Source: an optimization exercise on an open RTL-to-GDS flow (aim: small area). Production flows keep margins and buffers that such runs may drop.
Function was checked by simulation only, so behaviour that the tests miss may differ from the original.
Not every run is shown, and edits may drop behaviour that the tests do not exercise.

File: flow/run.sh
#!/bin/bash
# synth_recipe.tcl (not shown) runs the flow's synth.tcl, then flattens the netlist and writes it again
# the make line also repeats each setting of config.mk as NAME=value (left out here)
make -C /OpenROAD-flow-scripts/flow DESIGN_CONFIG=/design/flow/config.mk WORK_HOME=/design/flow/orfs CLKGATE_MAP_FILE= SYNTH_SCRIPT=/design/flow/synth_recipe.tcl finish
File: flow/config.mk
export PLATFORM = sky130hd
export DESIGN_NAME = cf_cpu
export DESIGN_NICKNAME = cf_cpu
export VERILOG_FILES = /design/flow/design.v
export SDC_FILE = /design/flow/constraint.sdc
export NUM_CORES = 4
export LEC_CHECK = 0
export CAP_MARGIN = 20
export CORE_MARGIN = 2
export CORE_UTILIZATION = 40
export SLEW_MARGIN = 20
File: flow/constraint.sdc
create_clock -name core_clock -period 10.0 [get_ports {clk}]
set_input_delay 2.0000 -clock core_clock [delete_from_list [all_inputs] [get_ports {clk}]]
set_output_delay 2.0000 -clock core_clock [all_outputs]
set_load 0.01 [all_outputs]
File: flow/design.v
`timescale 1ns/1ps
`default_nettype none
module serial_divide
	#(parameter
		BIT_WIDTH=16
	)(
	input wire clk,
	input wire rst_n,
	input wire [BIT_WIDTH-1:0] num,
	input wire [BIT_WIDTH-1:0] denom,
	input wire valid,
	output reg ready,
	output reg [BIT_WIDTH-1:0] quotient,
	output reg [BIT_WIDTH-1:0] remainder);
	reg [BIT_WIDTH-1:0] num_l;
	reg [BIT_WIDTH-1:0] denom_l;
	reg [BIT_WIDTH-1:0] tmp;
	reg [1:0] fsm_state;
	localparam
		FSM_IDLE      = 0,				 
		FSM_DONE      = 1,				 
		FSM_NORMALIZE = 2,				 
		FSM_REDUCE    = 3;				 
	always @(posedge clk) begin
		if (!rst_n) begin
			ready     <= 0;
			fsm_state <= FSM_IDLE;
		end else begin
			case(fsm_state)
				FSM_IDLE:
					begin
						if (valid) begin
							quotient  <= 0;
							remainder <= 0;
							num_l     <= num;
							denom_l   <= denom;
							tmp	      <= 1;
							if (num < denom || denom == 0) begin
								remainder <= denom > 0 ? num : 0;
								ready     <= 1;
								fsm_state <= FSM_DONE;
							end else begin
								fsm_state <= FSM_NORMALIZE;
							end
						end	
					end
				FSM_NORMALIZE:
					begin
						if ({denom_l, 1'b0} <= {1'b0, num_l}) begin
							denom_l <= {denom_l[BIT_WIDTH-2:0], 1'b0};
							tmp     <= {tmp[BIT_WIDTH-2:0], 1'b0};
						end else begin
							fsm_state <= FSM_REDUCE;
						end
					end
				FSM_REDUCE:
					begin
						if (denom_l <= num_l) begin
							quotient <= quotient + tmp;
							num_l    <= num_l - denom_l;
						end else begin
							denom_l  <= {1'b0, denom_l[BIT_WIDTH-1:1]};
							tmp		 <= {1'b0, tmp[BIT_WIDTH-1:1]};
							if (tmp == 1) begin
								remainder <= num_l;
								ready     <= 1;
								fsm_state <= FSM_DONE;
							end
						end
					end
				FSM_DONE:
					begin
						if (!valid) begin
							ready     <= 0;
							fsm_state <= FSM_IDLE;
						end
					end
				default: fsm_state <= FSM_IDLE;
			endcase
		end
	end
endmodule
`default_nettype none
`timescale 1ns/1ps
module cf_cpu #(
	parameter TOP_VER     = 8'h00,
    parameter BOOT_VECTOR = 16'hF000,
    parameter USE_BARREL  = 1            
)(
	input wire clk,
	input wire rst_n,
	output reg [16:0] bus_address,		 
	output reg bus_wr_en,				 
	output reg bus_io_flag,				 
	output reg bus_burst,				 
	output reg [15:0] bus_data_in,		 
	output reg bus_enable,				 
	input wire bus_ready,				 
	input wire [15:0] bus_data_out		 
);
	reg [15:0] reg_ACC;
	reg [15:0] reg_INDEX;
    reg [15:0] reg_R[0:1];
	reg [15:0] reg_SP;
	reg [15:0] reg_PC;
	reg [7:0]  reg_flags;  				 
	reg [15:0] reg_alt;
	reg [7:0]  cur_opcode;				 
    reg [7:0]  cur_opcode2;
	reg [15:0] reg_operand;				 
	reg 	   reg_operand_16;			 
	reg [15:0] switch_table_addr;		 
	reg [15:0] switch_addr;				 
    reg [15:0] cycle_count;              
	localparam
		FLAG_SLT = 0,
		FLAG_SGT = 1,
		FLAG_ULT = 2,
		FLAG_UGT = 3,
		FLAG_EQ  = 4;
	reg [3:0]  fsm_state;
	localparam
		FSM_FETCH_OPCODE                  = 0,
		FSM_FETCH_ALU_OPERAND_00_97       = 1,		 
		FSM_FETCH_ALU_OPERAND2_00_97      = 2,
		FSM_EXECUTE_ALU_OPCODE_00_97      = 3,
		FSM_FETCH_ALU_OPERAND_98_B7       = 4,		 
		FSM_FETCH_ALU_OPERAND_98_B7_STORE = 5,  	 
		FSM_EXECUTE_OPCODE_C8_CF          = 6,		 
		FSM_EXECUTE_OPERAND_D0_D9         = 7,		 
		FSM_OPCODE_D8_1                   = 8,
		FSM_EXECUTE_OPERAND_DA_DF         = 9,		 
		FSM_EXECUTE_OPERAND_E0_FF         = 10,		 
		FSM_SWITCH_LOAD_ADDR              = 11,		 
		FSM_SWITCH_LOAD_VALUE		      = 12;
	reg cf_start_fetch;
	reg [15:0] sd_num;
	reg [15:0] sd_denom;
	reg sd_valid;
	wire sd_ready;
	wire [15:0] sd_quotient;
	wire [15:0] sd_remainder;
	serial_divide divider(
		.clk(clk),
		.rst_n(rst_n),
		.num(sd_num), .denom(sd_denom), .valid(sd_valid),
		.ready(sd_ready), .quotient(sd_quotient), .remainder(sd_remainder));
    reg [31:0] temp_mult;
	always @(posedge clk) begin
		if (!rst_n) begin
			bus_enable   <= 0;
			reg_PC       <= BOOT_VECTOR;
			fsm_state    <= FSM_FETCH_OPCODE;
			sd_valid	 <= 0;
			cf_start_fetch <= 0;
            cycle_count  <= 0;
		end else begin
			cf_start_fetch <= 1'b0;
            cycle_count <= cycle_count + 1'b1;
			case(fsm_state)
				FSM_FETCH_OPCODE:
					begin
						if (!bus_enable) begin
							cf_start_fetch <= 1'b1;
							bus_enable  <= 1'b1;
							bus_wr_en   <= 1'b0;
							bus_io_flag <= 1'b0;
							bus_burst   <= 1'b1;
							bus_address <= {1'b0, reg_PC};
						end else if (bus_enable && bus_ready) begin
							reg_PC      <= reg_PC + 1'b1;
							cur_opcode  <= bus_data_out[7:0];
                            cur_opcode2 <= bus_data_out[15:8];
							bus_enable  <= 1'b0;
                            bus_burst   <= 1'b0;
                            case (1'b1)
                                (bus_data_out[7:0] <= 8'h97): begin
                                    fsm_state      <= FSM_FETCH_ALU_OPERAND_00_97;
                                    reg_operand_16 <= ~bus_data_out[3];
                                end
                                (bus_data_out[7:0] >= 8'h98 && bus_data_out[7:0] <= 8'hB7): begin
                                    fsm_state 		<= FSM_FETCH_ALU_OPERAND_98_B7;
                                    reg_operand_16 	<= (bus_data_out[7:4] == 4'hB) ? 1'b1 : ~bus_data_out[3];  
                                end
                                (bus_data_out[7:0] >= 8'hB8 && bus_data_out[7:0] <= 8'hC7): begin
                                    fsm_state		<= FSM_FETCH_ALU_OPERAND_00_97;
                                    reg_operand_16  <= 0;
                                end
                                (bus_data_out[7:0] >= 8'hC8 && bus_data_out[7:0] <= 8'hCF): begin
                                    fsm_state <= FSM_EXECUTE_OPCODE_C8_CF;
                                end
                                (bus_data_out[7:0] >= 8'hD0 && bus_data_out[7:0] <= 8'hD9): begin
                                    fsm_state <= FSM_EXECUTE_OPERAND_D0_D9;
                                end
                                (bus_data_out[7:0] >= 8'hDA && bus_data_out[7:0] <= 8'hDF): begin
                                    fsm_state <= FSM_EXECUTE_OPERAND_DA_DF;
                                end
                                (bus_data_out[7:0] >= 8'hE0): begin
                                    fsm_state <= FSM_EXECUTE_OPERAND_E0_FF;
                                end 
							endcase
						end
					end
				FSM_FETCH_ALU_OPERAND_00_97:
					begin
						if (!bus_enable) begin
							bus_enable  <= 1'b1;
                            bus_burst   <= 1'b1;
							case(cur_opcode[2:0])
								0:  
									begin
                                        if (reg_operand_16) begin
                                            bus_address <= {1'b0, reg_PC};
                                            reg_PC 		<= reg_PC + 1'b1 + reg_operand_16;
                                            bus_burst   <= reg_operand_16;		 
                                        end else begin
                                            bus_enable  <= 1'b0;
                                            reg_operand <= {8'b0, cur_opcode2};
                                            reg_PC      <= reg_PC + 1'b1;
                                            fsm_state   <= FSM_EXECUTE_ALU_OPCODE_00_97;
                                        end
									end
								1:  
									begin
										bus_address <= {1'b0, reg_PC};		 
										reg_PC 		<= reg_PC + 16'd2;
									end
								2:  
									begin
										bus_address <= {1'b1, reg_INDEX};	 
										bus_burst   <= reg_operand_16;		 
									end
								3:  
									begin
										bus_address <= {1'b1, reg_INDEX + {8'b0, cur_opcode2}};
										bus_burst   <= reg_operand_16;
										fsm_state   <= FSM_FETCH_ALU_OPERAND2_00_97;
                                        reg_PC      <= reg_PC + 1'b1;
									end
								4:  
									begin
										bus_address <= {1'b1, reg_SP + {8'b0, cur_opcode2}};
										bus_burst   <= reg_operand_16;
										fsm_state   <= FSM_FETCH_ALU_OPERAND2_00_97;
                                        reg_PC      <= reg_PC + 1'b1;
									end
								5, 6:  
									begin
										bus_address <= {1'b1, reg_SP};		 
										reg_SP      <= reg_SP + 16'd2;		 
									end
								7:  
									begin
										bus_address <= {1'b1, reg_SP};		 
									end
							endcase
						end else if (bus_enable && bus_ready) begin					 
							bus_enable <= 1'b0;
							case(cur_opcode[2:0])
								0:  
									begin
										reg_operand <= bus_data_out;
										fsm_state   <= FSM_EXECUTE_ALU_OPCODE_00_97;
									end
								1:  
									begin
										bus_address <= {1'b1, bus_data_out};
										bus_burst   <= reg_operand_16;
										fsm_state   <= FSM_FETCH_ALU_OPERAND2_00_97;
									end
								2:  
									begin
										reg_operand <= bus_data_out;
										fsm_state   <= FSM_EXECUTE_ALU_OPCODE_00_97;
									end
								5:  
									begin
										reg_operand <= bus_data_out;
										fsm_state   <= FSM_EXECUTE_ALU_OPCODE_00_97;
									end
								6:  
									begin
										bus_address <= {1'b1, bus_data_out};
										bus_burst   <= reg_operand_16;
										fsm_state   <= FSM_FETCH_ALU_OPERAND2_00_97;
									end
								7:  
									begin
										bus_address <= {1'b1, bus_data_out};
										bus_burst   <= reg_operand_16;
										fsm_state   <= FSM_FETCH_ALU_OPERAND2_00_97;
									end
							endcase
						end
					end
				FSM_FETCH_ALU_OPERAND2_00_97:
					begin
						if (!bus_enable) begin
							bus_enable  <= 1'b1;
						end else if (bus_enable && bus_ready) begin
							bus_enable  <= 1'b0;
							reg_operand <= bus_data_out;					 
							fsm_state   <= FSM_EXECUTE_ALU_OPCODE_00_97;
						end
					end
				FSM_EXECUTE_ALU_OPCODE_00_97:
					begin
						fsm_state <= FSM_FETCH_OPCODE;
						bus_enable  <= 1'b1;
						bus_wr_en   <= 1'b0;
						bus_io_flag <= 1'b0;
						bus_burst   <= 1'b1;
						bus_address <= {1'b0, reg_PC};
						case(cur_opcode[7:4])
							4'h0:  
								begin
									reg_ACC <= reg_operand;
								end
							4'h1:  
								begin
									reg_ACC <= reg_ACC + reg_operand;
								end
							4'h2:  
								begin
									reg_ACC <= reg_ACC - reg_operand;
								end
							4'h3:  
								begin
                                    if (bus_enable == 1'b0) begin
                                        fsm_state <= fsm_state;
                                        temp_mult <= {reg_ACC, reg_operand};
                                    end else begin
                                        {reg_alt,reg_ACC} <= temp_mult[15:0] * temp_mult[31:16];
                                    end
								end
							4'h4:  
								begin
									fsm_state <= fsm_state;			 
                                    sd_valid  <= ~sd_ready;
                                    sd_num   <= reg_ACC;
                                    sd_denom <= reg_operand;
									if (sd_ready) begin
										fsm_state <= FSM_FETCH_OPCODE;
										reg_ACC   <= sd_quotient;						 
										reg_alt   <= sd_remainder;
									end
								end
							4'h5:  
								begin
									reg_ACC <= reg_ACC & reg_operand;
								end
							4'h6:  
								begin
									reg_ACC <= reg_ACC | reg_operand;
								end
							4'h7:  
								begin
									reg_ACC <= reg_ACC ^ reg_operand;
								end
							4'h8:  
								begin
									reg_flags[FLAG_EQ]  <= (reg_ACC == reg_operand) ? 1'b1 : 1'b0;
									reg_ACC             <= (reg_ACC == reg_operand) ? 16'd1 : 16'd0;
									if (reg_operand_16) begin
										reg_flags[FLAG_SLT] <= ($signed(reg_ACC) < $signed(reg_operand)) ? 1'b1 : 1'b0;
										reg_flags[FLAG_SGT] <= ($signed(reg_ACC) > $signed(reg_operand)) ? 1'b1 : 1'b0;
									end else begin
										reg_flags[FLAG_SLT] <= ($signed(reg_ACC[7:0]) < $signed(reg_operand[7:0])) ? 1'b1 : 1'b0;
										reg_flags[FLAG_SGT] <= ($signed(reg_ACC[7:0]) > $signed(reg_operand[7:0])) ? 1'b1 : 1'b0;
									end
									reg_flags[FLAG_ULT] <= (reg_ACC < reg_operand) ? 1'b1 : 1'b0;
									reg_flags[FLAG_UGT] <= (reg_ACC > reg_operand) ? 1'b1 : 1'b0;
								end
							4'h9:  
								begin
									reg_INDEX <= reg_operand;
								end
							default:
								begin
									case(cur_opcode[7:3])
										5'h17:  
											begin
                                                if (USE_BARREL == 1) begin
                                                    if (bus_enable == 1'b0) begin
                                                        fsm_state      <= fsm_state;
                                                        temp_mult[3:0] <= reg_operand[3:0];
                                                    end else begin
                                                        reg_ACC <= reg_ACC >> temp_mult[3:0];
                                                    end
                                                end else begin
                                                    if (reg_operand != 0) begin
                                                        reg_ACC 	<= {1'b0, reg_ACC[15:1]};
                                                        reg_operand <= reg_operand - 1'b1;
                                                        fsm_state 	<= fsm_state;
                                                    end
                                                end
                                            end
										5'h18:  
											begin
                                                if (USE_BARREL == 1) begin
                                                    if (bus_enable == 1'b0) begin
                                                        fsm_state      <= fsm_state;
                                                        temp_mult[3:0] <= reg_operand[3:0];
                                                    end else begin
                                                        reg_ACC <= reg_ACC << temp_mult[3:0];
                                                    end
                                                end else begin
                                                    if (reg_operand != 0) begin
                                                        reg_ACC		<= {reg_ACC[14:0], 1'b0};
                                                        reg_operand <= reg_operand - 1'b1;
                                                        fsm_state   <= fsm_state;
                                                    end
                                                end
											end
										default: begin end
									endcase
								end
						endcase
					end
				FSM_FETCH_ALU_OPERAND_98_B7:								 
					begin
						if (!bus_enable) begin				 
							bus_enable  <= 1'b1;
							bus_wr_en   <= 1'b0;
                            bus_burst   <= 1'b1;
							bus_data_in <= (cur_opcode[7:4] == 4'hA) ? reg_ACC : reg_INDEX;  
							case(cur_opcode[2:0])
								1:  
									begin
										bus_address <= {1'b0, reg_PC};		 
										reg_PC 		<= reg_PC + 16'd2;
									end
								2:  
									begin
										bus_enable  <= 1'b0;
										bus_address <= {1'b0, reg_INDEX};
										fsm_state   <= FSM_FETCH_ALU_OPERAND_98_B7_STORE;
										bus_burst   <= reg_operand_16;									 
									end
								3:  
									begin
										bus_enable  <= 1'b0;
                                        fsm_state   <= FSM_FETCH_ALU_OPERAND_98_B7_STORE;
										bus_address <= {1'b0, reg_INDEX + cur_opcode2};
										reg_PC 		<= reg_PC + 1'b1;
										bus_burst   <= reg_operand_16;									 
									end
								4:  
									begin
										bus_enable  <= 1'b0;
                                        fsm_state   <= FSM_FETCH_ALU_OPERAND_98_B7_STORE;
										bus_address <= {1'b0, reg_SP + cur_opcode2};
										reg_PC 		<= reg_PC + 1'b1;
										bus_burst   <= reg_operand_16;									 
									end
								6:  
									begin
										bus_address <= {1'b1, reg_SP};		 
										if (cur_opcode[7:4] != 4'h9) begin   
											reg_SP <= reg_SP + 16'd2;
										end
									end
								7:  
									begin
										bus_address <= {1'b1, reg_SP};		 
									end
								default:  
									begin end
							endcase
						end else if (bus_enable && bus_ready) begin					 
							bus_enable  <= 1'b0;
							fsm_state   <= FSM_FETCH_ALU_OPERAND_98_B7_STORE;
							bus_burst   <= reg_operand_16;									 
                            bus_address <= {1'b1, bus_data_out};
						end
					end
				FSM_FETCH_ALU_OPERAND_98_B7_STORE:
					begin
						if (!bus_enable) begin
							if (cur_opcode[7:4] == 4'h9) begin  
								reg_INDEX <= bus_address[15:0];
								fsm_state <= FSM_FETCH_OPCODE;
							end else begin						 
								bus_wr_en  <= 1'b1;
								bus_enable <= 1'b1;
							end
						end else if (bus_enable && bus_ready) begin
							bus_wr_en  <= 1'b0;
							bus_enable <= 1'b0;
							fsm_state  <= FSM_FETCH_OPCODE;
						end
					end
				FSM_EXECUTE_OPCODE_C8_CF:  
					begin
						fsm_state <= FSM_FETCH_OPCODE;
						bus_enable  <= 1'b1;
						bus_wr_en   <= 1'b0;
						bus_io_flag <= 1'b0;
						bus_burst   <= 1'b1;
						bus_address <= {1'b0, reg_PC };
						case(cur_opcode[3:0])
							4'h8:  
								reg_ACC <= { 15'b0, reg_flags[FLAG_SLT] };
							4'h9:  
								reg_ACC <= { 15'b0, reg_flags[FLAG_SLT] | reg_flags[FLAG_EQ] };
							4'hA:  
								reg_ACC <= { 15'b0, reg_flags[FLAG_SGT] };
							4'hB:  
								reg_ACC <= { 15'b0, reg_flags[FLAG_SGT] | reg_flags[FLAG_EQ] };
							4'hC:  
								reg_ACC <= { 15'b0, reg_flags[FLAG_ULT] };
							4'hD:  
								reg_ACC <= { 15'b0, reg_flags[FLAG_ULT] | reg_flags[FLAG_EQ] };
							4'hE:  
								reg_ACC <= { 15'b0, reg_flags[FLAG_UGT] };
							4'hF:  
								reg_ACC <= { 15'b0, reg_flags[FLAG_UGT] | reg_flags[FLAG_EQ] };
							default: begin end
						endcase
					end
				FSM_EXECUTE_OPERAND_D0_D9:  
					begin
						if (!bus_enable) begin
							bus_enable  <= 1'b1;
							bus_wr_en   <= 1'b0;
							bus_io_flag <= 1'b0;
                            bus_burst   <= 1'b1;
							case(cur_opcode[3:0])
								4'h0, 4'h1, 4'h2:  
									begin
										bus_address <= {1'b0, reg_PC};
										reg_PC      <= reg_PC + 16'd2;
									end
								4'h3:  
									begin
										reg_PC <= reg_PC + 1'b1 + { {8{cur_opcode2[7]}}, cur_opcode2[7:0] };
                                        bus_enable <= 1'b0;
                                        fsm_state <= FSM_FETCH_OPCODE;
									end
								4'h4:  
									begin
										if (reg_ACC == 0) begin
											reg_PC <= reg_PC + 1'b1 + { {8{cur_opcode2[7]}}, cur_opcode2[7:0] };
										end else begin
                                            reg_PC <= reg_PC + 1'b1;
                                        end
                                        bus_enable <= 1'b0;
                                        fsm_state <= FSM_FETCH_OPCODE;
									end
								4'h5:  
									begin
										if (reg_ACC != 0) begin
											reg_PC <= reg_PC + 1'b1 + { {8{cur_opcode2[7]}}, cur_opcode2[7:0] };
										end	else begin
                                            reg_PC <= reg_PC + 1'b1;
                                        end
                                        bus_enable <= 1'b0;
                                        fsm_state <= FSM_FETCH_OPCODE;
									end
								4'h6:  
									begin
										bus_enable  <= 1'b0;
										reg_PC	    <= reg_ACC;
										fsm_state   <= FSM_FETCH_OPCODE;
									end
								4'h7:  
									begin
										bus_enable        <= 1'b0;
										bus_address 	  <= {1'b0, reg_INDEX};
										switch_table_addr <= reg_INDEX;
										fsm_state   	  <= FSM_SWITCH_LOAD_ADDR;
									end
								4'h8:  
									begin
										bus_address <= {1'b0, reg_PC};
										reg_PC      <= reg_PC + 16'd2;
									end
								4'h9:  
									begin
										bus_address <= {1'b1, reg_SP};
										reg_SP      <= reg_SP + 16'd2;
									end
								default: begin end
							endcase
						end else if (bus_enable && bus_ready) begin							 
							bus_enable <= 1'b0;
							fsm_state  <= FSM_FETCH_OPCODE;
							case(cur_opcode[3:0])
								4'h0:  
									begin
										reg_PC <= bus_data_out;
									end
								4'h1:  
									begin
										if (reg_ACC == 0) begin
											reg_PC <= bus_data_out;
										end
									end
								4'h2:  
									begin
										if (reg_ACC != 0) begin
											reg_PC <= bus_data_out;
										end
									end
								4'h8:  
									begin
										fsm_state <= FSM_OPCODE_D8_1;			 
										bus_address <= {1'b1, reg_SP - 16'd2};
										bus_data_in <= reg_PC;
										bus_wr_en   <= 1'b1;
										reg_SP      <= reg_SP - 16'd2;
										reg_PC      <= bus_data_out;
									end
								4'h9:  
									begin
										reg_PC <= bus_data_out;
									end
								default: begin end  
							endcase
						end
					end
				FSM_OPCODE_D8_1:  
					begin
						if (!bus_enable) begin
							bus_enable <= 1'b1;
						end else if (bus_enable && bus_ready) begin
							bus_enable <= 1'b0;
							bus_wr_en  <= 1'b0;
							fsm_state  <= FSM_FETCH_OPCODE;
						end
					end
				FSM_EXECUTE_OPERAND_DA_DF:  
					begin
						if (!bus_enable) begin
							bus_enable  <= 1'b1;
							bus_wr_en   <= 1'b0;
							bus_io_flag <= 1'b0;
							bus_burst   <= 1'b1;
							case(cur_opcode[3:0])
								4'hA:  
									begin
                                        bus_address <= {1'b0, reg_PC + 1'b1 };
										reg_PC      <= reg_PC + 1'b1;
                                        reg_SP      <= reg_SP - cur_opcode2;
                                        fsm_state   <= FSM_FETCH_OPCODE;
									end
								4'hB:  
									begin
                                        bus_address <= {1'b0, reg_PC + 1'b1 };
										reg_PC      <= reg_PC + 1'b1;
                                        reg_SP      <= reg_SP + cur_opcode2;
                                        fsm_state   <= FSM_FETCH_OPCODE;
									end
								4'hC:  
									begin
										bus_wr_en    <= 1'b1;
										bus_address  <= {1'b1, reg_SP - 16'd2};
										bus_data_in  <= reg_ACC;
										reg_SP	     <= reg_SP - 16'd2;
									end
								4'hD:  
									begin
										bus_wr_en    <= 1'b1;
										bus_address  <= {1'b1, reg_SP - 16'd2};
										bus_data_in  <= reg_INDEX;
										reg_SP	     <= reg_SP - 16'd2;
									end
								4'hE:  
									begin
                                        bus_address  <= {1'b0, reg_PC};
										reg_SP    <= reg_ACC;
										fsm_state <= FSM_FETCH_OPCODE;
									end
								4'hF:  
									begin
                                        bus_address  <= {1'b0, reg_PC};
										reg_ACC   <= reg_SP;
										fsm_state <= FSM_FETCH_OPCODE;
									end
								default: begin end  
							endcase
						end else if (bus_enable && bus_ready) begin
							bus_enable <= 1'b0;
							fsm_state  <= FSM_FETCH_OPCODE;
						end
					end
				FSM_EXECUTE_OPERAND_E0_FF:  
					begin
						if (!bus_enable) begin
							fsm_state <= FSM_FETCH_OPCODE;
							bus_enable  <= 1'b1;
							bus_wr_en   <= 1'b0;
							bus_io_flag <= 1'b0;
							bus_burst   <= 1'b1;
							bus_address <= {1'b0, reg_PC};
							case(cur_opcode[4:0])
								5'h00:  
									reg_ACC <= 0;
								5'h01:  
									reg_ACC <= ~reg_ACC;
								5'h02:  
									reg_ACC <= -reg_ACC;
								5'h03:  
									reg_ACC <= reg_ACC == 0 ? 16'd1 : 16'd0;
								5'h04:  
									reg_ACC <= reg_ACC + 1'b1;
								5'h05:  
									reg_ACC <= reg_ACC - 1'b1;
								5'h06:  
									reg_INDEX <= reg_ACC;
								5'h07:  
									reg_ACC <= reg_INDEX;
								5'h08:  
									reg_INDEX <= reg_INDEX + reg_ACC;
								5'h09:  
									reg_ACC <= reg_alt;
								5'h0A, 5'h0B:  
									begin
                                        fsm_state   <= fsm_state;
                                        bus_io_flag <= 1'b1;
                                        bus_address <= {1'b0, 8'b0, cur_opcode2};
                                        bus_data_in <= reg_ACC;
                                        bus_wr_en   <= cur_opcode[3:0] == 4'hA ? 1'b1 : 1'b0;   
                                        reg_PC      <= reg_PC + 1'b1;
									end
                                5'h0D:  
                                    reg_ACC   <= {TOP_VER, 8'h06};
                                5'h0E:  
                                    begin
                                        reg_ACC     <= cycle_count;
                                        cycle_count <= 16'b0;
                                    end
                                5'h0F:  
                                    reg_R[0] <= reg_ACC;
                                5'h10:  
                                    reg_R[1] <= reg_ACC;
                                5'h11:  
                                    reg_ACC <= reg_R[0];
                                5'h12:  
                                    reg_ACC <= reg_R[1];
                                5'h13:  
                                    begin
                                        reg_ACC <= reg_R[0];
                                        reg_R[0] <= reg_ACC;
                                    end
                                5'h14:  
                                    begin
                                        reg_ACC <= reg_R[1];
                                        reg_R[1] <= reg_ACC;
                                    end
                                5'h15:  
                                    begin
                                        reg_ACC  <= reg_R[0] - 1'b1;
                                        reg_R[0] <= reg_R[0] - 1'b1;
                                    end
                                5'h16:  
                                    begin
                                        reg_ACC  <= reg_R[1] - 1'b1;
                                        reg_R[1] <= reg_R[1] - 1'b1;
                                    end
                                5'h17:  
                                    reg_R[0] <= reg_R[0] + reg_ACC;
                                5'h18:  
                                    reg_R[1] <= reg_R[1] + reg_ACC;
                                5'h19:  
                                    begin
                                        reg_INDEX <= reg_R[0] + 1'b1;
                                        reg_R[0]  <= reg_R[0] + 1'b1;
                                    end
                                5'h1A:  
                                    begin
                                        reg_INDEX <= reg_R[1] + 1'b1;
                                        reg_R[1]  <= reg_R[1] + 1'b1;
                                    end
                                default: begin end
							endcase
						end else if (bus_enable && bus_ready) begin
							if (cur_opcode == 8'hEB || (bus_address[7:2] == 6'b111100)) begin	 
								reg_ACC <= bus_data_out;
							end
							bus_enable  <= 1'b0;
							bus_io_flag <= 1'b0;
                            bus_wr_en   <= 1'b0;
							fsm_state   <= FSM_FETCH_OPCODE;
						end
                    end
				FSM_SWITCH_LOAD_ADDR:  
					begin
						if (!bus_enable) begin
							bus_enable 		  <= 1'b1;
							switch_table_addr <= switch_table_addr + 16'd2;
						end else if (bus_enable && bus_ready) begin
							switch_addr <= bus_data_out;
							bus_enable  <= 1'b0;
							bus_address <= {1'b0, switch_table_addr};
							fsm_state   <= FSM_SWITCH_LOAD_VALUE;
						end
					end
				FSM_SWITCH_LOAD_VALUE:  
					begin
						if (!bus_enable) begin
							bus_enable 		  <= 1'b1;
							switch_table_addr <= switch_table_addr + 16'd2;
						end else if (bus_enable && bus_ready) begin
							bus_enable <= 1'b0;
                            fsm_state  <= FSM_FETCH_OPCODE;
							if (switch_addr == 0) begin				 
								reg_PC    <= bus_data_out;
							end else if (bus_data_out == reg_ACC) begin					 
								reg_PC    <= switch_addr;
							end else begin										 
								bus_address <= {1'b0, switch_table_addr};
								fsm_state   <= FSM_SWITCH_LOAD_ADDR;
							end
						end
					end					
				default:
					fsm_state <= FSM_FETCH_OPCODE;
			endcase
		end
	end
endmodule
### Routing congestion, run 1

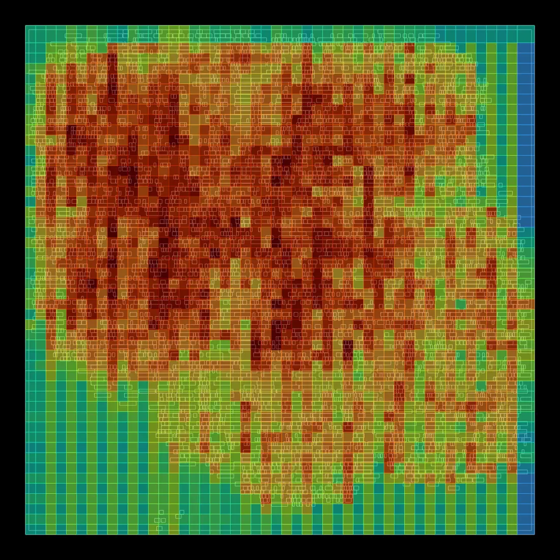
drt wl/cell: 30.6 um
global-route track usage on met2: 51.0%
Tot GR Track Use: 35.4%
GR peak layer: met2

### Cell sizes after repair, run 1

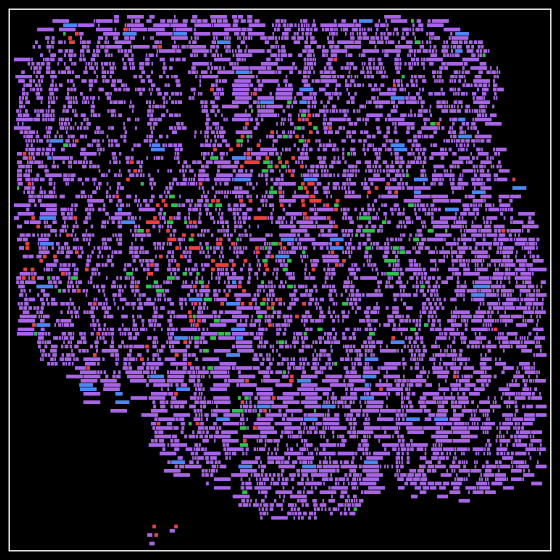
[red] drive 3 to 4 | cells: 180 | share: 3.3%
[blue] drive 6 and up | cells: 69 | share: 1.3%
[green] drive 2 | cells: 108 | share: 2.0%
[purple] drive 1 or less | cells: 5110 | share: 93%

==> impl_metrics.tcl, run 1 <==
set metrics [dict create \
    n_fill_cell 11518 \
    multi_input_gates 4343 \
    hold_path.class "flop to flop" \
    ys.flop_type "edfxtp_1" \
    synth_compound_area_share_pct 24.1 \
    grt_max_degree 68 \
    fin_crit_ns 7.23 \
    gp_congestion 1.04 \
    synth_top_family_by_area "compound AO/OA/AOI/OAI gates" \
    cts_sinks 387 \
    row_count 124 \
    cts_resized 0 \
    nWellTaps 1512 \
    syn_area_um2 45900 \
    multi_input_area_share_pct 63.6 \
    die_w_um 343 \
    bufAreaShareNonClock_pct 3.52 \
    clock_area_share_pct 3.46 \
    multiInputGateArea_um2 31800 \
    drc 0 \
    worst_setup_path_end_kind "flop" \
    syn_area_per_cell_um2 8.29 \
    synthDistinctLibCells 101 \
    required_ns 10.45 \
    async_reset_ff_share_pct 0 \
    tns_ns 0 \
    fin_nets 5975 \
    timing.fmax_mhz 138 \
    antenna_found_initial 15 \
    setup_viol 0 \
    dp_hpwl_mm 155 \
    largestRegisters "reg_R x32, temp_mult x32, bus_address x17" \
    layout-drive-gt1-share_pct 6.53 \
    num-nonclk-inverters 426 \
    maxSlewHeadroom_pct 14.7 \
    grt_setup_unrepaired "false" \
    drv_cap 0 \
    seq_area_frac_synth_pct 24.4 \
    start_util_pct 40.2 \
    route.vias.total 46639 \
    clkbuf_count 71 \
    grt_first_pass_wirelength_mm 308 \
    yosys_register_bits 387 \
    clockBufferDepth 3 \
    synthMuxAreaShare_pct 2.35 \
    dieHeight_um 343 \
    seq_share_pct 22.4 \
    grt_pass1_vias 44001 \
    tritoncts "done" \
    synth_xor_area_share_pct 5.55 \
    final_antenna_net_count 0 \
    core_area_um2 114000 \
    ctsHoldBuffers 0 \
    first_pass_iters 10 \
    finalCritPeriodShare_pct 72.3 \
    maxSlewViolCount 0 \
    final_hold_viol_count 0 \
    synthSimpleGateAreaFrac_pct 19.1 \
    yosys_warnings 3 \
    ioPinCount 56 \
    synth_edf_count 346 \
    synth_nets 6092 \
    area_growth_syn_to_layout_pct 9.00 \
    buffers 217 \
    crit_fanout 16 \
    yosys.area_share.adder_pct 17.8 \
    outcome "no timing/DRC/antenna violations" \
    fin_skew_ns 0.0505 \
    tightest_slew_ns 1.27 \
    numCtsBuffers 51 \
    num_antenna_cells 11 \
    drt-initial-drc-count 7176 \
    cts_max_level 2 \
    clk_pin_slew_ns 0.06 \
    dominant_cells "multi-input gates" \
    synth_cells 5543 \
    seq_cell_count 387 \
    start_kind "flop" \
    portBuffers 55 \
    cts-root-buf "clkbuf_16" \
    viasPerCell 6.67 \
    post_cts_buffers 0 \
    arrival_ns 7.69 \
]
### The whole layout, all layers, run 1

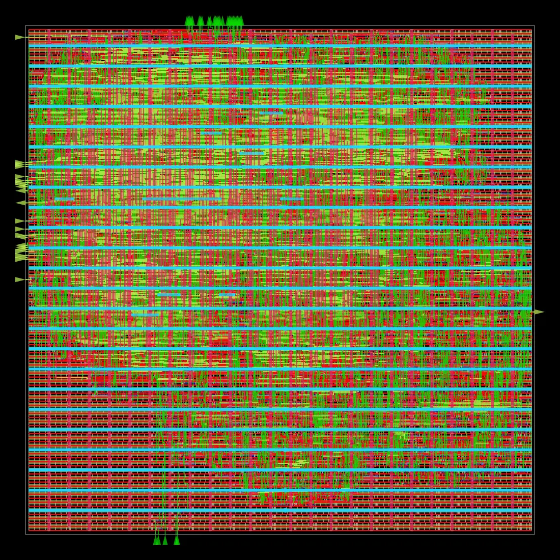
die area: 118000 um^2
wirelength, routed: 214 mm

### Signal metal coverage by tile, run 1

34 x 34 tiles, from dark purple (low) to yellow (high), scaled to the fullest tile. Values are wire area over tile area, all layers added.
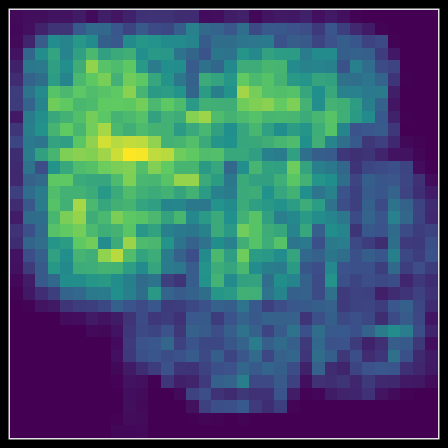
fullest tile: 0.99
tiles over half the peak: 29%
emptiest ninth of the die: lower left
mean over tiles: 0.33

[run 1: synthesized netlist by cell type (64+ instances only)]
master	count	area [um^2]
nand2_1	540	2030
inv_1	421	1580
nor2_1	413	1550
a21oi_1	346	1730
edfxtp_1	346	10400
o21ai_0	338	1690
clkbuf_1	335	1260
ha_1	324	4050
fa_1	206	4120
xnor2_1	169	1480
and2_1	148	926
nor3_1	137	686
xor2_1	122	1070
nand3_1	118	591
mux2i_1	81	811
a221oi_1	79	692
a22oi_1	76	571
a211oi_1	75	563
o211ai_1	68	510
nor2b_1	67	419
o22ai_1	64	400
[run 1: through the flow]
step	cells	setup WS, ns	cell area, um^2	util (%)
global placement	6885	3.04	48300	42.3
finish	6990	2.77	50100	43.8
CTS	6979	2.86	50000	43.8
floorplan	5543	1.88	45900	-
global route	6979	2.54	50000	43.8
detailed placement	6885	2.93	48300	42.3
[run 1: worst max-delay path, stage by stage (launching register included)]
cell       delay [ns]
edfxtp_1         0.72
and2_1           0.33
fa_1             0.50
inv_1            0.05
fa_1             0.49
inv_1            0.06
fa_1             0.52
fa_1             0.59
fa_1             0.56
inv_1            0.06
fa_1             0.53
inv_1            0.04
ha_1             0.38
nand3_1          0.20
a2111oi_0        0.99
a22o_1           0.34
o21a_1           0.18
o41ai_1          0.11
and3_1           0.19
o31ai_1          0.19
[run 1: routing by layer]
layer / share of wire [%] / vias to the layer above / wire [um] / track usage (%)
li1: - / 20091 / - / -
met1: 39 / 22528 / 82400 / 46.4
met2: 41 / 3183 / 87600 / 51.0
met3: 13 / 819 / 27800 / 11.2
met4: 7.3 / 18 / 15600 / 20.6
met5: 0.073 / - / 156 / 0.321
[run 1: path summary, 6_finish.rpt]
kind / slack (ns) / depth (start not counted) / startpoint / endpoint
hold / removal: 0.48 / 1 / cycle_count[0] / cycle_count[0]
hold reg to reg: 0.48 / 1 / cycle_count[0] / cycle_count[0]
setup / recovery: 2.77 / 19 / temp_mult[4] / reg_alt[13]
setup reg to reg: 2.77 / 19 / temp_mult[4] / reg_alt[13]
### Metal 2, run 1

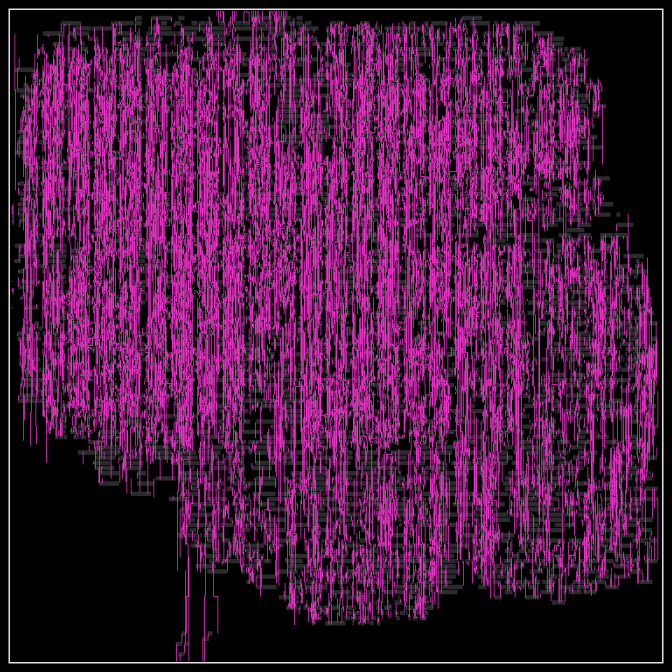

==> run 2: a larger rewrite; changed files in full <==
==> flow/design.v <==
`timescale 1ns/1ps
`default_nettype none
module serial_divide;
endmodule
`default_nettype none
`timescale 1ns/1ps
module cf_cpu (
	input wire clk,
	input wire rst_n,
	output wire [16:0] bus_address,
	output wire bus_wr_en,
	output wire bus_io_flag,
	output wire bus_burst,
	output wire [15:0] bus_data_in,
	output wire bus_enable,
	input wire bus_ready,
	input wire [15:0] bus_data_out
);
	localparam [5:0]
		S_INIT  = 6'd0,  S_FETCH = 6'd1,  S_RDOP  = 6'd2,  S_OPA   = 6'd3,
		S_OPN   = 6'd4,  S_NORM  = 6'd5,  S_AN    = 6'd6,  S_AXS   = 6'd7,
		S_ASP   = 6'd8,  S_RDP   = 6'd9,  S_AM    = 6'd10, S_RDO   = 6'd11,
		S_EXA   = 6'd12, S_CMP1  = 6'd13, S_SETB  = 6'd14, S_CLRT  = 6'd15,
		S_MSTEP = 6'd16, S_DZ    = 6'd17, S_SHLT  = 6'd18, S_TRIAL = 6'd19,
		S_STEP  = 6'd20, S_SHIFTA= 6'd21, S_SHX   = 6'd22, S_DATA  = 6'd23,
		S_WR    = 6'd24, S_LEA   = 6'd25, S_AP    = 6'd26, S_RDT   = 6'd27,
		S_JM    = 6'd28, S_SJ    = 6'd29, S_SWA   = 6'd30, S_SWB   = 6'd31,
		S_SWV   = 6'd32, S_SWC   = 6'd33, S_SWE   = 6'd34, S_PSH1  = 6'd35,
		S_PD    = 6'd36, S_SN    = 6'd37, S_MISC  = 6'd38, S_IOA   = 6'd39,
		S_IOX   = 6'd40, S_SWP1  = 6'd41, S_SWP2  = 6'd42, S_SWP3  = 6'd43;
	localparam [3:0] A_0 = 0, A_A = 1, A_X = 2, A_R0 = 3, A_R1 = 4, A_S = 5,
	                 A_P = 6, A_T = 7, A_M = 8, A_AR = 9;
	localparam [3:0] B_0 = 0, B_M = 1, B_N = 2, B_A = 3, B_K2 = 4, B_K6 = 5,
	                 B_KF = 6, B_V = 7, B_MQ = 8;
	localparam [2:0] O_ADD = 0, O_AND = 1, O_OR = 2, O_XOR = 3, O_SHL = 4;
	reg [3:0]  bc;
	reg [5:0]  st;
	reg        sy;
	reg [15:0] rA, rX, rR0, rR1, rS, rP, rT;
	reg [15:0] M, AR;
	reg [7:0]  IR;
	reg [3:0]  cnt;
	reg        c, q, zf, zA;
	reg        f_slt, f_seq, f_ult, f_eq;
	wire ph0  = (bc == 4'd0);
	wire ph7  = (bc == 4'd7);
	wire ph15 = (bc == 4'd15);
	wire [2:0] md = IR[2:0];
	wire g_alu = (IR <= 8'h97) || (IR >= 8'hB8 && IR <= 8'hC7);
	wire g_st  = (IR >= 8'h98 && IR <= 8'hB7);
	wire leai  = (IR[7:3] == 5'b10011);
	wire w16   = (IR <= 8'h97) ? ~IR[3] : 1'b0;
	wire isbus = (st == S_RDOP) | (st == S_RDP) | (st == S_RDO) | (st == S_WR) |
	             (st == S_RDT) | (st == S_SWA) | (st == S_SWV) | (st == S_IOX);
	wire step_end = ph15 & (~isbus | sy);
	reg [3:0] asel, bsel;
	reg [2:0] op;
	reg inv, cin;
	reg [1:0] cisel;        
	reg wA, wX, wR0, wR1, wS, wP, wT, wAR, arA, msh;
	reg [1:0] msel;         
	reg rshA, rshT;
	reg [5:0] nxt;
	wire en_sh = (cnt < M[3:0]);
	wire zA_n, zf_n;
	wire [5:0] adone = g_alu ? S_RDO : (leai ? S_LEA : S_DATA);
	reg [5:0] exd;
	always @* begin
		case (IR[7:4])
			4'h3: exd = S_CLRT;
			4'h4: exd = S_DZ;
			4'h8: exd = S_CMP1;
			4'hB, 4'hC: exd = S_SHX;
			default: exd = S_EXA;
		endcase
	end
	reg [5:0] disp;
	always @* begin
		disp = S_FETCH;
		if (g_alu || g_st) begin
			case (md)
				3'd0: disp = w16 ? S_OPA : S_OPN;
				3'd1: disp = S_OPA;
				3'd2, 3'd7: disp = S_AXS;
				3'd3, 3'd4: disp = S_AN;
				default: disp = S_ASP;
			endcase
		end else if (IR[7:3] == 5'b11001) begin
			disp = S_SETB;                        
		end else begin
			case (IR)
				8'hD0: disp = S_AP;
				8'hD1: disp = zA_n ? S_AP : S_OPA;
				8'hD2: disp = zA_n ? S_OPA : S_AP;
				8'hD3: disp = S_SJ;
				8'hD4: disp = zA_n ? S_SJ : S_OPN;
				8'hD5: disp = zA_n ? S_OPN : S_SJ;
				8'hD7: disp = S_AXS;
				8'hD8: disp = S_PSH1;
				8'hD9: disp = S_ASP;
				8'hDA, 8'hDB: disp = S_SN;
				8'hDC, 8'hDD: disp = S_PSH1;
				8'hE3: disp = S_SETB;
				8'hEA, 8'hEB: disp = S_OPN;
				8'hF3, 8'hF4: disp = S_SWP1;
				default: disp = S_MISC;
			endcase
		end
	end
	always @* begin
		asel = A_0; bsel = B_0; op = O_ADD; inv = 1'b0; cin = 1'b0; cisel = 2'd0;
		wA = 0; wX = 0; wR0 = 0; wR1 = 0; wS = 0; wP = 0; wT = 0; wAR = 0; arA = 0;
		msh = 0; msel = 2'd0; rshA = 0; rshT = 0;
		nxt = S_FETCH;
		case (st)
			S_INIT:  begin bsel = B_KF; wP = 1; end
			S_FETCH: begin asel = A_P; cin = 1; wP = 1; wAR = 1; arA = 1; nxt = S_RDOP; end
			S_RDOP:  nxt = disp;
			S_OPA:   begin asel = A_P; bsel = B_K2; wP = 1; wAR = 1; arA = 1;
			               nxt = (IR[7:4] == 4'hD) ? S_FETCH : (md == 3'd1 ? S_RDP : S_RDO); end
			S_OPN:   begin asel = A_P; cin = 1; wP = 1;
			               if (IR == 8'hEA || IR == 8'hEB) nxt = S_IOA;
			               else if (IR[7:4] == 4'hD) nxt = S_FETCH;
			               else if (md == 3'd0) nxt = S_NORM;
			               else nxt = adone; end
			S_NORM:  begin bsel = B_N; msh = 1; msel = 2'd0; nxt = exd; end
			S_AN:    begin asel = md[0] ? A_X : A_S; bsel = B_N; msh = 1; wAR = 1; nxt = S_OPN; end
			S_AXS:   begin asel = (md == 3'd7 && IR != 8'hD7) ? A_S : A_X; wAR = 1;
			               nxt = (IR == 8'hD7) ? S_SWA : (md == 3'd7 ? S_RDP : adone); end
			S_ASP:   begin asel = A_S; bsel = B_K2; wS = ~leai; wAR = 1; arA = 1;
			               nxt = (IR == 8'hD9) ? S_RDT : (md == 3'd6 ? S_RDP : S_RDO); end
			S_RDP:   nxt = S_AM;
			S_AM:    begin asel = A_M; msh = 1; msel = 2'd1; wAR = 1; nxt = adone; end
			S_RDO:   nxt = exd;
			S_EXA:   begin
			             bsel = B_M; msh = 1; msel = 2'd1;
			             case (IR[7:4])
			                 4'h1: asel = A_A;
			                 4'h2: begin asel = A_A; inv = 1; cin = 1; end
			                 4'h5: begin asel = A_A; op = O_AND; end
			                 4'h6: begin asel = A_A; op = O_OR; end
			                 4'h7: begin asel = A_A; op = O_XOR; end
			                 default: ;
			             endcase
			             if (IR[7:4] == 4'h9) wX = 1; else wA = 1;
			         end
			S_CMP1:  begin asel = A_A; bsel = B_M; inv = 1; cin = 1; wA = 1; msh = 1; msel = 2'd1; nxt = S_SETB; end
			S_SETB:  begin bsel = B_V; wA = 1; end
			S_CLRT:  begin wT = 1; nxt = S_MSTEP; end
			S_MSTEP: begin asel = A_T; bsel = B_MQ; msh = 1; msel = 2'd1; rshA = 1; rshT = 1;
			               nxt = (cnt == 4'd15) ? S_FETCH : S_MSTEP; end
			S_DZ:    begin wT = 1; msh = 1; msel = 2'd1; nxt = zf_n ? S_MISC : S_SHLT; end
			S_SHLT:  begin asel = A_T; op = O_SHL; cisel = 2'd2; wT = 1; nxt = S_TRIAL; end
			S_TRIAL: begin asel = A_T; bsel = B_M; inv = 1; cin = 1; msh = 1; msel = 2'd1; nxt = S_STEP; end
			S_STEP:  begin asel = A_T; bsel = B_MQ; inv = q; cin = q; msh = 1; msel = 2'd1; wT = 1; nxt = S_SHIFTA; end
			S_SHIFTA:begin asel = A_A; op = O_SHL; cisel = 2'd1; wA = 1;
			               nxt = (cnt == 4'd15) ? S_FETCH : S_SHLT; end
			S_SHX:   begin asel = A_A; op = O_SHL;
			               if (IR[7:4] == 4'hC) wA = en_sh; else rshA = en_sh;
			               nxt = (cnt == 4'd15) ? S_FETCH : S_SHX; end
			S_DATA:  begin asel = ((IR[7:3] == 5'b10110) || IR == 8'hDD) ? A_X : A_A; msh = 1; msel = 2'd0;
			               nxt = (IR[7:4] == 4'hE) ? S_IOX : S_WR; end
			S_WR:    nxt = (IR == 8'hD8) ? S_AP : S_FETCH;
			S_LEA:   begin asel = A_AR; wAR = 1; wX = 1; end
			S_AP:    begin asel = A_P; wAR = 1; nxt = S_RDT; end
			S_RDT:   nxt = S_JM;
			S_JM:    begin bsel = B_M; msh = 1; msel = 2'd1; wP = 1; end
			S_SJ:    begin asel = A_P; bsel = B_N; cin = 1; msh = 1; msel = 2'd2; wP = 1; end
			S_SWA:   nxt = S_SWB;
			S_SWB:   begin asel = A_AR; bsel = B_K2; wAR = 1; msh = 1; msel = 2'd1; nxt = S_SWV; end
			S_SWV:   nxt = zf ? S_JM : S_SWC;
			S_SWC:   begin asel = A_A; bsel = B_M; inv = 1; cin = 1; msh = 1; msel = 2'd0; nxt = S_SWE; end
			S_SWE:   begin asel = A_AR; bsel = B_K2; inv = zf; cin = zf; wAR = 1; nxt = zf ? S_RDT : S_SWA; end
			S_PSH1:  begin asel = A_S; bsel = B_K2; inv = 1; cin = 1; wS = 1; wAR = 1;
			               nxt = (IR == 8'hD8) ? S_PD : S_DATA; end
			S_PD:    begin asel = A_P; bsel = B_K2; msh = 1; msel = 2'd0; nxt = S_WR; end
			S_SN:    begin asel = A_S; bsel = B_N; msh = 1; inv = ~IR[0]; cin = ~IR[0]; wS = 1; nxt = S_OPN; end
			S_IOA:   begin bsel = B_N; msh = 1; wAR = 1; nxt = S_DATA; end
			S_IOX:   nxt = (IR[0] || AR[7:2] == 6'b111100) ? S_EXA : S_FETCH;
			S_SWP1:  begin asel = A_A; msh = 1; msel = 2'd0; nxt = S_SWP2; end
			S_SWP2:  begin asel = IR[0] ? A_R0 : A_R1; wA = 1; nxt = S_SWP3; end
			S_SWP3:  begin asel = A_M; msh = 1; msel = 2'd1; if (IR[0]) wR0 = 1; else wR1 = 1; end
			S_MISC:  begin
			             case (IR)
			                 8'hD6: begin asel = A_A; wP = 1; end                  
			                 8'hDE: begin asel = A_A; wS = 1; end                  
			                 8'hDF: begin asel = A_S; wA = 1; end                  
			                 8'hE0: wA = 1;                                         
			                 8'hE1: begin asel = A_A; inv = 1; op = O_XOR; wA = 1; end  
			                 8'hE2: begin bsel = B_A; inv = 1; cin = 1; wA = 1; end     
			                 8'hE4: begin asel = A_A; cin = 1; wA = 1; end         
			                 8'hE5: begin asel = A_A; inv = 1; wA = 1; end         
			                 8'hE6: begin asel = A_A; wX = 1; end                  
			                 8'hE7: begin asel = A_X; wA = 1; end                  
			                 8'hE8: begin asel = A_X; bsel = B_A; wX = 1; end      
			                 8'hE9: begin asel = A_T; wA = 1; end                  
			                 8'hED: begin bsel = B_K6; wA = 1; end                 
			                 8'hEF: begin asel = A_A; wR0 = 1; end                 
			                 8'hF0: begin asel = A_A; wR1 = 1; end                 
			                 8'hF1: begin asel = A_R0; wA = 1; end                 
			                 8'hF2: begin asel = A_R1; wA = 1; end                 
			                 8'hF5: begin asel = A_R0; inv = 1; wR0 = 1; wA = 1; end   
			                 8'hF6: begin asel = A_R1; inv = 1; wR1 = 1; wA = 1; end   
			                 8'hF7: begin asel = A_R0; bsel = B_A; wR0 = 1; end    
			                 8'hF8: begin asel = A_R1; bsel = B_A; wR1 = 1; end    
			                 8'hF9: begin asel = A_R0; cin = 1; wR0 = 1; wX = 1; end   
			                 8'hFA: begin asel = A_R1; cin = 1; wR1 = 1; wX = 1; end   
			                 default: if (IR[7:4] == 4'h4) wA = 1;                 
			             endcase
			         end
			default: ;
		endcase
	end
	reg a, b;
	always @* begin
		case (asel)
			A_A:  a = rA[0];
			A_X:  a = rX[0];
			A_R0: a = rR0[0];
			A_R1: a = rR1[0];
			A_S:  a = rS[0];
			A_P:  a = rP[0];
			A_T:  a = rT[0];
			A_M:  a = M[0];
			A_AR: a = AR[0];
			default: a = 1'b0;
		endcase
	end
	wire f_sgt = ~f_slt & ~f_seq;
	wire f_ugt = ~f_ult & ~f_eq;
	wire fbase = IR[2] ? (IR[1] ? f_ugt : f_ult) : (IR[1] ? f_sgt : f_slt);
	wire fv    = fbase | (IR[0] & f_eq);
	wire v     = (IR[7:5] == 3'b110) ? fv : zA;
	always @* begin
		case (bsel)
			B_M:  b = M[0];
			B_N:  b = M[8] & (~bc[3] | (st == S_SJ));
			B_A:  b = rA[0];
			B_K2: b = (bc == 4'd1);
			B_K6: b = (bc == 4'd1) | (bc == 4'd2);
			B_KF: b = bc[3] & bc[2];
			B_V:  b = ph0 & v;
			B_MQ: b = M[0] & q;
			default: b = 1'b0;
		endcase
	end
	wire bi = b ^ inv;
	reg  ci;
	always @* begin
		if (ph0) begin
			case (cisel)
				2'd1: ci = q;
				2'd2: ci = rA[15];
				default: ci = (op == O_SHL) ? 1'b0 : cin;
			endcase
		end else ci = c;
	end
	wire sum  = a ^ bi ^ ci;
	wire cout = (a & bi) | (a & ci) | (bi & ci);
	reg z, cn;
	always @* begin
		cn = cout;
		case (op)
			O_AND: z = a & bi;
			O_OR:  z = a | bi;
			O_XOR: z = a ^ bi;
			O_SHL: begin z = ci; cn = a; end
			default: z = sum;
		endcase
	end
	wire act = ~isbus;
	wire [15:0] dA_in;
	wire a15_in = rshA ? (ph0 ? (rshT & z) : rA[15]) : (wA ? z : rA[0]);
	wire a14_in = (rshA & ~ph0) ? rA[0] : rA[15];
	wire t15_in = rshT ? cn : (wT ? z : rT[0]);
	wire t14_in = (rshT & ~ph0) ? z : rT[15];
	wire m15_in = (msel == 2'd0) ? z : ((msel == 2'd1) ? M[0] : M[15]);
	assign zA_n = (ph0 | zA) & ~a15_in;
	assign zf_n = (ph0 | zf) & ~m15_in;
	always @(posedge clk) begin
		rA  <= {a15_in, a14_in, rA[14:1]};
		rT  <= {t15_in, t14_in, rT[14:1]};
		rX  <= {(wX  ? z : rX[0]),  rX[15:1]};
		rR0 <= {(wR0 ? z : rR0[0]), rR0[15:1]};
		rR1 <= {(wR1 ? z : rR1[0]), rR1[15:1]};
		rS  <= {(wS  ? z : rS[0]),  rS[15:1]};
		rP  <= {(wP  ? z : rP[0]),  rP[15:1]};
		c   <= cn;
		zA  <= zA_n;
		if (wAR) AR <= {(arA ? a : z), AR[15:1]};
		if (isbus & ~sy & bus_ready) M <= bus_data_out;
		else if (msh) M <= {m15_in, M[15:1]};
		if (msh) zf <= zf_n;
		if (st == S_RDOP && ~sy && bus_ready) IR <= bus_data_out[7:0];
		if ((st == S_CLRT || st == S_MSTEP) && ph15) q <= rA[1];
		if (st == S_SHLT && ph15) q <= cn;
		if (st == S_TRIAL && ph15) q <= q | cn;
		if (st == S_CMP1) begin
			if (ph15) begin
				f_ult <= ~cn;
				f_eq  <= zA_n;
			end
			if (IR[3] ? ph7 : ph15) begin
				f_slt <= z ^ ci ^ cn;
				f_seq <= zA_n;
			end
		end
	end
	always @(posedge clk) begin
		if (!rst_n) begin
			bc  <= 4'd0;
			st  <= S_INIT;
			sy  <= 1'b0;
		end else begin
			bc <= bc + 1'b1;
			if (isbus & ~sy & bus_ready) sy <= 1'b1;
			if (step_end) begin
				st <= nxt;
				sy <= 1'b0;
			end
			if (st == S_FETCH) cnt <= 4'd0;
			else if (step_end && (st == S_MSTEP || st == S_SHIFTA || st == S_SHX)) cnt <= cnt + 1'b1;
		end
	end
	assign bus_enable  = isbus & ~sy;
	assign bus_wr_en   = (st == S_WR) | ((st == S_IOX) & ~IR[0]);
	assign bus_io_flag = (st == S_IOX);
	assign bus_burst   = ~(((st == S_RDO) & IR[3] & (md != 3'd5)) | ((st == S_WR) & (IR[7:3] == 5'b10101)));
	assign bus_address = {~(st == S_IOX) & ~((IR[7:6] == 2'b10) & ((md == 3'd2) | (md == 3'd3) | (md == 3'd4))), AR};
	assign bus_data_in = M;
endmodule
### Metal 2, run 2

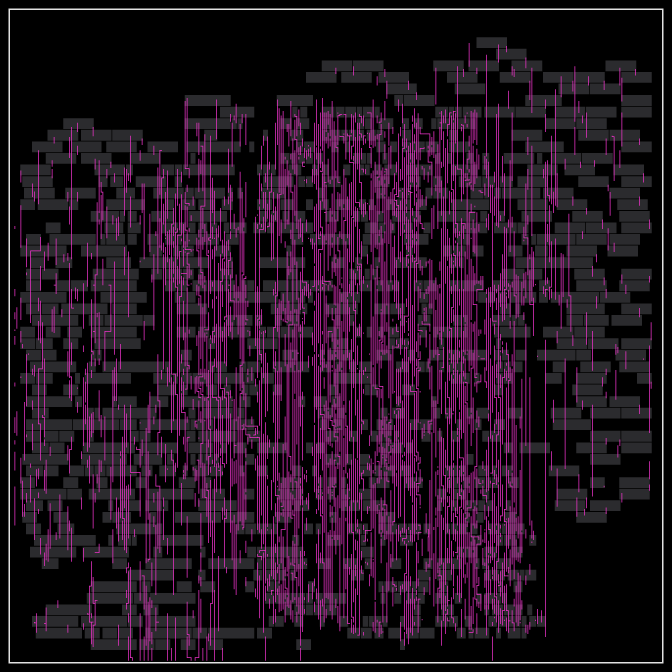
share of all routed wire: 44%
main direction: vertical
nets with wire on the layer: 862
longest straight run: 69.7 um

### Routing congestion, run 2

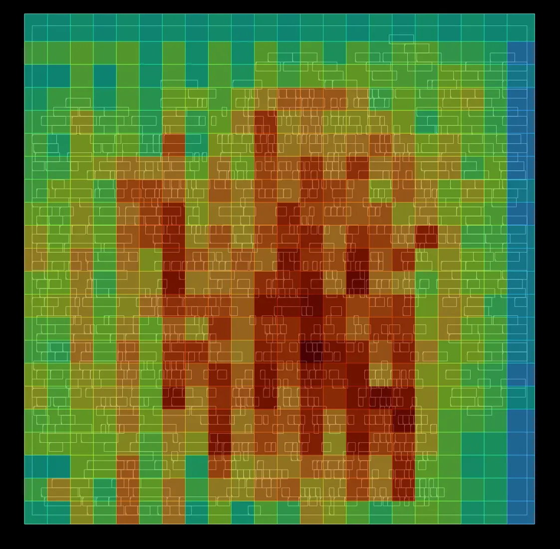
Finished Core Util: 46.7%
met3 GRT Util: 5.73%
M1 GR Usage: 35.0%
Tot GR Track Use: 25.7%

==> impl_metrics.tcl, run 2 <==
set metrics [dict create \
    outcome "no timing/DRC/antenna violations" \
    layout-drive-gt1-share_pct 9.69 \
    viasPerCell 6.33 \
    clockBufferDepth 2 \
    grt_pass1_vias 7619 \
    synthDistinctLibCells 105 \
    final_antenna_net_count 0 \
    slowest_stage "dfxtp_1" \
    seq_area_frac_synth_pct 45.0 \
    synth_common_cells "dfxtp_1 (125), nor2_1 (80), nand2_1 (76), o21ai_0 (64), a21oi_1 (54)" \
    synth_compound_area_share_pct 21.1 \
    synthMuxAreaShare_pct 3.16 \
    yosys_register_bits 175 \
    min_path_cells 0 \
    cts-root-buf "clkbuf_16" \
    fin_nets 1021 \
    synthSimpleGateAreaFrac_pct 22.0 \
    drt_wl_total_mm 30.4 \
    r2r-end "st[3]" \
    finalCritPeriodShare_pct 57.9 \
    grt_setup_unrepaired "false" \
    arrival_ns 6.16 \
    ctsHoldBuffers 0 \
    drv_cap 0 \
    ys.flop_type "dfxtp_1" \
    globalRouteOverflowTotal 0 \
    tns_ns 0 \
    cts_resized 0 \
    syn_area_per_cell_um2 9.20 \
    wire_per_inst_um 23.7 \
    maxSlewHeadroom_pct 11.6 \
    synth_area_leaders "dfxtp_1 (28%), edfxtp_1 (17%), o21ai_0 (3.6%)" \
    row_count 54 \
    required_ns 10.36 \
    yosys_warnings 1 \
    setup_viol 0 \
    n_fill_cell 2103 \
    netlist.area_leader.share_pct 28.1 \
    multiInputGateArea_um2 4420 \
    crit_buf_inv 1 \
    maxSlewViolCount 0 \
    drt-initial-drc-count 1007 \
    reg2reg_slack_ns 4.21 \
    syn_area_um2 8900 \
    synth_edf_count 50 \
    worst_setup_path_end_kind "flop" \
    critPathMostFrequentCell "a211o_1" \
    synth_top_cell_by_area "dfxtp_1" \
    hold_path.class "flop to flop" \
    insertion_delay_ns 0.43 \
    timing.fmax_mhz 173 \
    dp_hpwl_mm 21.9 \
    route.vias.total 8109 \
    r2r-start "st[1]" \
    cts_sinks 175 \
    seq_area_um2 4000 \
    final_common_cell "dfxtp_1" \
    dieArea_um2 23500 \
    yosys.area_share.adder_pct 2.16 \
    reg2reg_depth 16 \
    hold_path_end "rR1[14]" \
    synth_top_family_by_area "simple AND/OR/NAND/NOR gates" \
    critPathTopFamily "simple AND/OR/NAND/NOR gates" \
    final_hold_viol_count 0 \
    layout_common_cells "dfxtp_1 (125), nor2_1 (80), nand2_1 (76), o21ai_0 (63), clkdlybuf4s50_1 (55)" \
    tightest_slew_ns 1.29 \
    crit_path_max_incr_delay_ns 0.77 \
    fin_cells 1281 \
    die_w_um 153 \
    grt_max_degree 50 \
    hp-start "rR1[15]" \
    area_growth_syn_to_layout_pct 14.6 \
    tritoncts "done" \
    num_antenna_cells 0 \
    crit_fanout 38 \
    drc 0 \
    fin_crit_ns 5.79 \
    portBuffers 55 \
    path_class "flop to flop" \
    synth_cells 968 \
    grt_first_pass_wirelength_mm 46.5 \
    cts_max_level 4 \
    numCtsBuffers 17 \
    dp_cells 1249 \
    fin_skew_ns 0.0145 \
    clk_pin_slew_ns 0.08 \
    yosysMostFrequentCell "dfxtp_1" \
    final_area_um2 10200 \
    start_kind "flop" \
    dieHeight_um 153 \
    antenna_found_initial 0 \
    synth_xor_area_share_pct 1.28 \
    core_area_um2 21800 \
    placed_area_um2 9580 \
    first_pass_iters 5 \
    ioPinCount 56 \
    synth_nets 1001 \
    gp_congestion 1.01 \
    start_util_pct 40.8 \
    post_cts_buffers 0 \
    async_reset_ff_share_pct 0 \
    crit_chain "buf_4, nor2_1, and3_1, a211o_1, a41oi_1, and2_1, and3b_1, or3_1, a32oi_1, fa_1, nor3b_2, a211o_1, a31o_2, mux2i_1, or3b_1, a41oi_2" \
]
### I/O nets highlighted, run 2

Scale bar: 50 um.
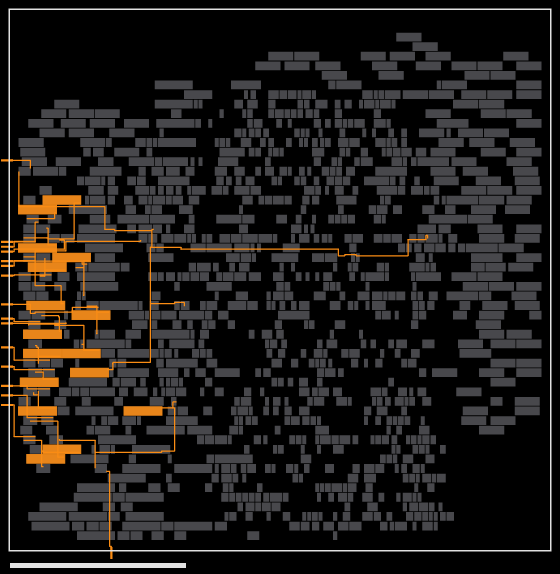
[orange] bus_data_in | bits: 16 | direction: output | edge: 15 left, 1 bottom | end cells: 16 | buffers: 16 | wire: 765 um

## run 2: worst max-delay path by stage
stage / startpoint / end / slack, ns / depth (start not counted)
after detailed placement: st[1] / st[3] / 4.40 / 16
after floorplan: IR[7] / st[3] / 5.61 / 18
final: st[1] / st[3] / 4.21 / 16
after global placement: st[5] / st[3] / 4.28 / 16
after CTS: st[1] / st[3] / 4.38 / 16
after global routing: st[1] / st[3] / 3.97 / 16
## run 2: cells by family (layout without fill, tap and decap cells)
family	Yosys count	in the layout
compound gates	272	272
xor+xnor	13	13
fa+ha+maj	15	15
buf+inv	103	136
flops	175	175
mux	25	25
simple gates	365	365
## run 2: final cells by class
class / instances / area share (%)
Clock buffer: 17 / 4.17
Timing Repair Buffer: 74 / 6.80
Sequential cell: 175 / 39.3
Clock inverter: 15 / 1.86
Inverter: 30 / 1.13
Multi-Input combinational cell: 690 / 43.4
Tap cell: 280 / 3.43
## run 2: layer usage
layer / routed length [um] / global-route usage (%) / vias to the layer above
met5: 0 / 0 / -
met4: 1410 / 12.9 / 0
met3: 2730 / 5.73 / 94
met2: 13400 / 38.4 / 511
met1: 12900 / 35.0 / 3863
li1: - / - / 3641
## run 2: per-stage QoR
| step | hold WS (ns) | utilization [%] | setup WS, ns |
|---|---|---|---|
| floorplan | 0.310 | - | 5.61 |
| CTS | 0.324 | 46.7 | 4.38 |
| global route | 0.328 | 46.7 | 3.97 |
| detailed placement | 0.312 | 43.9 | 4.40 |
| global placement | 0.311 | 43.9 | 4.28 |
| finish | 0.325 | 46.7 | 4.21 |
### Signal metal coverage by tile, run 2

31 x 31 tiles, from dark purple (low) to yellow (high), scaled to the fullest tile. Values are wire area over tile area, all layers added.
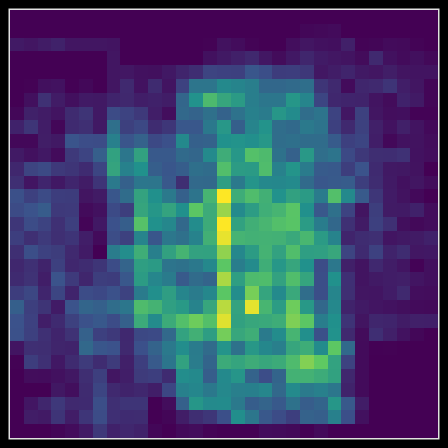

==> run 2 -> run 3 <==
--- a/flow/config.mk
+++ b/flow/config.mk
@@ -7,2 +7,3 @@
 export LEC_CHECK = 0
+export ABC_AREA = 1
 export CAP_MARGIN = 20
### Signal metal coverage by tile, run 3

29 x 29 tiles, from dark purple (low) to yellow (high), scaled to the fullest tile. Values are wire area over tile area, all layers added.
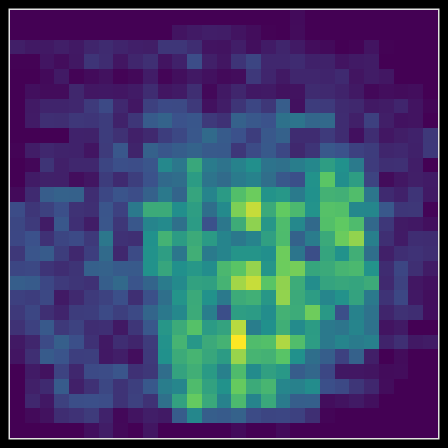
densest ninth of the die: center
nearly empty tiles: 16%
fullest tile: 0.84
mean over tiles: 0.20

### I/O nets highlighted, run 3

Scale bar: 50 um.
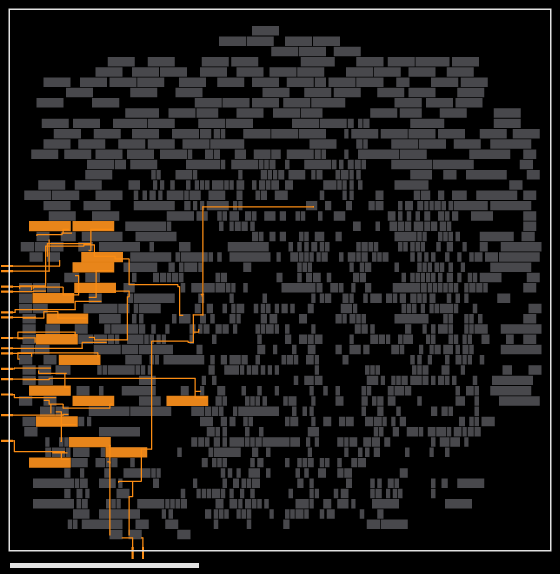
[orange] bus_data_in | bits: 16 | direction: output | edge: 14 left, 2 bottom | end cells: 16 | buffers: 16 | wire: 712 um

### Metal 2, run 3

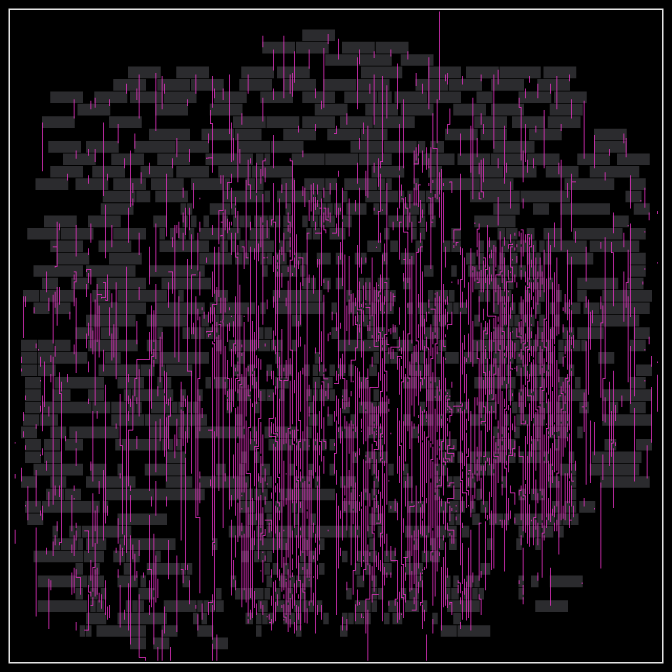
nets with wire on the layer: 864
main direction: vertical
longest straight run: 62.6 um
wire length on this layer: 10200 um

==> impl_metrics.tcl, run 3 <==
set metrics [dict create \
    post_cts_buffers 0 \
    final_antenna_net_count 0 \
    path_class "flop to output port" \
    tritoncts "done" \
    setup_viol 0 \
    hold_slack_ns 0.323 \
    r2r-end "st[3]" \
    insertion_delay_ns 0.45 \
    syn_area_per_cell_um2 8.30 \
    cts-root-buf "clkbuf_16" \
    track_usage_pct 24.5 \
    globalRouteOverflowTotal 0 \
    layout_common_cells "nand2_1 (181), nor2_1 (140), dfxtp_1 (125), inv_1 (103), clkdlybuf4s50_1 (55)" \
    synth_nets 963 \
    layout-drive-gt1-share_pct 8.59 \
    outcome "no timing/DRC/antenna violations" \
    area_growth_syn_to_layout_pct 18.4 \
    grt_setup_unrepaired "false" \
    async_reset_ff_share_pct 0 \
    ctsHoldBuffers 0 \
    hp-start "rS[4]" \
    core_area_um2 18800 \
    seq_area_frac_synth_pct 51.9 \
    tns_ns 0 \
    num_antenna_cells 0 \
    die_w_um 143 \
    ioPinCount 56 \
    reg2reg_depth 29 \
    reg2reg_slack_ns 4.97 \
    start_kind "flop" \
    start_util_pct 41.0 \
    clk_pin_slew_ns 0.09 \
    numCtsBuffers 17 \
    fin_cells 1261 \
    drt_wl_total_mm 24.2 \
    drv_cap 0 \
    dieHeight_um 143 \
    hold_path_end "rS[3]" \
    dp_cells 1229 \
    antenna_found_initial 0 \
    arrival_ns 3.26 \
    place_ws_ns 5.06 \
    dp_hpwl_mm 18.6 \
    clockBufferDepth 2 \
    grt_max_degree 23 \
    synth_edf_count 50 \
    maxSlewHeadroom_pct 22.9 \
    cts_sinks 175 \
    gr-max-usage-layer "met2" \
    gp_congestion 1.00 \
    min_path_cells 0 \
    fin_nets 1021 \
    yosysMostFrequentCell "nand2_1" \
    hold_path.class "flop to flop" \
    setup_slack_ns 4.74 \
    final_hold_viol_count 0 \
    worst_setup_path_end_kind "output port" \
    maxSlewViolCount 0 \
    synth_common_cells "nand2_1 (181), nor2_1 (140), dfxtp_1 (125), inv_1 (103)" \
    synth_cells 930 \
    syn_area_um2 7710 \
    final_common_cell "nand2_1" \
]
-- run 3: cell types whose count changed after synthesis, moves of 14 or more --
cell / delta
nor3_1: -16
nand2_1: +105
a21oi_1: -18
buf_2: -14
nand2b_1: -17
clkbuf_1: -25
nor2_1: +60
nand4_1: +19
nor2b_1: -15
inv_1: +77
-- run 3: cells by family (layout without fill, tap and decap cells) --
| kind of cell | after synthesis | in the layout | synth area share, % |
|---|---|---|---|
| flops | 175 | 175 | 51.9 |
| buf+inv | 134 | 205 | 7.01 |
| compound gates | 130 | 130 | 10.1 |
| fa+ha+maj | 14 | 14 | 2.37 |
| mux | 12 | 12 | 1.75 |
| xor+xnor | 4 | 4 | 0.454 |
| simple gates | 461 | 461 | 26.5 |
-- run 3: layer usage --
layer	part of all wire [%]	wire (um)	up-vias
li1	-	-	3231
met1	44	10600	3161
met2	42	10200	399
met3	9.8	2360	79
met4	4.1	999	0
met5	0	0	-
-- run 3: worst max path at each step --
stage	from	end	slack [ns]	cells after the start
floorplan	IR[0]	st[3]	6.37	29
global placement	st[4]	st[3]	5.13	29
detailed placement	st[4]	st[3]	5.06	29
CTS	st[4]	bus_enable	4.80	11
global route	st[4]	st[3]	4.36	31
finish	st[4]	bus_enable	4.74	11
-- run 3: area by class of cell --
cell class              count  area, um^2
multi-input cells         621        3170
flip-flops and latches    175        4000
well taps                 260         325
clock inverters            15         218
fillers                  1860        9690
clock buffers              17         425
inverters                 118         444
repair buffers             55         551
-- run 3: worst max-delay path, stage by stage (launching register included) --
cell,delay [ns]
dfxtp_1,0.42
inv_2,0.07
nor2_1,0.52
inv_1,0.31
nor3_1,0.44
inv_1,0.08
nand2_1,0.09
inv_1,0.06
nand4_1,0.13
nand2_1,0.06
inv_1,0.08
clkdlybuf4s50_1,0.54
-- run 3: per-stage QoR --
| stage | utilization (%) | cell area [um^2] |
|---|---|---|
| finish | 48.5 | 9140 |
| floorplan | - | 7710 |
| global placement | 45.1 | 8490 |
| CTS | 48.5 | 9140 |
| detailed placement | 45.1 | 8490 |
| global route | 48.5 | 9140 |
### The whole layout, all layers, run 3

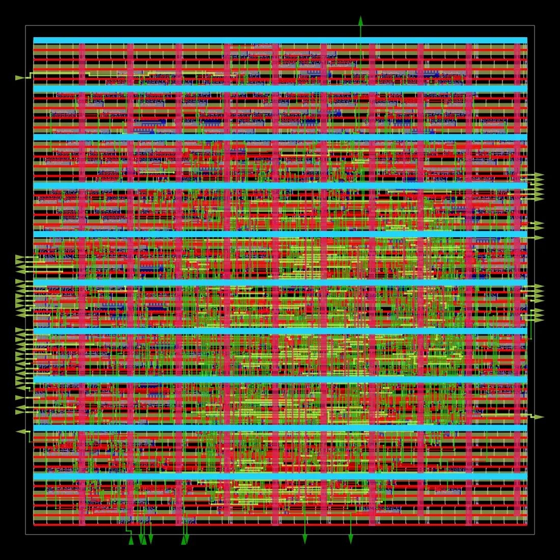

==> run 4: too many edits to list; what changed since run 3 <==
flow/design.v: 331 -> 278 lines; modules unchanged: 1
  cf_cpu: edited, 325 -> 272 lines
==> flow/flow/run.sh (new file) <==
#!/bin/bash
# Layout flow: the standard synthesis; then yosys/abc re-maps the
# combinational logic for area, keeping every flip-flop instance (name and
# cell type) as the standard synthesis made it; then the standard ORFS steps
# with buf_1 port buffers and a clock tree of clkbuf_8 without dummy loads.
# Each tool's output goes to a log of its own in this folder.
set -euo pipefail
cat >> config.mk <<'EOF'
export BUFFER_PORTS_ARGS = -buffer_cell sky130_fd_sc_hd__buf_1
export CTS_ARGS = -sink_clustering_enable -repair_clock_nets -dont_use_dummy_load -buf_list sky130_fd_sc_hd__clkbuf_8
EOF
bash standard.sh synth > synth.log 2>&1
R=orfs/results/${FLOW_PLATFORM}/cf_cpu/base
YOSYS=yosys
if [[ -x ${FLOW_HOME}/../tools/install/yosys/bin/yosys ]]; then YOSYS=${FLOW_HOME}/../tools/install/yosys/bin/yosys; fi
cp ${R}/1_2_yosys.v ${R}/1_2_yosys_std.v
REMAP_LIB=${FLOW_HOME}/platforms/sky130hd/lib/sky130_fd_sc_hd__tt_025C_1v80.lib \
REMAP_IN=${R}/1_2_yosys_std.v REMAP_OUT=${R}/1_2_yosys.v REMAP_ABC=flow/area.abc \
  ${YOSYS} -c flow/remap.tcl > remap.log 2>&1
rm -f ${R}/1_synth.odb ${R}/1_synth.sdc
bash standard.sh synth > synth_odb.log 2>&1
bash standard.sh > finish.log 2>&1
==> flow/flow/area.abc (new file) <==
strash
dch -f
map -a
strash
dch -f
map -a
topo
==> flow/flow/remap.tcl (new file) <==
# Re-map the combinational logic of a synthesized sky130hd netlist for area,
# keeping every flip-flop instance (name and cell type) as it is.
yosys -import
set lib $::env(REMAP_LIB)
set in  $::env(REMAP_IN)
set out $::env(REMAP_OUT)
read_liberty -ignore_miss_func -ignore_miss_data_latch $lib
read_verilog $in
hierarchy -top cf_cpu
set ffs [list sky130_fd_sc_hd__dfxtp_1 sky130_fd_sc_hd__edfxtp_1 sky130_fd_sc_hd__dfxtp_2 sky130_fd_sc_hd__dfxtp_4 sky130_fd_sc_hd__edfxtp_1 sky130_fd_sc_hd__dfrtp_1 sky130_fd_sc_hd__dfstp_2 sky130_fd_sc_hd__dfrtp_2 sky130_fd_sc_hd__dfrtp_4 sky130_fd_sc_hd__dfstp_1 sky130_fd_sc_hd__dfstp_4 sky130_fd_sc_hd__sdfxtp_1 sky130_fd_sc_hd__conb_1]
foreach f $ffs { catch { setattr -mod -set keep_hierarchy 1 $f } }
flatten
yosys rename -hide w:*.*
opt_clean -purge
stat
abc -script $::env(REMAP_ABC) -liberty $lib -dont_use sky130_fd_sc_hd__lpflow_* -dont_use sky130_fd_sc_hd__probe*
splitnets
opt_clean -purge
hilomap -singleton -hicell sky130_fd_sc_hd__conb_1 HI -locell sky130_fd_sc_hd__conb_1 LO
foreach f $ffs { catch { blackbox $f } }
stat -liberty $lib
write_verilog -noattr -noexpr -nohex -nodec $out
==> flow/standard.sh (new file) <==
#!/bin/bash
# synth_recipe.tcl (not shown) runs the flow's synth.tcl, then flattens the netlist and writes it again
# the make line also repeats each setting of config.mk as NAME=value (left out here)
make -C /OpenROAD-flow-scripts/flow DESIGN_CONFIG=/design/flow/config.mk WORK_HOME=/design/flow/orfs CLKGATE_MAP_FILE= SYNTH_SCRIPT=/design/flow/synth_recipe.tcl "${@:-finish}"
--- a/flow/config.mk
+++ b/flow/config.mk
@@ -11,2 +11,4 @@
 export CORE_UTILIZATION = 40
 export SLEW_MARGIN = 20
+export BUFFER_PORTS_ARGS = -buffer_cell sky130_fd_sc_hd__buf_1
+export CTS_ARGS = -sink_clustering_enable -repair_clock_nets -dont_use_dummy_load -buf_list sky130_fd_sc_hd__clkbuf_8
removed: flow/run.sh
### The whole layout, all layers, run 4

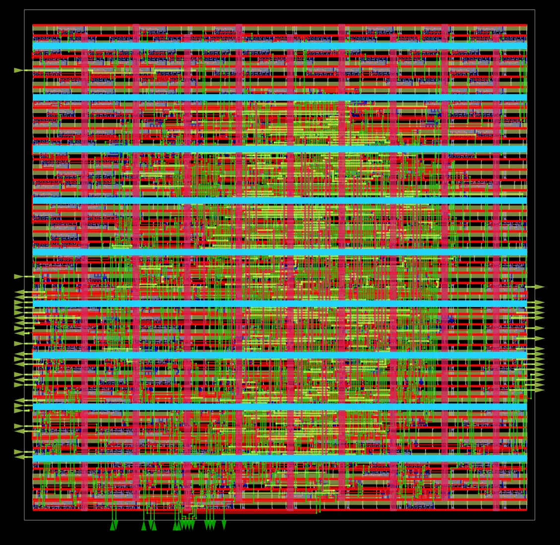
Non-Filler Instances: 1089
die area: 18100 um^2
Ports: 56

### Signal metal coverage by tile, run 4

27 x 27 tiles, from dark purple (low) to yellow (high), scaled to the fullest tile. Values are wire area over tile area, all layers added.
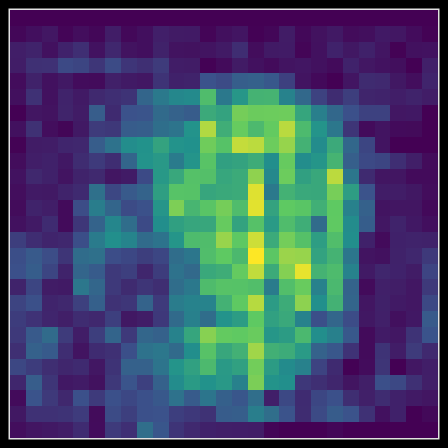
nearly empty tiles: 8.4%
densest ninth of the die: center
tiles over half the peak: 22%
mean over tiles: 0.24

==> impl_metrics.tcl, run 4 <==
set metrics [dict create \
    outcome "no timing/DRC/antenna violations" \
    wire_per_inst_um 23.6 \
    row_count 47 \
    viasPerCell 5.84 \
    cts_resized 0 \
    timing.fmax_mhz 160 \
    tns_ns 0 \
    arrival_ns 6.45 \
    layout-drive-gt1-share_pct 3.34 \
    utilization_pct 45.6 \
    path_class "flop to flop" \
    maxSlewHeadroom_pct 34.1 \
    ctsHoldBuffers 0 \
    clockBufferDepth 2 \
    cts_sinks 176 \
    synth_nets 809 \
    drv_cap 0 \
    crit_path_max_incr_delay_ns 0.81 \
    drc 0 \
    finalCritPeriodShare_pct 62.7 \
    numCtsBuffers 17 \
    synth_cells 790 \
    grt_first_pass_wirelength_mm 38.0 \
    gp_congestion 1.05 \
    tightest_slew_ns 0.985 \
    fin_nets 889 \
    worst_setup_path_end_kind "flop" \
    grt_pass1_vias 5938 \
    final_common_cell "nor2_1" \
    globalRouteOverflowTotal 0 \
    layout_common_cells "nor2_1 (150), dfxtp_1 (130), nand2_1 (116), clkinv_1 (112), buf_1 (55)" \
    hold_path.class "flop to flop" \
    clk_pin_slew_ns 0.11 \
    antenna_found_initial 1 \
    dp_hpwl_mm 19.5 \
    dieHeight_um 135 \
    syn_area_per_cell_um2 8.64 \
    insertion_delay_ns 0.48 \
    critPathTopFamily "simple AND/OR/NAND/NOR gates" \
    yosys_warnings 1 \
    cts-root-buf "clkbuf_8" \
    syn_area_um2 6830 \
    start_util_pct 41.0 \
    final_antenna_net_count 0 \
    final_hold_viol_count 0 \
    slowest_stage "dfxtp_1" \
    drt_wl_total_mm 25.7 \
    route.vias.total 6363 \
    core_area_um2 16600 \
    first_pass_iters 9 \
    area_growth_syn_to_layout_pct 11.3 \
    cts_max_level 4 \
    fin_skew_ns 0.0388 \
    required_ns 10.18 \
    track_usage_pct 28.9 \
    crit_buf_inv 4 \
    maxSlewViolCount 0 \
    grt_max_degree 23 \
    post_cts_buffers 0 \
    drt-initial-drc-count 804 \
    start_kind "flop" \
    die_w_um 135 \
    tritoncts "done" \
    dp_cells 1071 \
    setup_viol 0 \
    crit_fanout 16 \
    grt_setup_unrepaired "false" \
    n_fill_cell 1655 \
    portBuffers 55 \
    crit_chain "clkinv_1, nor2_1, clkinv_1, nor2_1, nor2_1, a21oi_1, a22oi_1, a221oi_1, nand3_1, nor2_1, clkinv_1, or2_2, nand2_1, clkinv_1, or2_2, a221oi_1, a21oi_1, or2_2, nand2_1, a21oi_1, a221oi_1, nand2_1" \
    fin_crit_ns 6.27 \
]
### Cell sizes after repair, run 4

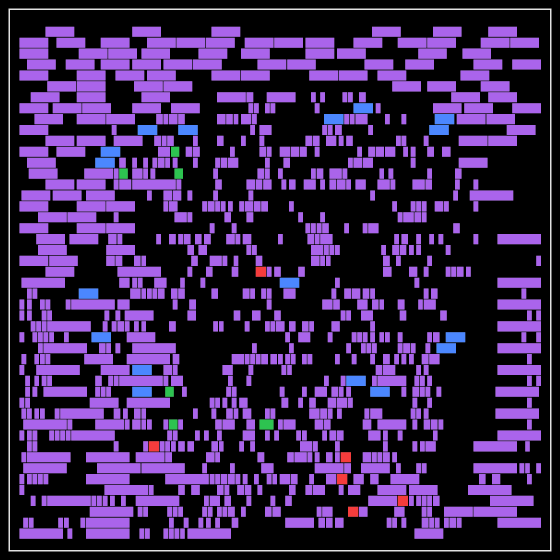
[green] drive 2 | cells: 6 | share: 0.69%
[red] drive 3 to 4 | cells: 6 | share: 0.69%
[blue] drive 6 and up | cells: 17 | share: 2.0%
[purple] drive 1 or less | cells: 839 | share: 97%

## run 4: changes by cell type in the layout (fill, tap and decap cells not counted), moves of 12 or more
cell             change
clkinv_1           +111
inv_1              -103
nand2_1             -65
buf_1               +55
clkdlybuf4s50_1     -55
nand3_1             -29
nand4_1             -18
clkbuf_16           -17
clkbuf_8            +17
ha_1                -13
inv_2               -13
mux2_2              -12
## run 4: per-stage QoR
stage	hold WS [ns]	setup WS, ns	cell area, um^2
after floorplan	0.310	5.70	6830
after global placement	0.310	3.86	7350
after detailed placement	0.312	3.96	7360
after CTS	0.299	3.92	7590
after global routing	0.302	3.45	7590
final	0.300	3.73	7590
## run 4: worst register-to-register path, delay by kind of cell (launching register included)
kind / cells / cell delay [ns]
buffers and inverters: 4 / 0.95
and+or+nand+nor: 11 / 2.95
AOI/OAI and AO/OA: 7 / 1.30
DFF: 1 / 0.81
## run 4: per-layer routing
metal / vias up / wire, um / GRT usage, %
met5: - / 0 / 0
met4: 0 / 1390 / 13.8
met3: 91 / 2680 / 8.15
met2: 453 / 11000 / 43.4
met1: 2964 / 10600 / 38.5
li1: 2855 / - / -
## run 4: final timing paths
| path | startpoint | to | slack (ns) | cells after the start |
|---|---|---|---|---|
| setup / recovery | st[1] | M[15] | 3.73 | 22 |
| hold / removal | rS[14] | rS[13] | 0.30 | 0 |
| setup reg to reg | st[1] | M[15] | 3.73 | 22 |
| hold reg to reg | rS[14] | rS[13] | 0.30 | 0 |
## run 4: area by class of cell
cell class              count  area (um^2)  share of cell area, %
well taps                 220          275                   3.62
repair buffers             61          251                   3.31
diodes                      1         2.50                 0.0329
clock buffers              17          234                   3.08
multi-input cells         502         2430                   32.0
flip-flops and latches    176         3980                   52.5
inverters                 112          420                   5.54
### Routing congestion, run 4

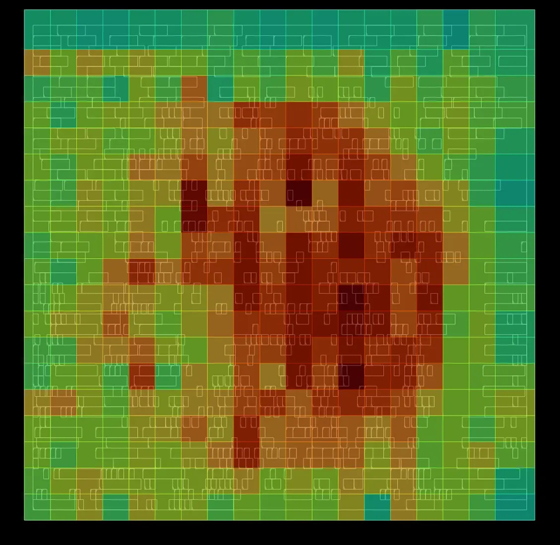

## Run 5: large edit since run 4, in outline
flow/design.v: 278 -> 278 lines; modules unchanged: 1
  cf_cpu: edited, 272 -> 272 lines
--- a/flow/flow/run.sh
+++ b/flow/flow/run.sh
@@ -8,5 +8,5 @@
 cat >> config.mk <<'EOF'
 export BUFFER_PORTS_ARGS = -buffer_cell sky130_fd_sc_hd__buf_1
-export CTS_ARGS = -sink_clustering_enable -repair_clock_nets -dont_use_dummy_load -buf_list sky130_fd_sc_hd__clkbuf_8
+export CTS_ARGS = -sink_clustering_enable -repair_clock_nets -dont_use_dummy_load -buf_list {sky130_fd_sc_hd__clkbuf_4 sky130_fd_sc_hd__clkbuf_8}
 EOF
 bash standard.sh synth > synth.log 2>&1
--- a/flow/config.mk
+++ b/flow/config.mk
@@ -12,3 +12,3 @@
 export SLEW_MARGIN = 20
 export BUFFER_PORTS_ARGS = -buffer_cell sky130_fd_sc_hd__buf_1
-export CTS_ARGS = -sink_clustering_enable -repair_clock_nets -dont_use_dummy_load -buf_list sky130_fd_sc_hd__clkbuf_8
+export CTS_ARGS = -sink_clustering_enable -repair_clock_nets -dont_use_dummy_load -buf_list {sky130_fd_sc_hd__clkbuf_4 sky130_fd_sc_hd__clkbuf_8}
### Routing congestion, run 5

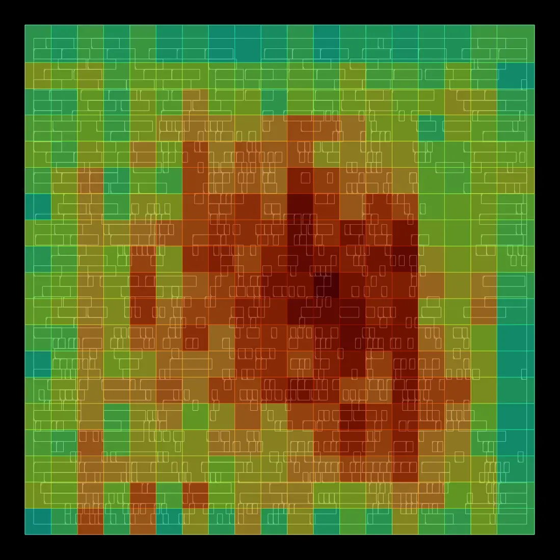
met3 GRT Util: 6.99%
drt wl/cell: 24.4 um

### Signal metal coverage by tile, run 5

27 x 27 tiles, from dark purple (low) to yellow (high), scaled to the fullest tile. Values are wire area over tile area, all layers added.
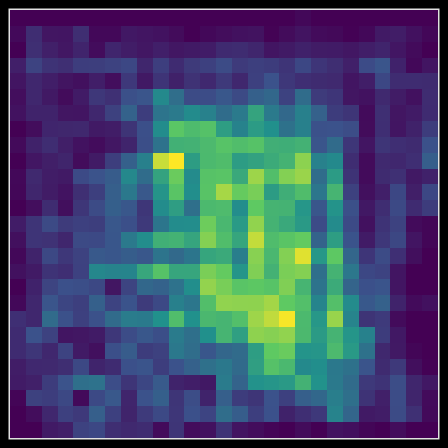
fullest tile: 0.92
emptiest ninth of the die: upper left
tiles over half the peak: 20%
mean over tiles: 0.25

==> impl_metrics.tcl, run 5 <==
set metrics [dict create \
    drt_wl_total_mm 26.2 \
    die_w_um 134 \
    crit_fanout 15 \
    layout-drive-gt1-share_pct 3.16 \
    num_antenna_cells 0 \
    cts_sinks 176 \
    outcome "no timing/DRC/antenna violations" \
    syn_area_per_cell_um2 8.73 \
    grt_max_degree 22 \
    first_pass_iters 6 \
    gp_congestion 1.09 \
    grt_first_pass_wirelength_mm 38.2 \
    start_util_pct 40.8 \
    required_ns 8.00 \
    cts-root-buf "clkbuf_8" \
    yosys_warnings 1 \
    dp_cells 1057 \
    cts_max_level 4 \
    route.vias.total 6231 \
    drv_cap 0 \
    grt_setup_unrepaired "false" \
    fin_nets 875 \
    grt_pass1_vias 5840 \
    portBuffers 55 \
    ioPinCount 56 \
    track_usage_pct 29.7 \
    clockBufferDepth 2 \
    tightest_slew_ns 0.968 \
    hold_path.class "flop to flop" \
    start_kind "flop" \
    final_antenna_net_count 0 \
    ctsHoldBuffers 0 \
    tritoncts "done" \
    syn_area_um2 6770 \
    setup_viol 0 \
    numCtsBuffers 17 \
    path_class "flop to output port" \
    crit_chain "clkinv_1, nor2_1, clkinv_1, nor3_1, nand2_1, o21ai_0, buf_1" \
    synth_nets 794 \
    dieHeight_um 134 \
    drt-initial-drc-count 779 \
    drc 0 \
    antenna_found_initial 0 \
    fin_cells 1074 \
    post_cts_buffers 0 \
    n_fill_cell 1727 \
    core_area_um2 16600 \
    cts_resized 0 \
    dieArea_um2 18000 \
    crit_path_max_incr_delay_ns 0.84 \
    arrival_ns 3.70 \
    dp_hpwl_mm 20.2 \
    final_hold_viol_count 0 \
    fin_crit_ns 5.70 \
    insertion_delay_ns 0.46 \
    worst_setup_path_end_kind "output port" \
    final_common_cell "nor2_1" \
    globalRouteOverflowTotal 0 \
    maxSlewViolCount 0 \
    timing.fmax_mhz 175 \
    layout_common_cells "nor2_1 (137), dfxtp_1 (130), clkinv_1 (120), nand2_1 (103), buf_1 (55)" \
    area_growth_syn_to_layout_pct 11.4 \
    tns_ns 0 \
    slowest_stage "nor2_1" \
    clk_pin_slew_ns 0.11 \
    synth_cells 775 \
    fin_skew_ns 0.0370 \
    critPathMostFrequentCell "clkinv_1" \
    row_count 47 \
]
### Metal 2, run 5

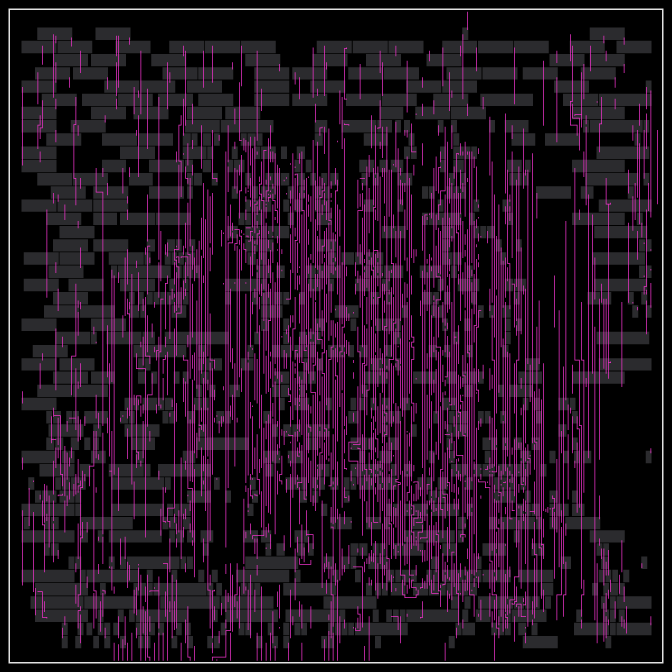
wire length on this layer: 11100 um
longest straight run: 81.3 um
share of all routed wire: 42%
main direction: vertical

## run 5: cell type report
| cell class | count | area [um^2] | area share (%) |
|---|---|---|---|
| repair buffers | 62 | 259 | 3.44 |
| flip-flops and latches | 176 | 3980 | 52.9 |
| well taps | 220 | 275 | 3.65 |
| multi-input cells | 479 | 2330 | 31.0 |
| inverters | 120 | 450 | 5.98 |
| clock buffers | 17 | 234 | 3.10 |
## run 5: path summary, 6_finish.rpt
path	start	to	slack [ns]	cells after the start
max	st[1]	bus_wr_en	4.30	7
min	rX[6]	rX[5]	0.31	0
max reg2reg	st[4]	f_eq	4.77	25
min reg2reg	rX[6]	rX[5]	0.31	0
## run 5: routing by layer
| metal | global-route usage [%] | up-vias | wire (um) |
|---|---|---|---|
| met5 | 0 | - | 0 |
| met3 | 6.99 | 89 | 2570 |
| met4 | 15.3 | 0 | 1490 |
| li1 | - | 2812 | - |
| met2 | 44.3 | 402 | 11100 |
| met1 | 40.4 | 2928 | 11000 |
## run 5: critical path: cells and delay by family, from the launching register on
kind	cells	cell delay, ns
and+or+nand+nor	3	1.27
buffers and inverters	3	1.18
AOI/OAI and AO/OA	1	0.09
DFF	1	0.71
## run 5: stage by stage
step           setup slack (ns)  cell area, um^2  utilization [%]  hold slack (ns)
6_report                   4.30             7540             45.4            0.306
5_1_grt                    4.17             7540             45.4            0.311
4_1_cts                    4.52             7540             45.4            0.311
3_3_place_gp               4.81             7300             44.0            0.310
3_5_place_dp               5.01             7300             44.0            0.312
2_1_floorplan              5.89             6770                -            0.310
==> run 5 -> run 6 <==
--- a/flow/flow/run.sh
+++ b/flow/flow/run.sh
@@ -9,3 +9,3 @@
 export BUFFER_PORTS_ARGS = -buffer_cell sky130_fd_sc_hd__buf_1
-export CTS_ARGS = -sink_clustering_enable -repair_clock_nets -dont_use_dummy_load -buf_list {sky130_fd_sc_hd__clkbuf_4 sky130_fd_sc_hd__clkbuf_8}
+export CTS_ARGS = -sink_clustering_enable -repair_clock_nets -dont_use_dummy_load -buf_list sky130_fd_sc_hd__clkbuf_8
 EOF
--- a/flow/config.mk
+++ b/flow/config.mk
@@ -13,2 +13,2 @@
 export BUFFER_PORTS_ARGS = -buffer_cell sky130_fd_sc_hd__buf_1
-export CTS_ARGS = -sink_clustering_enable -repair_clock_nets -dont_use_dummy_load -buf_list {sky130_fd_sc_hd__clkbuf_4 sky130_fd_sc_hd__clkbuf_8}
+export CTS_ARGS = -sink_clustering_enable -repair_clock_nets -dont_use_dummy_load -buf_list sky130_fd_sc_hd__clkbuf_8
### The whole layout, all layers, run 6

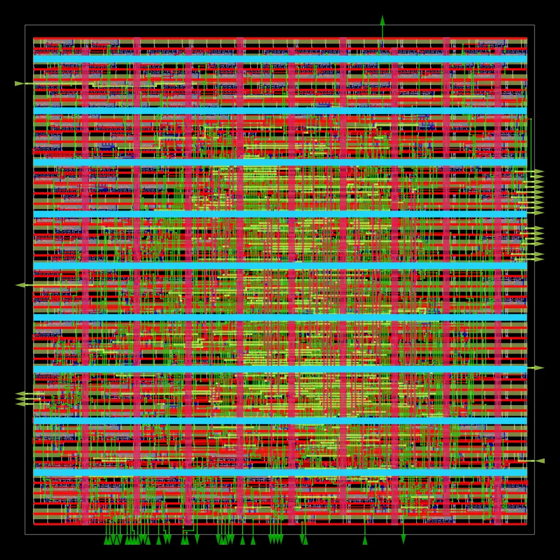
Non-Filler Instances: 1074
Die Ht: 134 um
Finished Core Util: 45.4%
wirelength, routed: 26.2 mm

### Cell sizes after repair, run 6

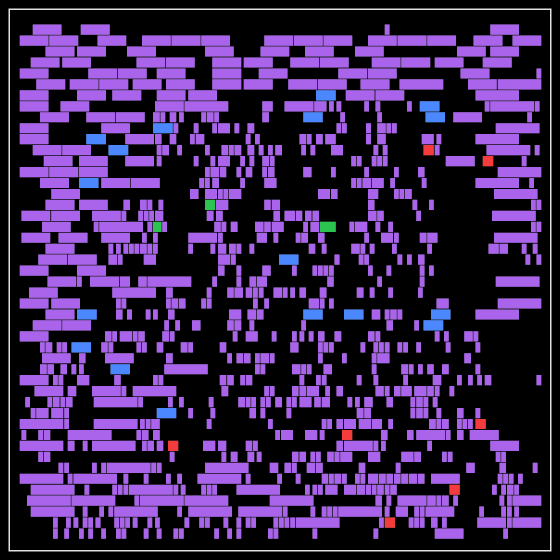
[purple] drive 1 or less | cells: 827 | share: 97%
[blue] drive 6 and up | cells: 17 | share: 2.0%
[red] drive 3 to 4 | cells: 7 | share: 0.82%
[green] drive 2 | cells: 3 | share: 0.35%

### I/O nets highlighted, run 6

Scale bar: 50 um.
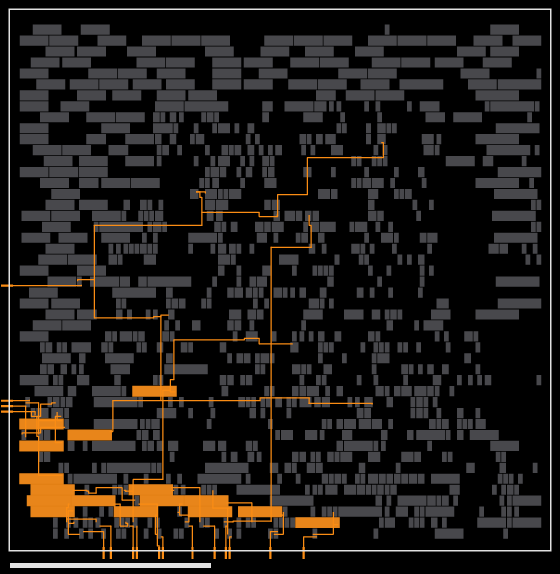
[orange] bus_data_in | bits: 16 | direction: output | edge: 12 bottom, 4 left | end cells: 16 | buffers: 16 | wire: 765 um

==> impl_metrics.tcl, run 6 <==
set metrics [dict create \
    outcome "no timing/DRC/antenna violations" \
    drt-initial-drc-count 779 \
    maxSlewViolCount 0 \
    cts_max_level 4 \
    ioPinCount 56 \
    yosys_warnings 1 \
    clk_pin_slew_ns 0.11 \
    reg2reg_slack_ns 4.77 \
    portBuffers 55 \
    start_util_pct 40.8 \
    grt_first_pass_wirelength_mm 38.2 \
    synth_cells 775 \
    worst_setup_path_end_kind "output port" \
    wire_per_inst_um 24.4 \
    grt_setup_unrepaired "false" \
    final_area_um2 7540 \
    dp_hpwl_mm 20.2 \
    fin_skew_ns 0.0370 \
    globalRouteOverflowTotal 0 \
    core_area_um2 16600 \
    dieArea_um2 18000 \
    fin_crit_ns 5.70 \
    area_growth_syn_to_layout_pct 11.4 \
    crit_fanout 15 \
    layout-drive-gt1-share_pct 3.16 \
    syn_area_um2 6770 \
    path_class "flop to output port" \
    final_antenna_net_count 0 \
    final_hold_viol_count 0 \
    gp_congestion 1.09 \
    setup_viol 0 \
    tns_ns 0 \
    tritoncts "done" \
    arrival_ns 3.70 \
    finalCritPeriodShare_pct 57.0 \
    first_pass_iters 6 \
    tightest_slew_ns 0.968 \
    syn_area_per_cell_um2 8.73 \
    cts-root-buf "clkbuf_8" \
    route.vias.total 6231 \
    insertion_delay_ns 0.46 \
    grt_pass1_vias 5840 \
    viasPerCell 5.80 \
    die_w_um 134 \
    placed_area_um2 7300 \
    hold_path.class "flop to flop" \
    track_usage_pct 29.7 \
    start_kind "flop" \
    antenna_found_initial 0 \
    numCtsBuffers 17 \
    clockBufferDepth 2 \
    synth_nets 794 \
    row_count 47 \
    timing.fmax_mhz 175 \
    ctsHoldBuffers 0 \
    post_cts_buffers 0 \
    layout_common_cells "nor2_1 (137), dfxtp_1 (130), clkinv_1 (120), nand2_1 (103), buf_1 (55)" \
    drv_cap 0 \
    drc 0 \
    maxSlewHeadroom_pct 35.3 \
    num_antenna_cells 0 \
    cts_sinks 176 \
    final_common_cell "nor2_1" \
    required_ns 8.00 \
    grt_max_degree 22 \
    fin_nets 875 \
    cts_resized 0 \
]
## run 6: cell counts in the layout (fill, tap and decap cells not counted)
No cell type changed its count.
## run 6: critical path: stages, from the launching register on
cell      delay (ns)
dfxtp_1         0.71
clkinv_1        0.61
nor2_1          0.84
clkinv_1        0.40
nor3_1          0.35
nand2_1         0.08
o21ai_0         0.09
buf_1           0.17
## run 6: final cells by class
cell class	count	area, um^2
timing repair buffer	62	259
multi-input combinational	479	2330
tap	220	275
sequential	176	3980
clock buffer	17	234
fill	1727	9050
inverter	120	450
## run 6: final timing paths
kind / start / end / depth (start not counted)
worst max-delay path: st[1] / bus_wr_en / 7
worst min-delay path: rX[6] / rX[5] / 0
worst max register to register: st[4] / f_eq / 25
worst min register to register: rX[6] / rX[5] / 0
## run 6: layer usage
metal | share of wire, % | vias to the layer above | global-route usage [%]
met3 | 9.8 | 89 | 6.99
li1 | - | 2812 | -
met2 | 42 | 402 | 44.3
met4 | 5.7 | 0 | 15.3
met1 | 42 | 2928 | 40.4
met5 | 0 | - | 0
## run 6: metrics by stage
step	hold slack [ns]	std cells	utilization [%]	setup WS, ns
2_1_floorplan	0.310	775	-	5.89
3_3_place_gp	0.310	1057	44.0	4.81
3_5_place_dp	0.312	1057	44.0	5.01
4_1_cts	0.311	1074	45.4	4.52
5_1_grt	0.311	1074	45.4	4.17
6_report	0.306	1074	45.4	4.30
==> run 6 -> run 7 <==
==> flow/flow/area.abc (replaced) <==
strash
fraig
resub
dc2
drw
resub
dch -f
map -a
strash
dch -f
amap
topo
--- a/flow/config.mk
+++ b/flow/config.mk
@@ -11,2 +11,3 @@
 export CORE_UTILIZATION = 40
+export GPL_TIMING_DRIVEN = 0
 export SLEW_MARGIN = 20
### Cell sizes after repair, run 7

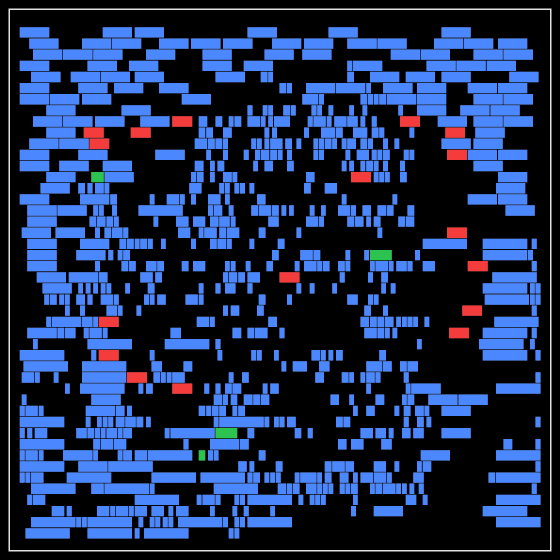
[green] drive 2 | cells: 4 | share: 0.53%
[red] drive 6 and up | cells: 17 | share: 2.3%
[blue] drive 1 or less | cells: 727 | share: 97%

### Metal 2, run 7

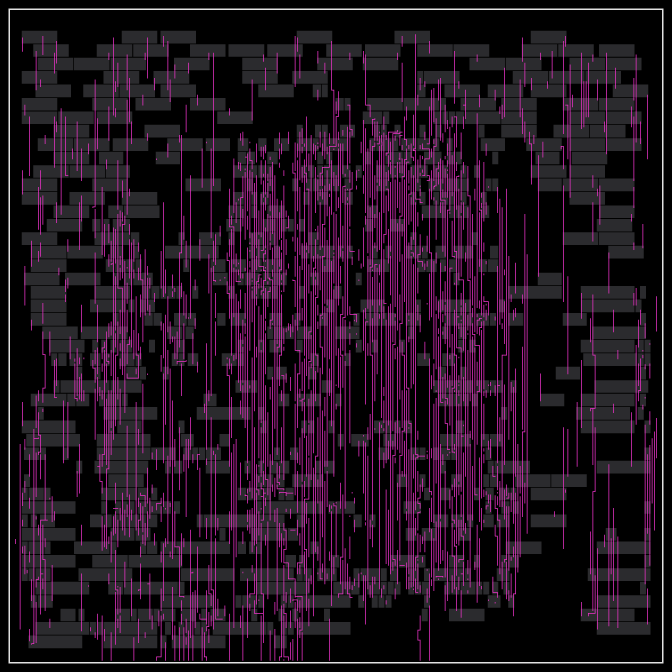
longest straight run: 56.4 um
main direction: vertical
nets with wire on the layer: 681

### Routing congestion, run 7

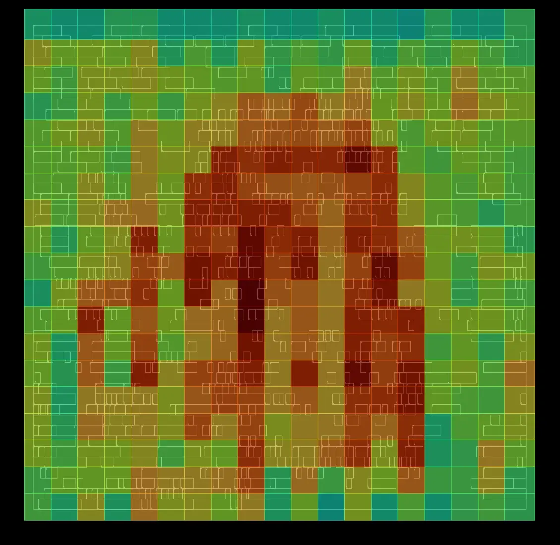
global-route track usage on met2: 41.3%
drt wl/cell: 23.7 um
Finished Core Util: 45.7%
met3 GRT Util: 5.77%
Tot GR Track Use: 26.7%

==> impl_metrics.tcl, run 7 <==
set metrics [dict create \
    drt-initial-drc-count 733 \
    grt_pass1_vias 5798 \
    crit_fanout 23 \
    dieArea_um2 17400 \
    dieHeight_um 132 \
    antenna_found_initial 0 \
    cts_max_level 4 \
    dp_hpwl_mm 17.0 \
    maxSlewHeadroom_pct 33.0 \
    start_kind "flop" \
    yosys_warnings 1 \
    setup_viol 0 \
    viasPerCell 6.00 \
    placed_area_um2 7050 \
    globalRouteOverflowTotal 0 \
    hold_path_end "rS[9]" \
    r2r-start "st[1]" \
    final_common_cell "nor2_1" \
    gr-max-usage-layer "met2" \
    reg2reg_depth 17 \
    syn_area_per_cell_um2 9.70 \
    final_hold_viol_count 0 \
    grt_max_degree 24 \
    tightest_slew_ns 1.00 \
    die_w_um 132 \
    outcome "no timing/DRC/antenna violations" \
    tritoncts "done" \
    gp_congestion 1.00 \
    grt_first_pass_wirelength_mm 34.7 \
    hold_path.class "flop to flop" \
    maxSlewViolCount 0 \
    drc 0 \
    final_antenna_net_count 0 \
    r2r-end "M[15]" \
    clk_pin_slew_ns 0.12 \
    ioPinCount 56 \
    area_growth_syn_to_layout_pct 11.2 \
    hp-start "rS[10]" \
    required_ns 10.16 \
    synth_nets 694 \
    portBuffers 55 \
    grt_use_met1_pct 34.9 \
    row_count 46 \
    drt_wl_total_mm 22.8 \
    tns_ns 0 \
    cts_resized 0 \
    start_util_pct 41.1 \
    seq_area_um2 3980 \
    syn_area_um2 6550 \
    post_cts_buffers 0 \
    route.vias.total 5785 \
    cts-root-buf "clkbuf_8" \
    arrival_ns 7.15 \
    grt_setup_unrepaired "false" \
    fin_nets 769 \
    n_fill_cell 1553 \
    insertion_delay_ns 0.47 \
    final_area_um2 7280 \
    fin_crit_ns 6.99 \
    path_class "flop to flop" \
    reg2reg_slack_ns 3.01 \
    first_pass_iters 5 \
    worst_setup_path_end_kind "flop" \
    fin_skew_ns 0.0643 \
    finalCritPeriodShare_pct 69.9 \
    ctsHoldBuffers 0 \
    synth_cells 675 \
    timing.fmax_mhz 143 \
    drv_cap 0 \
    layout-drive-gt1-share_pct 2.81 \
    core_area_um2 15900 \
    cts_sinks 176 \
    layout_common_cells "nor2_1 (138), dfxtp_1 (130), clkinv_1 (62), buf_1 (55), nand2_1 (54)" \
    clockBufferDepth 2 \
    multiInputGateArea_um2 2350 \
    min_path_cells 0 \
    numCtsBuffers 17 \
    num_antenna_cells 0 \
]
==> run 7: stage by stage <==
stage	hold WS (ns)	setup slack [ns]	std cells
floorplan	0.310	5.59	675
global placement	0.310	2.68	946
detailed placement	0.312	3.28	947
CTS	0.308	3.22	964
global route	0.306	2.67	964
finish	0.305	3.01	964
==> run 7: area by class of cell <==
| class | count | area share, % |
|---|---|---|
| Clock buffer | 17 | 3.21 |
| Inverter | 62 | 3.20 |
| Sequential cell | 176 | 54.7 |
| Tap cell | 216 | 3.71 |
| Multi-Input combinational cell | 437 | 32.3 |
| Timing Repair Buffer | 56 | 2.90 |
==> run 7: worst max path at each step <==
stage,cells after the start,slack [ns],endpoint,startpoint
after CTS,17,3.22,M[15],st[1]
after global routing,17,2.67,M[15],st[1]
final,17,3.01,M[15],st[1]
after floorplan,17,5.59,M[15],st[1]
after detailed placement,17,3.28,M[15],st[1]
after global placement,17,2.68,M[15],st[1]
==> run 7: per-layer routing <==
layer / wire, um / part of all wire, %
met4: 1140 / 5.0
met2: 10200 / 44
met3: 2080 / 9.1
met1: 9450 / 41
met5: 0 / 0
==> run 7: worst max-delay path, stage by stage, from the launching register on <==
cell and delay [ns]:
dfxtp_1 0.96, clkinv_1 0.96, nor2_1 0.56, clkinv_1 0.42
nor2_1 0.42, a2111oi_0 0.24, o311ai_0 0.19, nor4b_1 0.09
a2111oi_0 0.66, nor2_1 0.18, nand2_1 0.10, o21ai_0 0.10
nor2_1 0.16, a21oi_1 0.13, a21oi_2 0.68, a31oi_1 0.22
a311oi_1 0.46, a21oi_1 0.14
### The whole layout, all layers, run 7

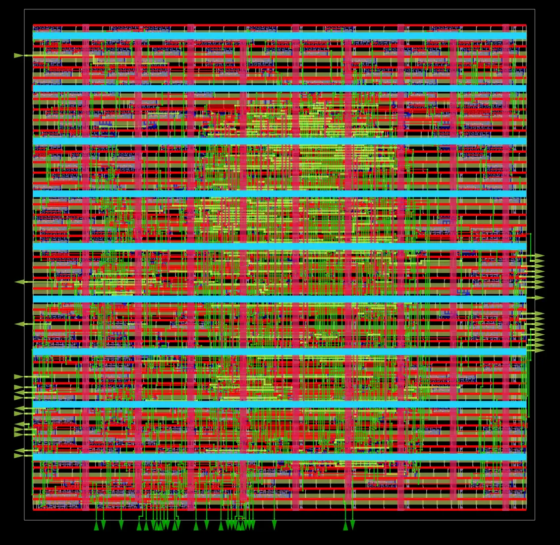

==> run 7 -> run 8 <==
--- a/flow/config.mk
+++ b/flow/config.mk
@@ -11,3 +11,2 @@
 export CORE_UTILIZATION = 40
-export GPL_TIMING_DRIVEN = 0
 export SLEW_MARGIN = 20
### The whole layout, all layers, run 8

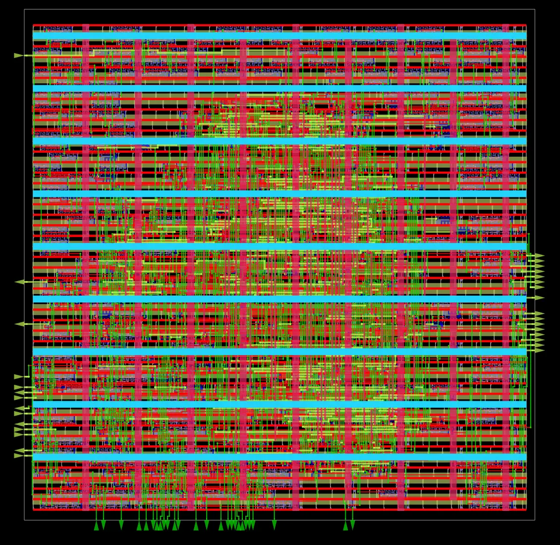
Non-Filler Instances: 970
die area: 17400 um^2
# rows: 46

### I/O nets highlighted, run 8

Scale bar: 50 um.
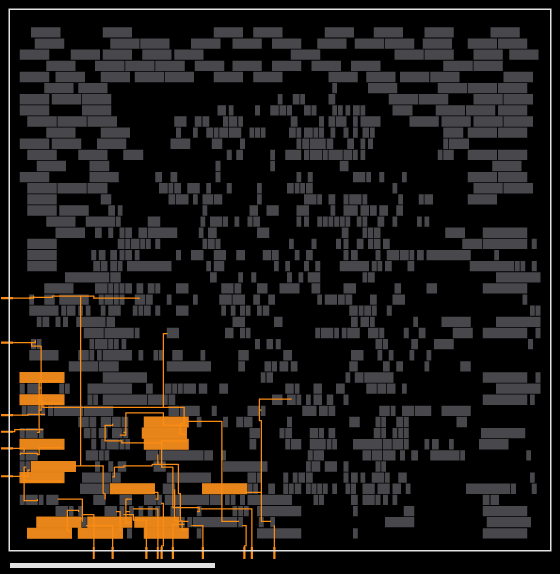
[orange] bus_data_in | bits: 16 | direction: output | edge: 10 bottom, 6 left | end cells: 16 | buffers: 16 | wire: 631 um

==> impl_metrics.tcl, run 8 <==
set metrics [dict create \
    insertion_delay_ns 0.46 \
    final_area_um2 7320 \
    drt_wl_total_mm 23.5 \
    cts_resized 0 \
    first_pass_iters 7 \
    syn_area_per_cell_um2 9.70 \
    grt_max_degree 24 \
    wire_per_inst_um 24.2 \
    reg2reg_slack_ns 4.00 \
    placed_area_um2 7080 \
    n_fill_cell 1539 \
    core_area_um2 15900 \
    arrival_ns 6.14 \
    tightest_slew_ns 0.968 \
    start_util_pct 41.1 \
    fin_crit_ns 6.00 \
    cts-root-buf "clkbuf_8" \
    final_hold_viol_count 0 \
    synth_nets 694 \
    antenna_found_initial 0 \
    path_class "flop to flop" \
    r2r-end "M[15]" \
    setup_slack_ns 4.00 \
    numCtsBuffers 17 \
    fin_skew_ns 0.0450 \
    critPathMostFrequentCell "nor2_1" \
    timing.fmax_mhz 167 \
    layout-drive-gt1-share_pct 3.32 \
    cts_sinks 176 \
    finalCritPeriodShare_pct 60.0 \
    ctsHoldBuffers 0 \
    drc 0 \
    track_usage_pct 27.4 \
    synth_cells 675 \
    outcome "no timing/DRC/antenna violations" \
    worst_setup_path_end_kind "flop" \
    die_w_um 132 \
    fin_nets 775 \
    portBuffers 55 \
    gp_congestion 1.10 \
    dp_cells 953 \
    yosys_warnings 1 \
    syn_area_um2 6550 \
    setup_viol 0 \
    ioPinCount 56 \
    layout_common_cells "nor2_1 (138), dfxtp_1 (130), clkinv_1 (62), buf_1 (55), nand2_1 (54)" \
    num_antenna_cells 0 \
    drv_cap 0 \
    final_antenna_net_count 0 \
    seq_area_um2 3980 \
    multiInputGateArea_um2 2340 \
    crit_fanout 13 \
    place_ws_ns 4.01 \
    min_path_cells 0 \
    crit_chain "clkinv_1, nor2_1, nand2_1, nor2_1, clkinv_1, nor2_1, a22oi_1, o21ai_0, nor4b_1, a2111oi_0, nor2_1, o21ai_0, nor2_1, a21oi_1, nor2_1, a21oi_2, a31oi_1, a311oi_1, a21oi_1" \
    utilization_pct 45.9 \
    dieHeight_um 132 \
    required_ns 10.14 \
    dp_hpwl_mm 17.8 \
    route.vias.total 5942 \
    reg2reg_depth 19 \
    hold_path.class "flop to flop" \
    post_cts_buffers 0 \
    viasPerCell 6.13 \
    grt_first_pass_wirelength_mm 35.8 \
    tns_ns 0 \
    slowest_stage "nor2_1" \
    area_growth_syn_to_layout_pct 11.7 \
    maxSlewViolCount 0 \
    clk_pin_slew_ns 0.11 \
    globalRouteOverflowTotal 0 \
    hold_path_end "rX[10]" \
    hold_slack_ns 0.297 \
    maxSlewHeadroom_pct 33.8 \
    tritoncts "done" \
    hp-start "rX[11]" \
    final_common_cell "nor2_1" \
    crit_path_max_incr_delay_ns 0.69 \
    start_kind "flop" \
    drt-initial-drc-count 643 \
    r2r-start "st[3]" \
    grt_pass1_vias 5774 \
    cts_max_level 4 \
    clockBufferDepth 2 \
    grt_setup_unrepaired "false" \
]
### Metal 2, run 8

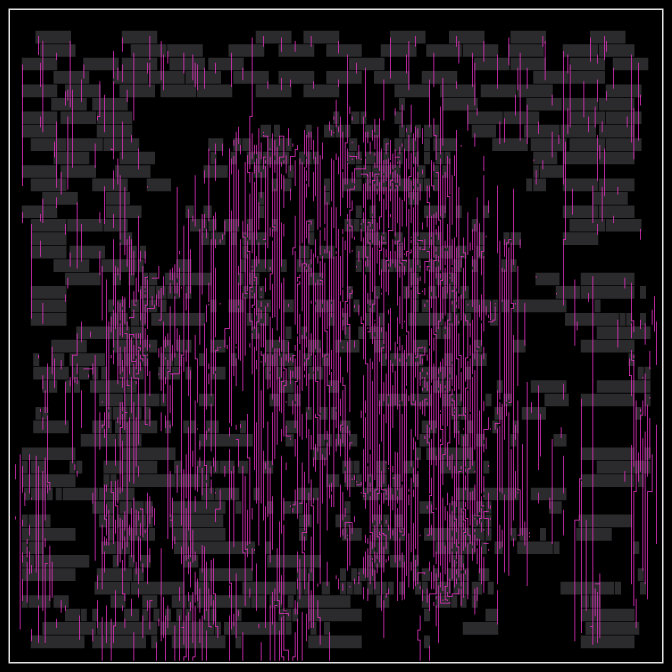
nets with wire on the layer: 687
wire length on this layer: 10300 um
main direction: vertical
share of all routed wire: 44%
longest straight run: 74.5 um

==> run 8: metal layers <==
| layer | global-route usage [%] | wire [um] | up-vias |
|---|---|---|---|
| met4 | 15.6 | 1450 | 0 |
| met3 | 5.69 | 2150 | 89 |
| met2 | 42.1 | 10300 | 424 |
| met1 | 36.1 | 9590 | 2808 |
| li1 | - | - | 2621 |
| met5 | 0 | 0 | - |
==> run 8: worst max-delay path: cells and delay by family, from the launching register on <==
kind,cells,cell delay [ns]
DFF,1,0.34
and+or+nand+nor,8,2.11
buffers and inverters,2,0.69
AOI/OAI and AO/OA,9,2.56
==> run 8: layout make-up <==
type                    count  share of cell area, %
well taps                 216                   3.69
clock buffers              17                   3.20
flip-flops and latches    176                   54.4
repair buffers             62                   3.54
multi-input cells         437                   31.9
inverters                  62                   3.18
==> run 8: worst max path at each step <==
stage	start	endpoint	slack, ns	depth (start not counted)
after floorplan	st[1]	M[15]	5.59	17
after global placement	st[3]	M[15]	3.98	19
after detailed placement	st[3]	M[15]	4.01	19
after CTS	st[3]	M[15]	3.94	19
after global routing	st[3]	M[15]	3.70	19
final	st[3]	M[15]	4.00	19
### Routing congestion, run 8

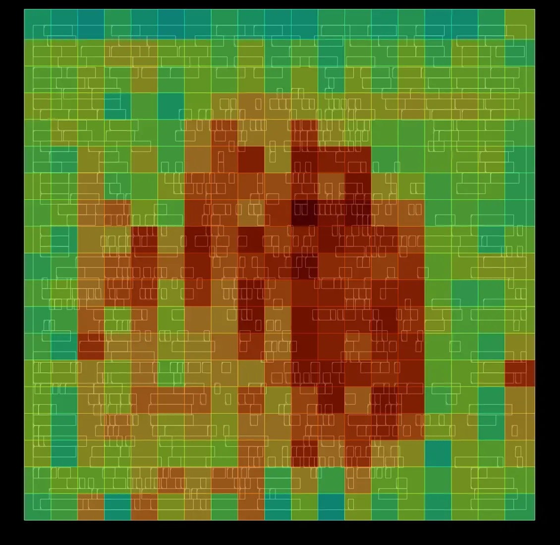

==> run 9: too many edits to list; what changed since run 8 <==
flow/design.v: 278 -> 278 lines; modules unchanged: 1
  cf_cpu: edited, 272 -> 272 lines
--- a/flow/config.mk
+++ b/flow/config.mk
@@ -10,4 +10,6 @@
 export CORE_MARGIN = 2
 export CORE_UTILIZATION = 40
+export GPL_TIMING_DRIVEN = 0
+export PLACE_DENSITY = 0.75
 export SLEW_MARGIN = 20
 export BUFFER_PORTS_ARGS = -buffer_cell sky130_fd_sc_hd__buf_1
### Routing congestion, run 9

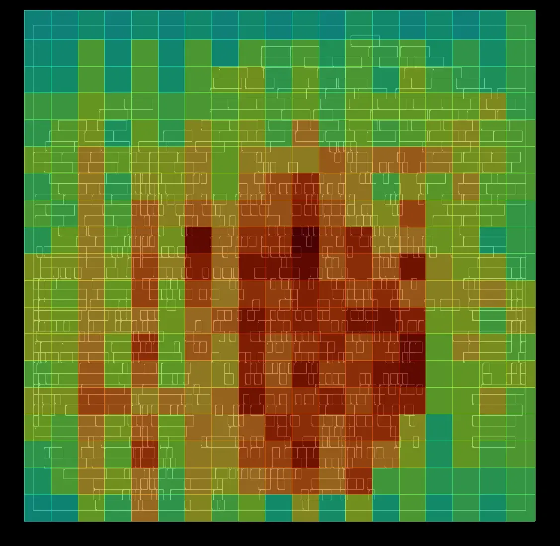
M1 GR Usage: 32.9%
Tot GR Track Use: 24.4%
drt wl/cell: 21.4 um
met3 GRT Util: 6.87%

### Signal metal coverage by tile, run 9

26 x 26 tiles, from dark purple (low) to yellow (high), scaled to the fullest tile. Values are wire area over tile area, all layers added.
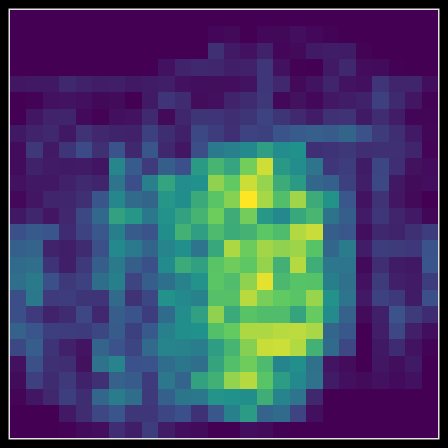
nearly empty tiles: 19%
fullest tile: 0.85
tiles over half the peak: 17%
emptiest ninth of the die: upper left

### Metal 2, run 9

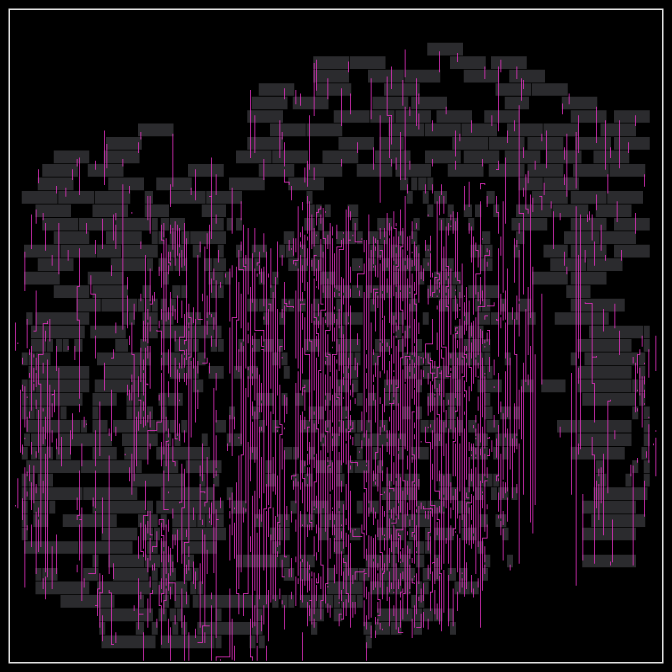
longest straight run: 76.5 um
share of all routed wire: 43%

==> impl_metrics.tcl, run 9 <==
set metrics [dict create \
    insertion_delay_ns 0.44 \
    path_class "flop to flop" \
    crit_fanout 15 \
    cts-root-buf "clkbuf_8" \
    arrival_ns 6.89 \
    fin_crit_ns 6.67 \
    setup_slack_ns 3.33 \
    final_antenna_net_count 0 \
    slowest_stage "nor2_1" \
    min_path_cells 0 \
    core_area_um2 15900 \
    crit_chain "clkinv_1, nor2_1, clkinv_1, nor2_1, clkinv_1, nor4_1, nor4_1, o21ai_0, a21oi_1, a21oi_1, a2111oi_0, o31ai_1, clkinv_1, nand2_1, o21ai_0, clkinv_1, o21ai_0, o21ai_1, clkinv_1, o211ai_1, o311ai_0, nor2_1" \
    crit_path_max_incr_delay_ns 0.67 \
    yosys_warnings 1 \
    fin_nets 782 \
    syn_area_um2 6520 \
    clockBufferDepth 2 \
    critPathMostFrequentCell "clkinv_1" \
    post_cts_buffers 0 \
    portBuffers 55 \
    area_growth_syn_to_layout_pct 11.1 \
    ctsHoldBuffers 0 \
    grt_max_degree 24 \
    drc 0 \
    setup_viol 0 \
    globalRouteOverflowTotal 0 \
    fin_skew_ns 0.0317 \
    maxSlewHeadroom_pct 34.8 \
    dieArea_um2 17300 \
    clk_pin_slew_ns 0.09 \
    antenna_found_initial 0 \
    dieHeight_um 132 \
    ioPinCount 56 \
    drt-initial-drc-count 551 \
    synth_nets 707 \
    outcome "no timing/DRC/antenna violations" \
    grt_pass1_vias 5405 \
    start_util_pct 41.0 \
    row_count 46 \
    drv_cap 0 \
    worst_setup_path_end_kind "flop" \
    start_kind "flop" \
    syn_area_per_cell_um2 9.47 \
    reg2reg_depth 22 \
    final_hold_viol_count 0 \
    finalCritPeriodShare_pct 66.7 \
    viasPerCell 5.91 \
    required_ns 10.22 \
    layout_common_cells "nor2_1 (136), dfxtp_1 (130), clkinv_1 (70), nand2_1 (56), buf_1 (55)" \
    first_pass_iters 5 \
    synth_cells 688 \
    timing.fmax_mhz 150 \
    cts_resized 0 \
    tritoncts "done" \
    numCtsBuffers 17 \
    drt_wl_total_mm 20.9 \
    tightest_slew_ns 0.976 \
    place_ws_ns 3.64 \
    final_common_cell "nor2_1" \
    die_w_um 132 \
    cts_sinks 176 \
    tns_ns 0 \
    dp_hpwl_mm 15.4 \
    layout-drive-gt1-share_pct 2.37 \
]
[run 9: final timing paths]
path                              start       to  slack [ns]
worst max-delay path              st[1]     f_eq        3.33
worst min-delay path            rR0[14]  rR0[13]        0.31
worst max register to register    st[1]     f_eq        3.33
worst min register to register  rR0[14]  rR0[13]        0.31
[run 9: cell type report]
type | count | area [um^2]
flip-flops and latches | 176 | 3980
inverters | 70 | 263
repair buffers | 56 | 218
well taps | 216 | 270
fillers | 1601 | 8640
multi-input cells | 442 | 2270
clock buffers | 17 | 234
[run 9: worst max-delay path: cells and delay by family (launching register included)]
family	cells	cell delay (ns)
compound gates	10	1.99
simple gates	6	1.92
buf+inv	6	1.89
flops	1	0.65
[run 9: through the flow]
| stage | instance area (um^2) | cells | util, % | hold slack (ns) |
|---|---|---|---|---|
| 6_report | 7240 | 977 | 45.6 | 0.306 |
| 5_1_grt | 7240 | 977 | 45.6 | 0.305 |
| 4_1_cts | 7240 | 977 | 45.6 | 0.309 |
| 3_5_place_dp | 7010 | 960 | 44.1 | 0.312 |
| 3_3_place_gp | 7000 | 959 | 44.0 | 0.311 |
| 2_1_floorplan | 6520 | 688 | - | 0.310 |
[run 9: per-layer routing]
layer | track usage, % | routed length (um) | vias up | share of wire, %
met2 | 35.2 | 8920 | 353 | 43
met1 | 32.9 | 9040 | 2730 | 43
met4 | 13.0 | 921 | 0 | 4.4
li1 | - | - | 2620 | -
met3 | 6.87 | 2040 | 68 | 9.7
met5 | 0 | 0 | - | 0

==> re-timing with driven ports <==
The flow's constraints put no driver on any port. The routed layouts listed below were extracted and timed again, unchanged, in two steps. Step 1: set_driving_cell puts a clkbuf_16 on clk and a buf_2 on each other input, an assumption about the parent block. Step 2, shift: input delay + t, output delay - t, t = (earliest + latest rising clock arrival at the registers) / 2. This alone moves slack from input paths to output paths. Three values: no drivers, after step 1, after step 2; two values: the first two.
| run | t (ns) | setup WS [ns] | worst setup path after step 2 | worst slew at a driven data input, ns |
|---|---|---|---|---|
| run 1 | 0.727 | 2.765 / 2.765 / 2.765 | register to register | 0.08 |
| run 2 | 0.476 | 4.206 / 4.206 / 4.206 | register to register | 0.04 |
| run 3 | 0.479 | 4.743 / 4.698 / 4.971 | register to register | 0.04 |
| run 4 | 0.490 | 3.732 / 3.732 / 3.732 | register to register | 0.03 |
| run 5 | 0.478 | 4.295 / 4.258 / 4.736 | register to output | 0.05 |
| run 6 | 0.478 | 4.295 / 4.258 / 4.736 | register to output | 0.05 |
| run 7 | 0.477 | 3.012 / 3.012 / 3.012 | register to register | 0.03 |
| run 8 | 0.480 | 3.999 / 3.999 / 3.999 | register to register | 0.04 |
| run 9 | 0.457 | 3.326 / 3.326 / 3.326 | register to register | 0.04 |
After both steps setup and hold are still met in every run listed.
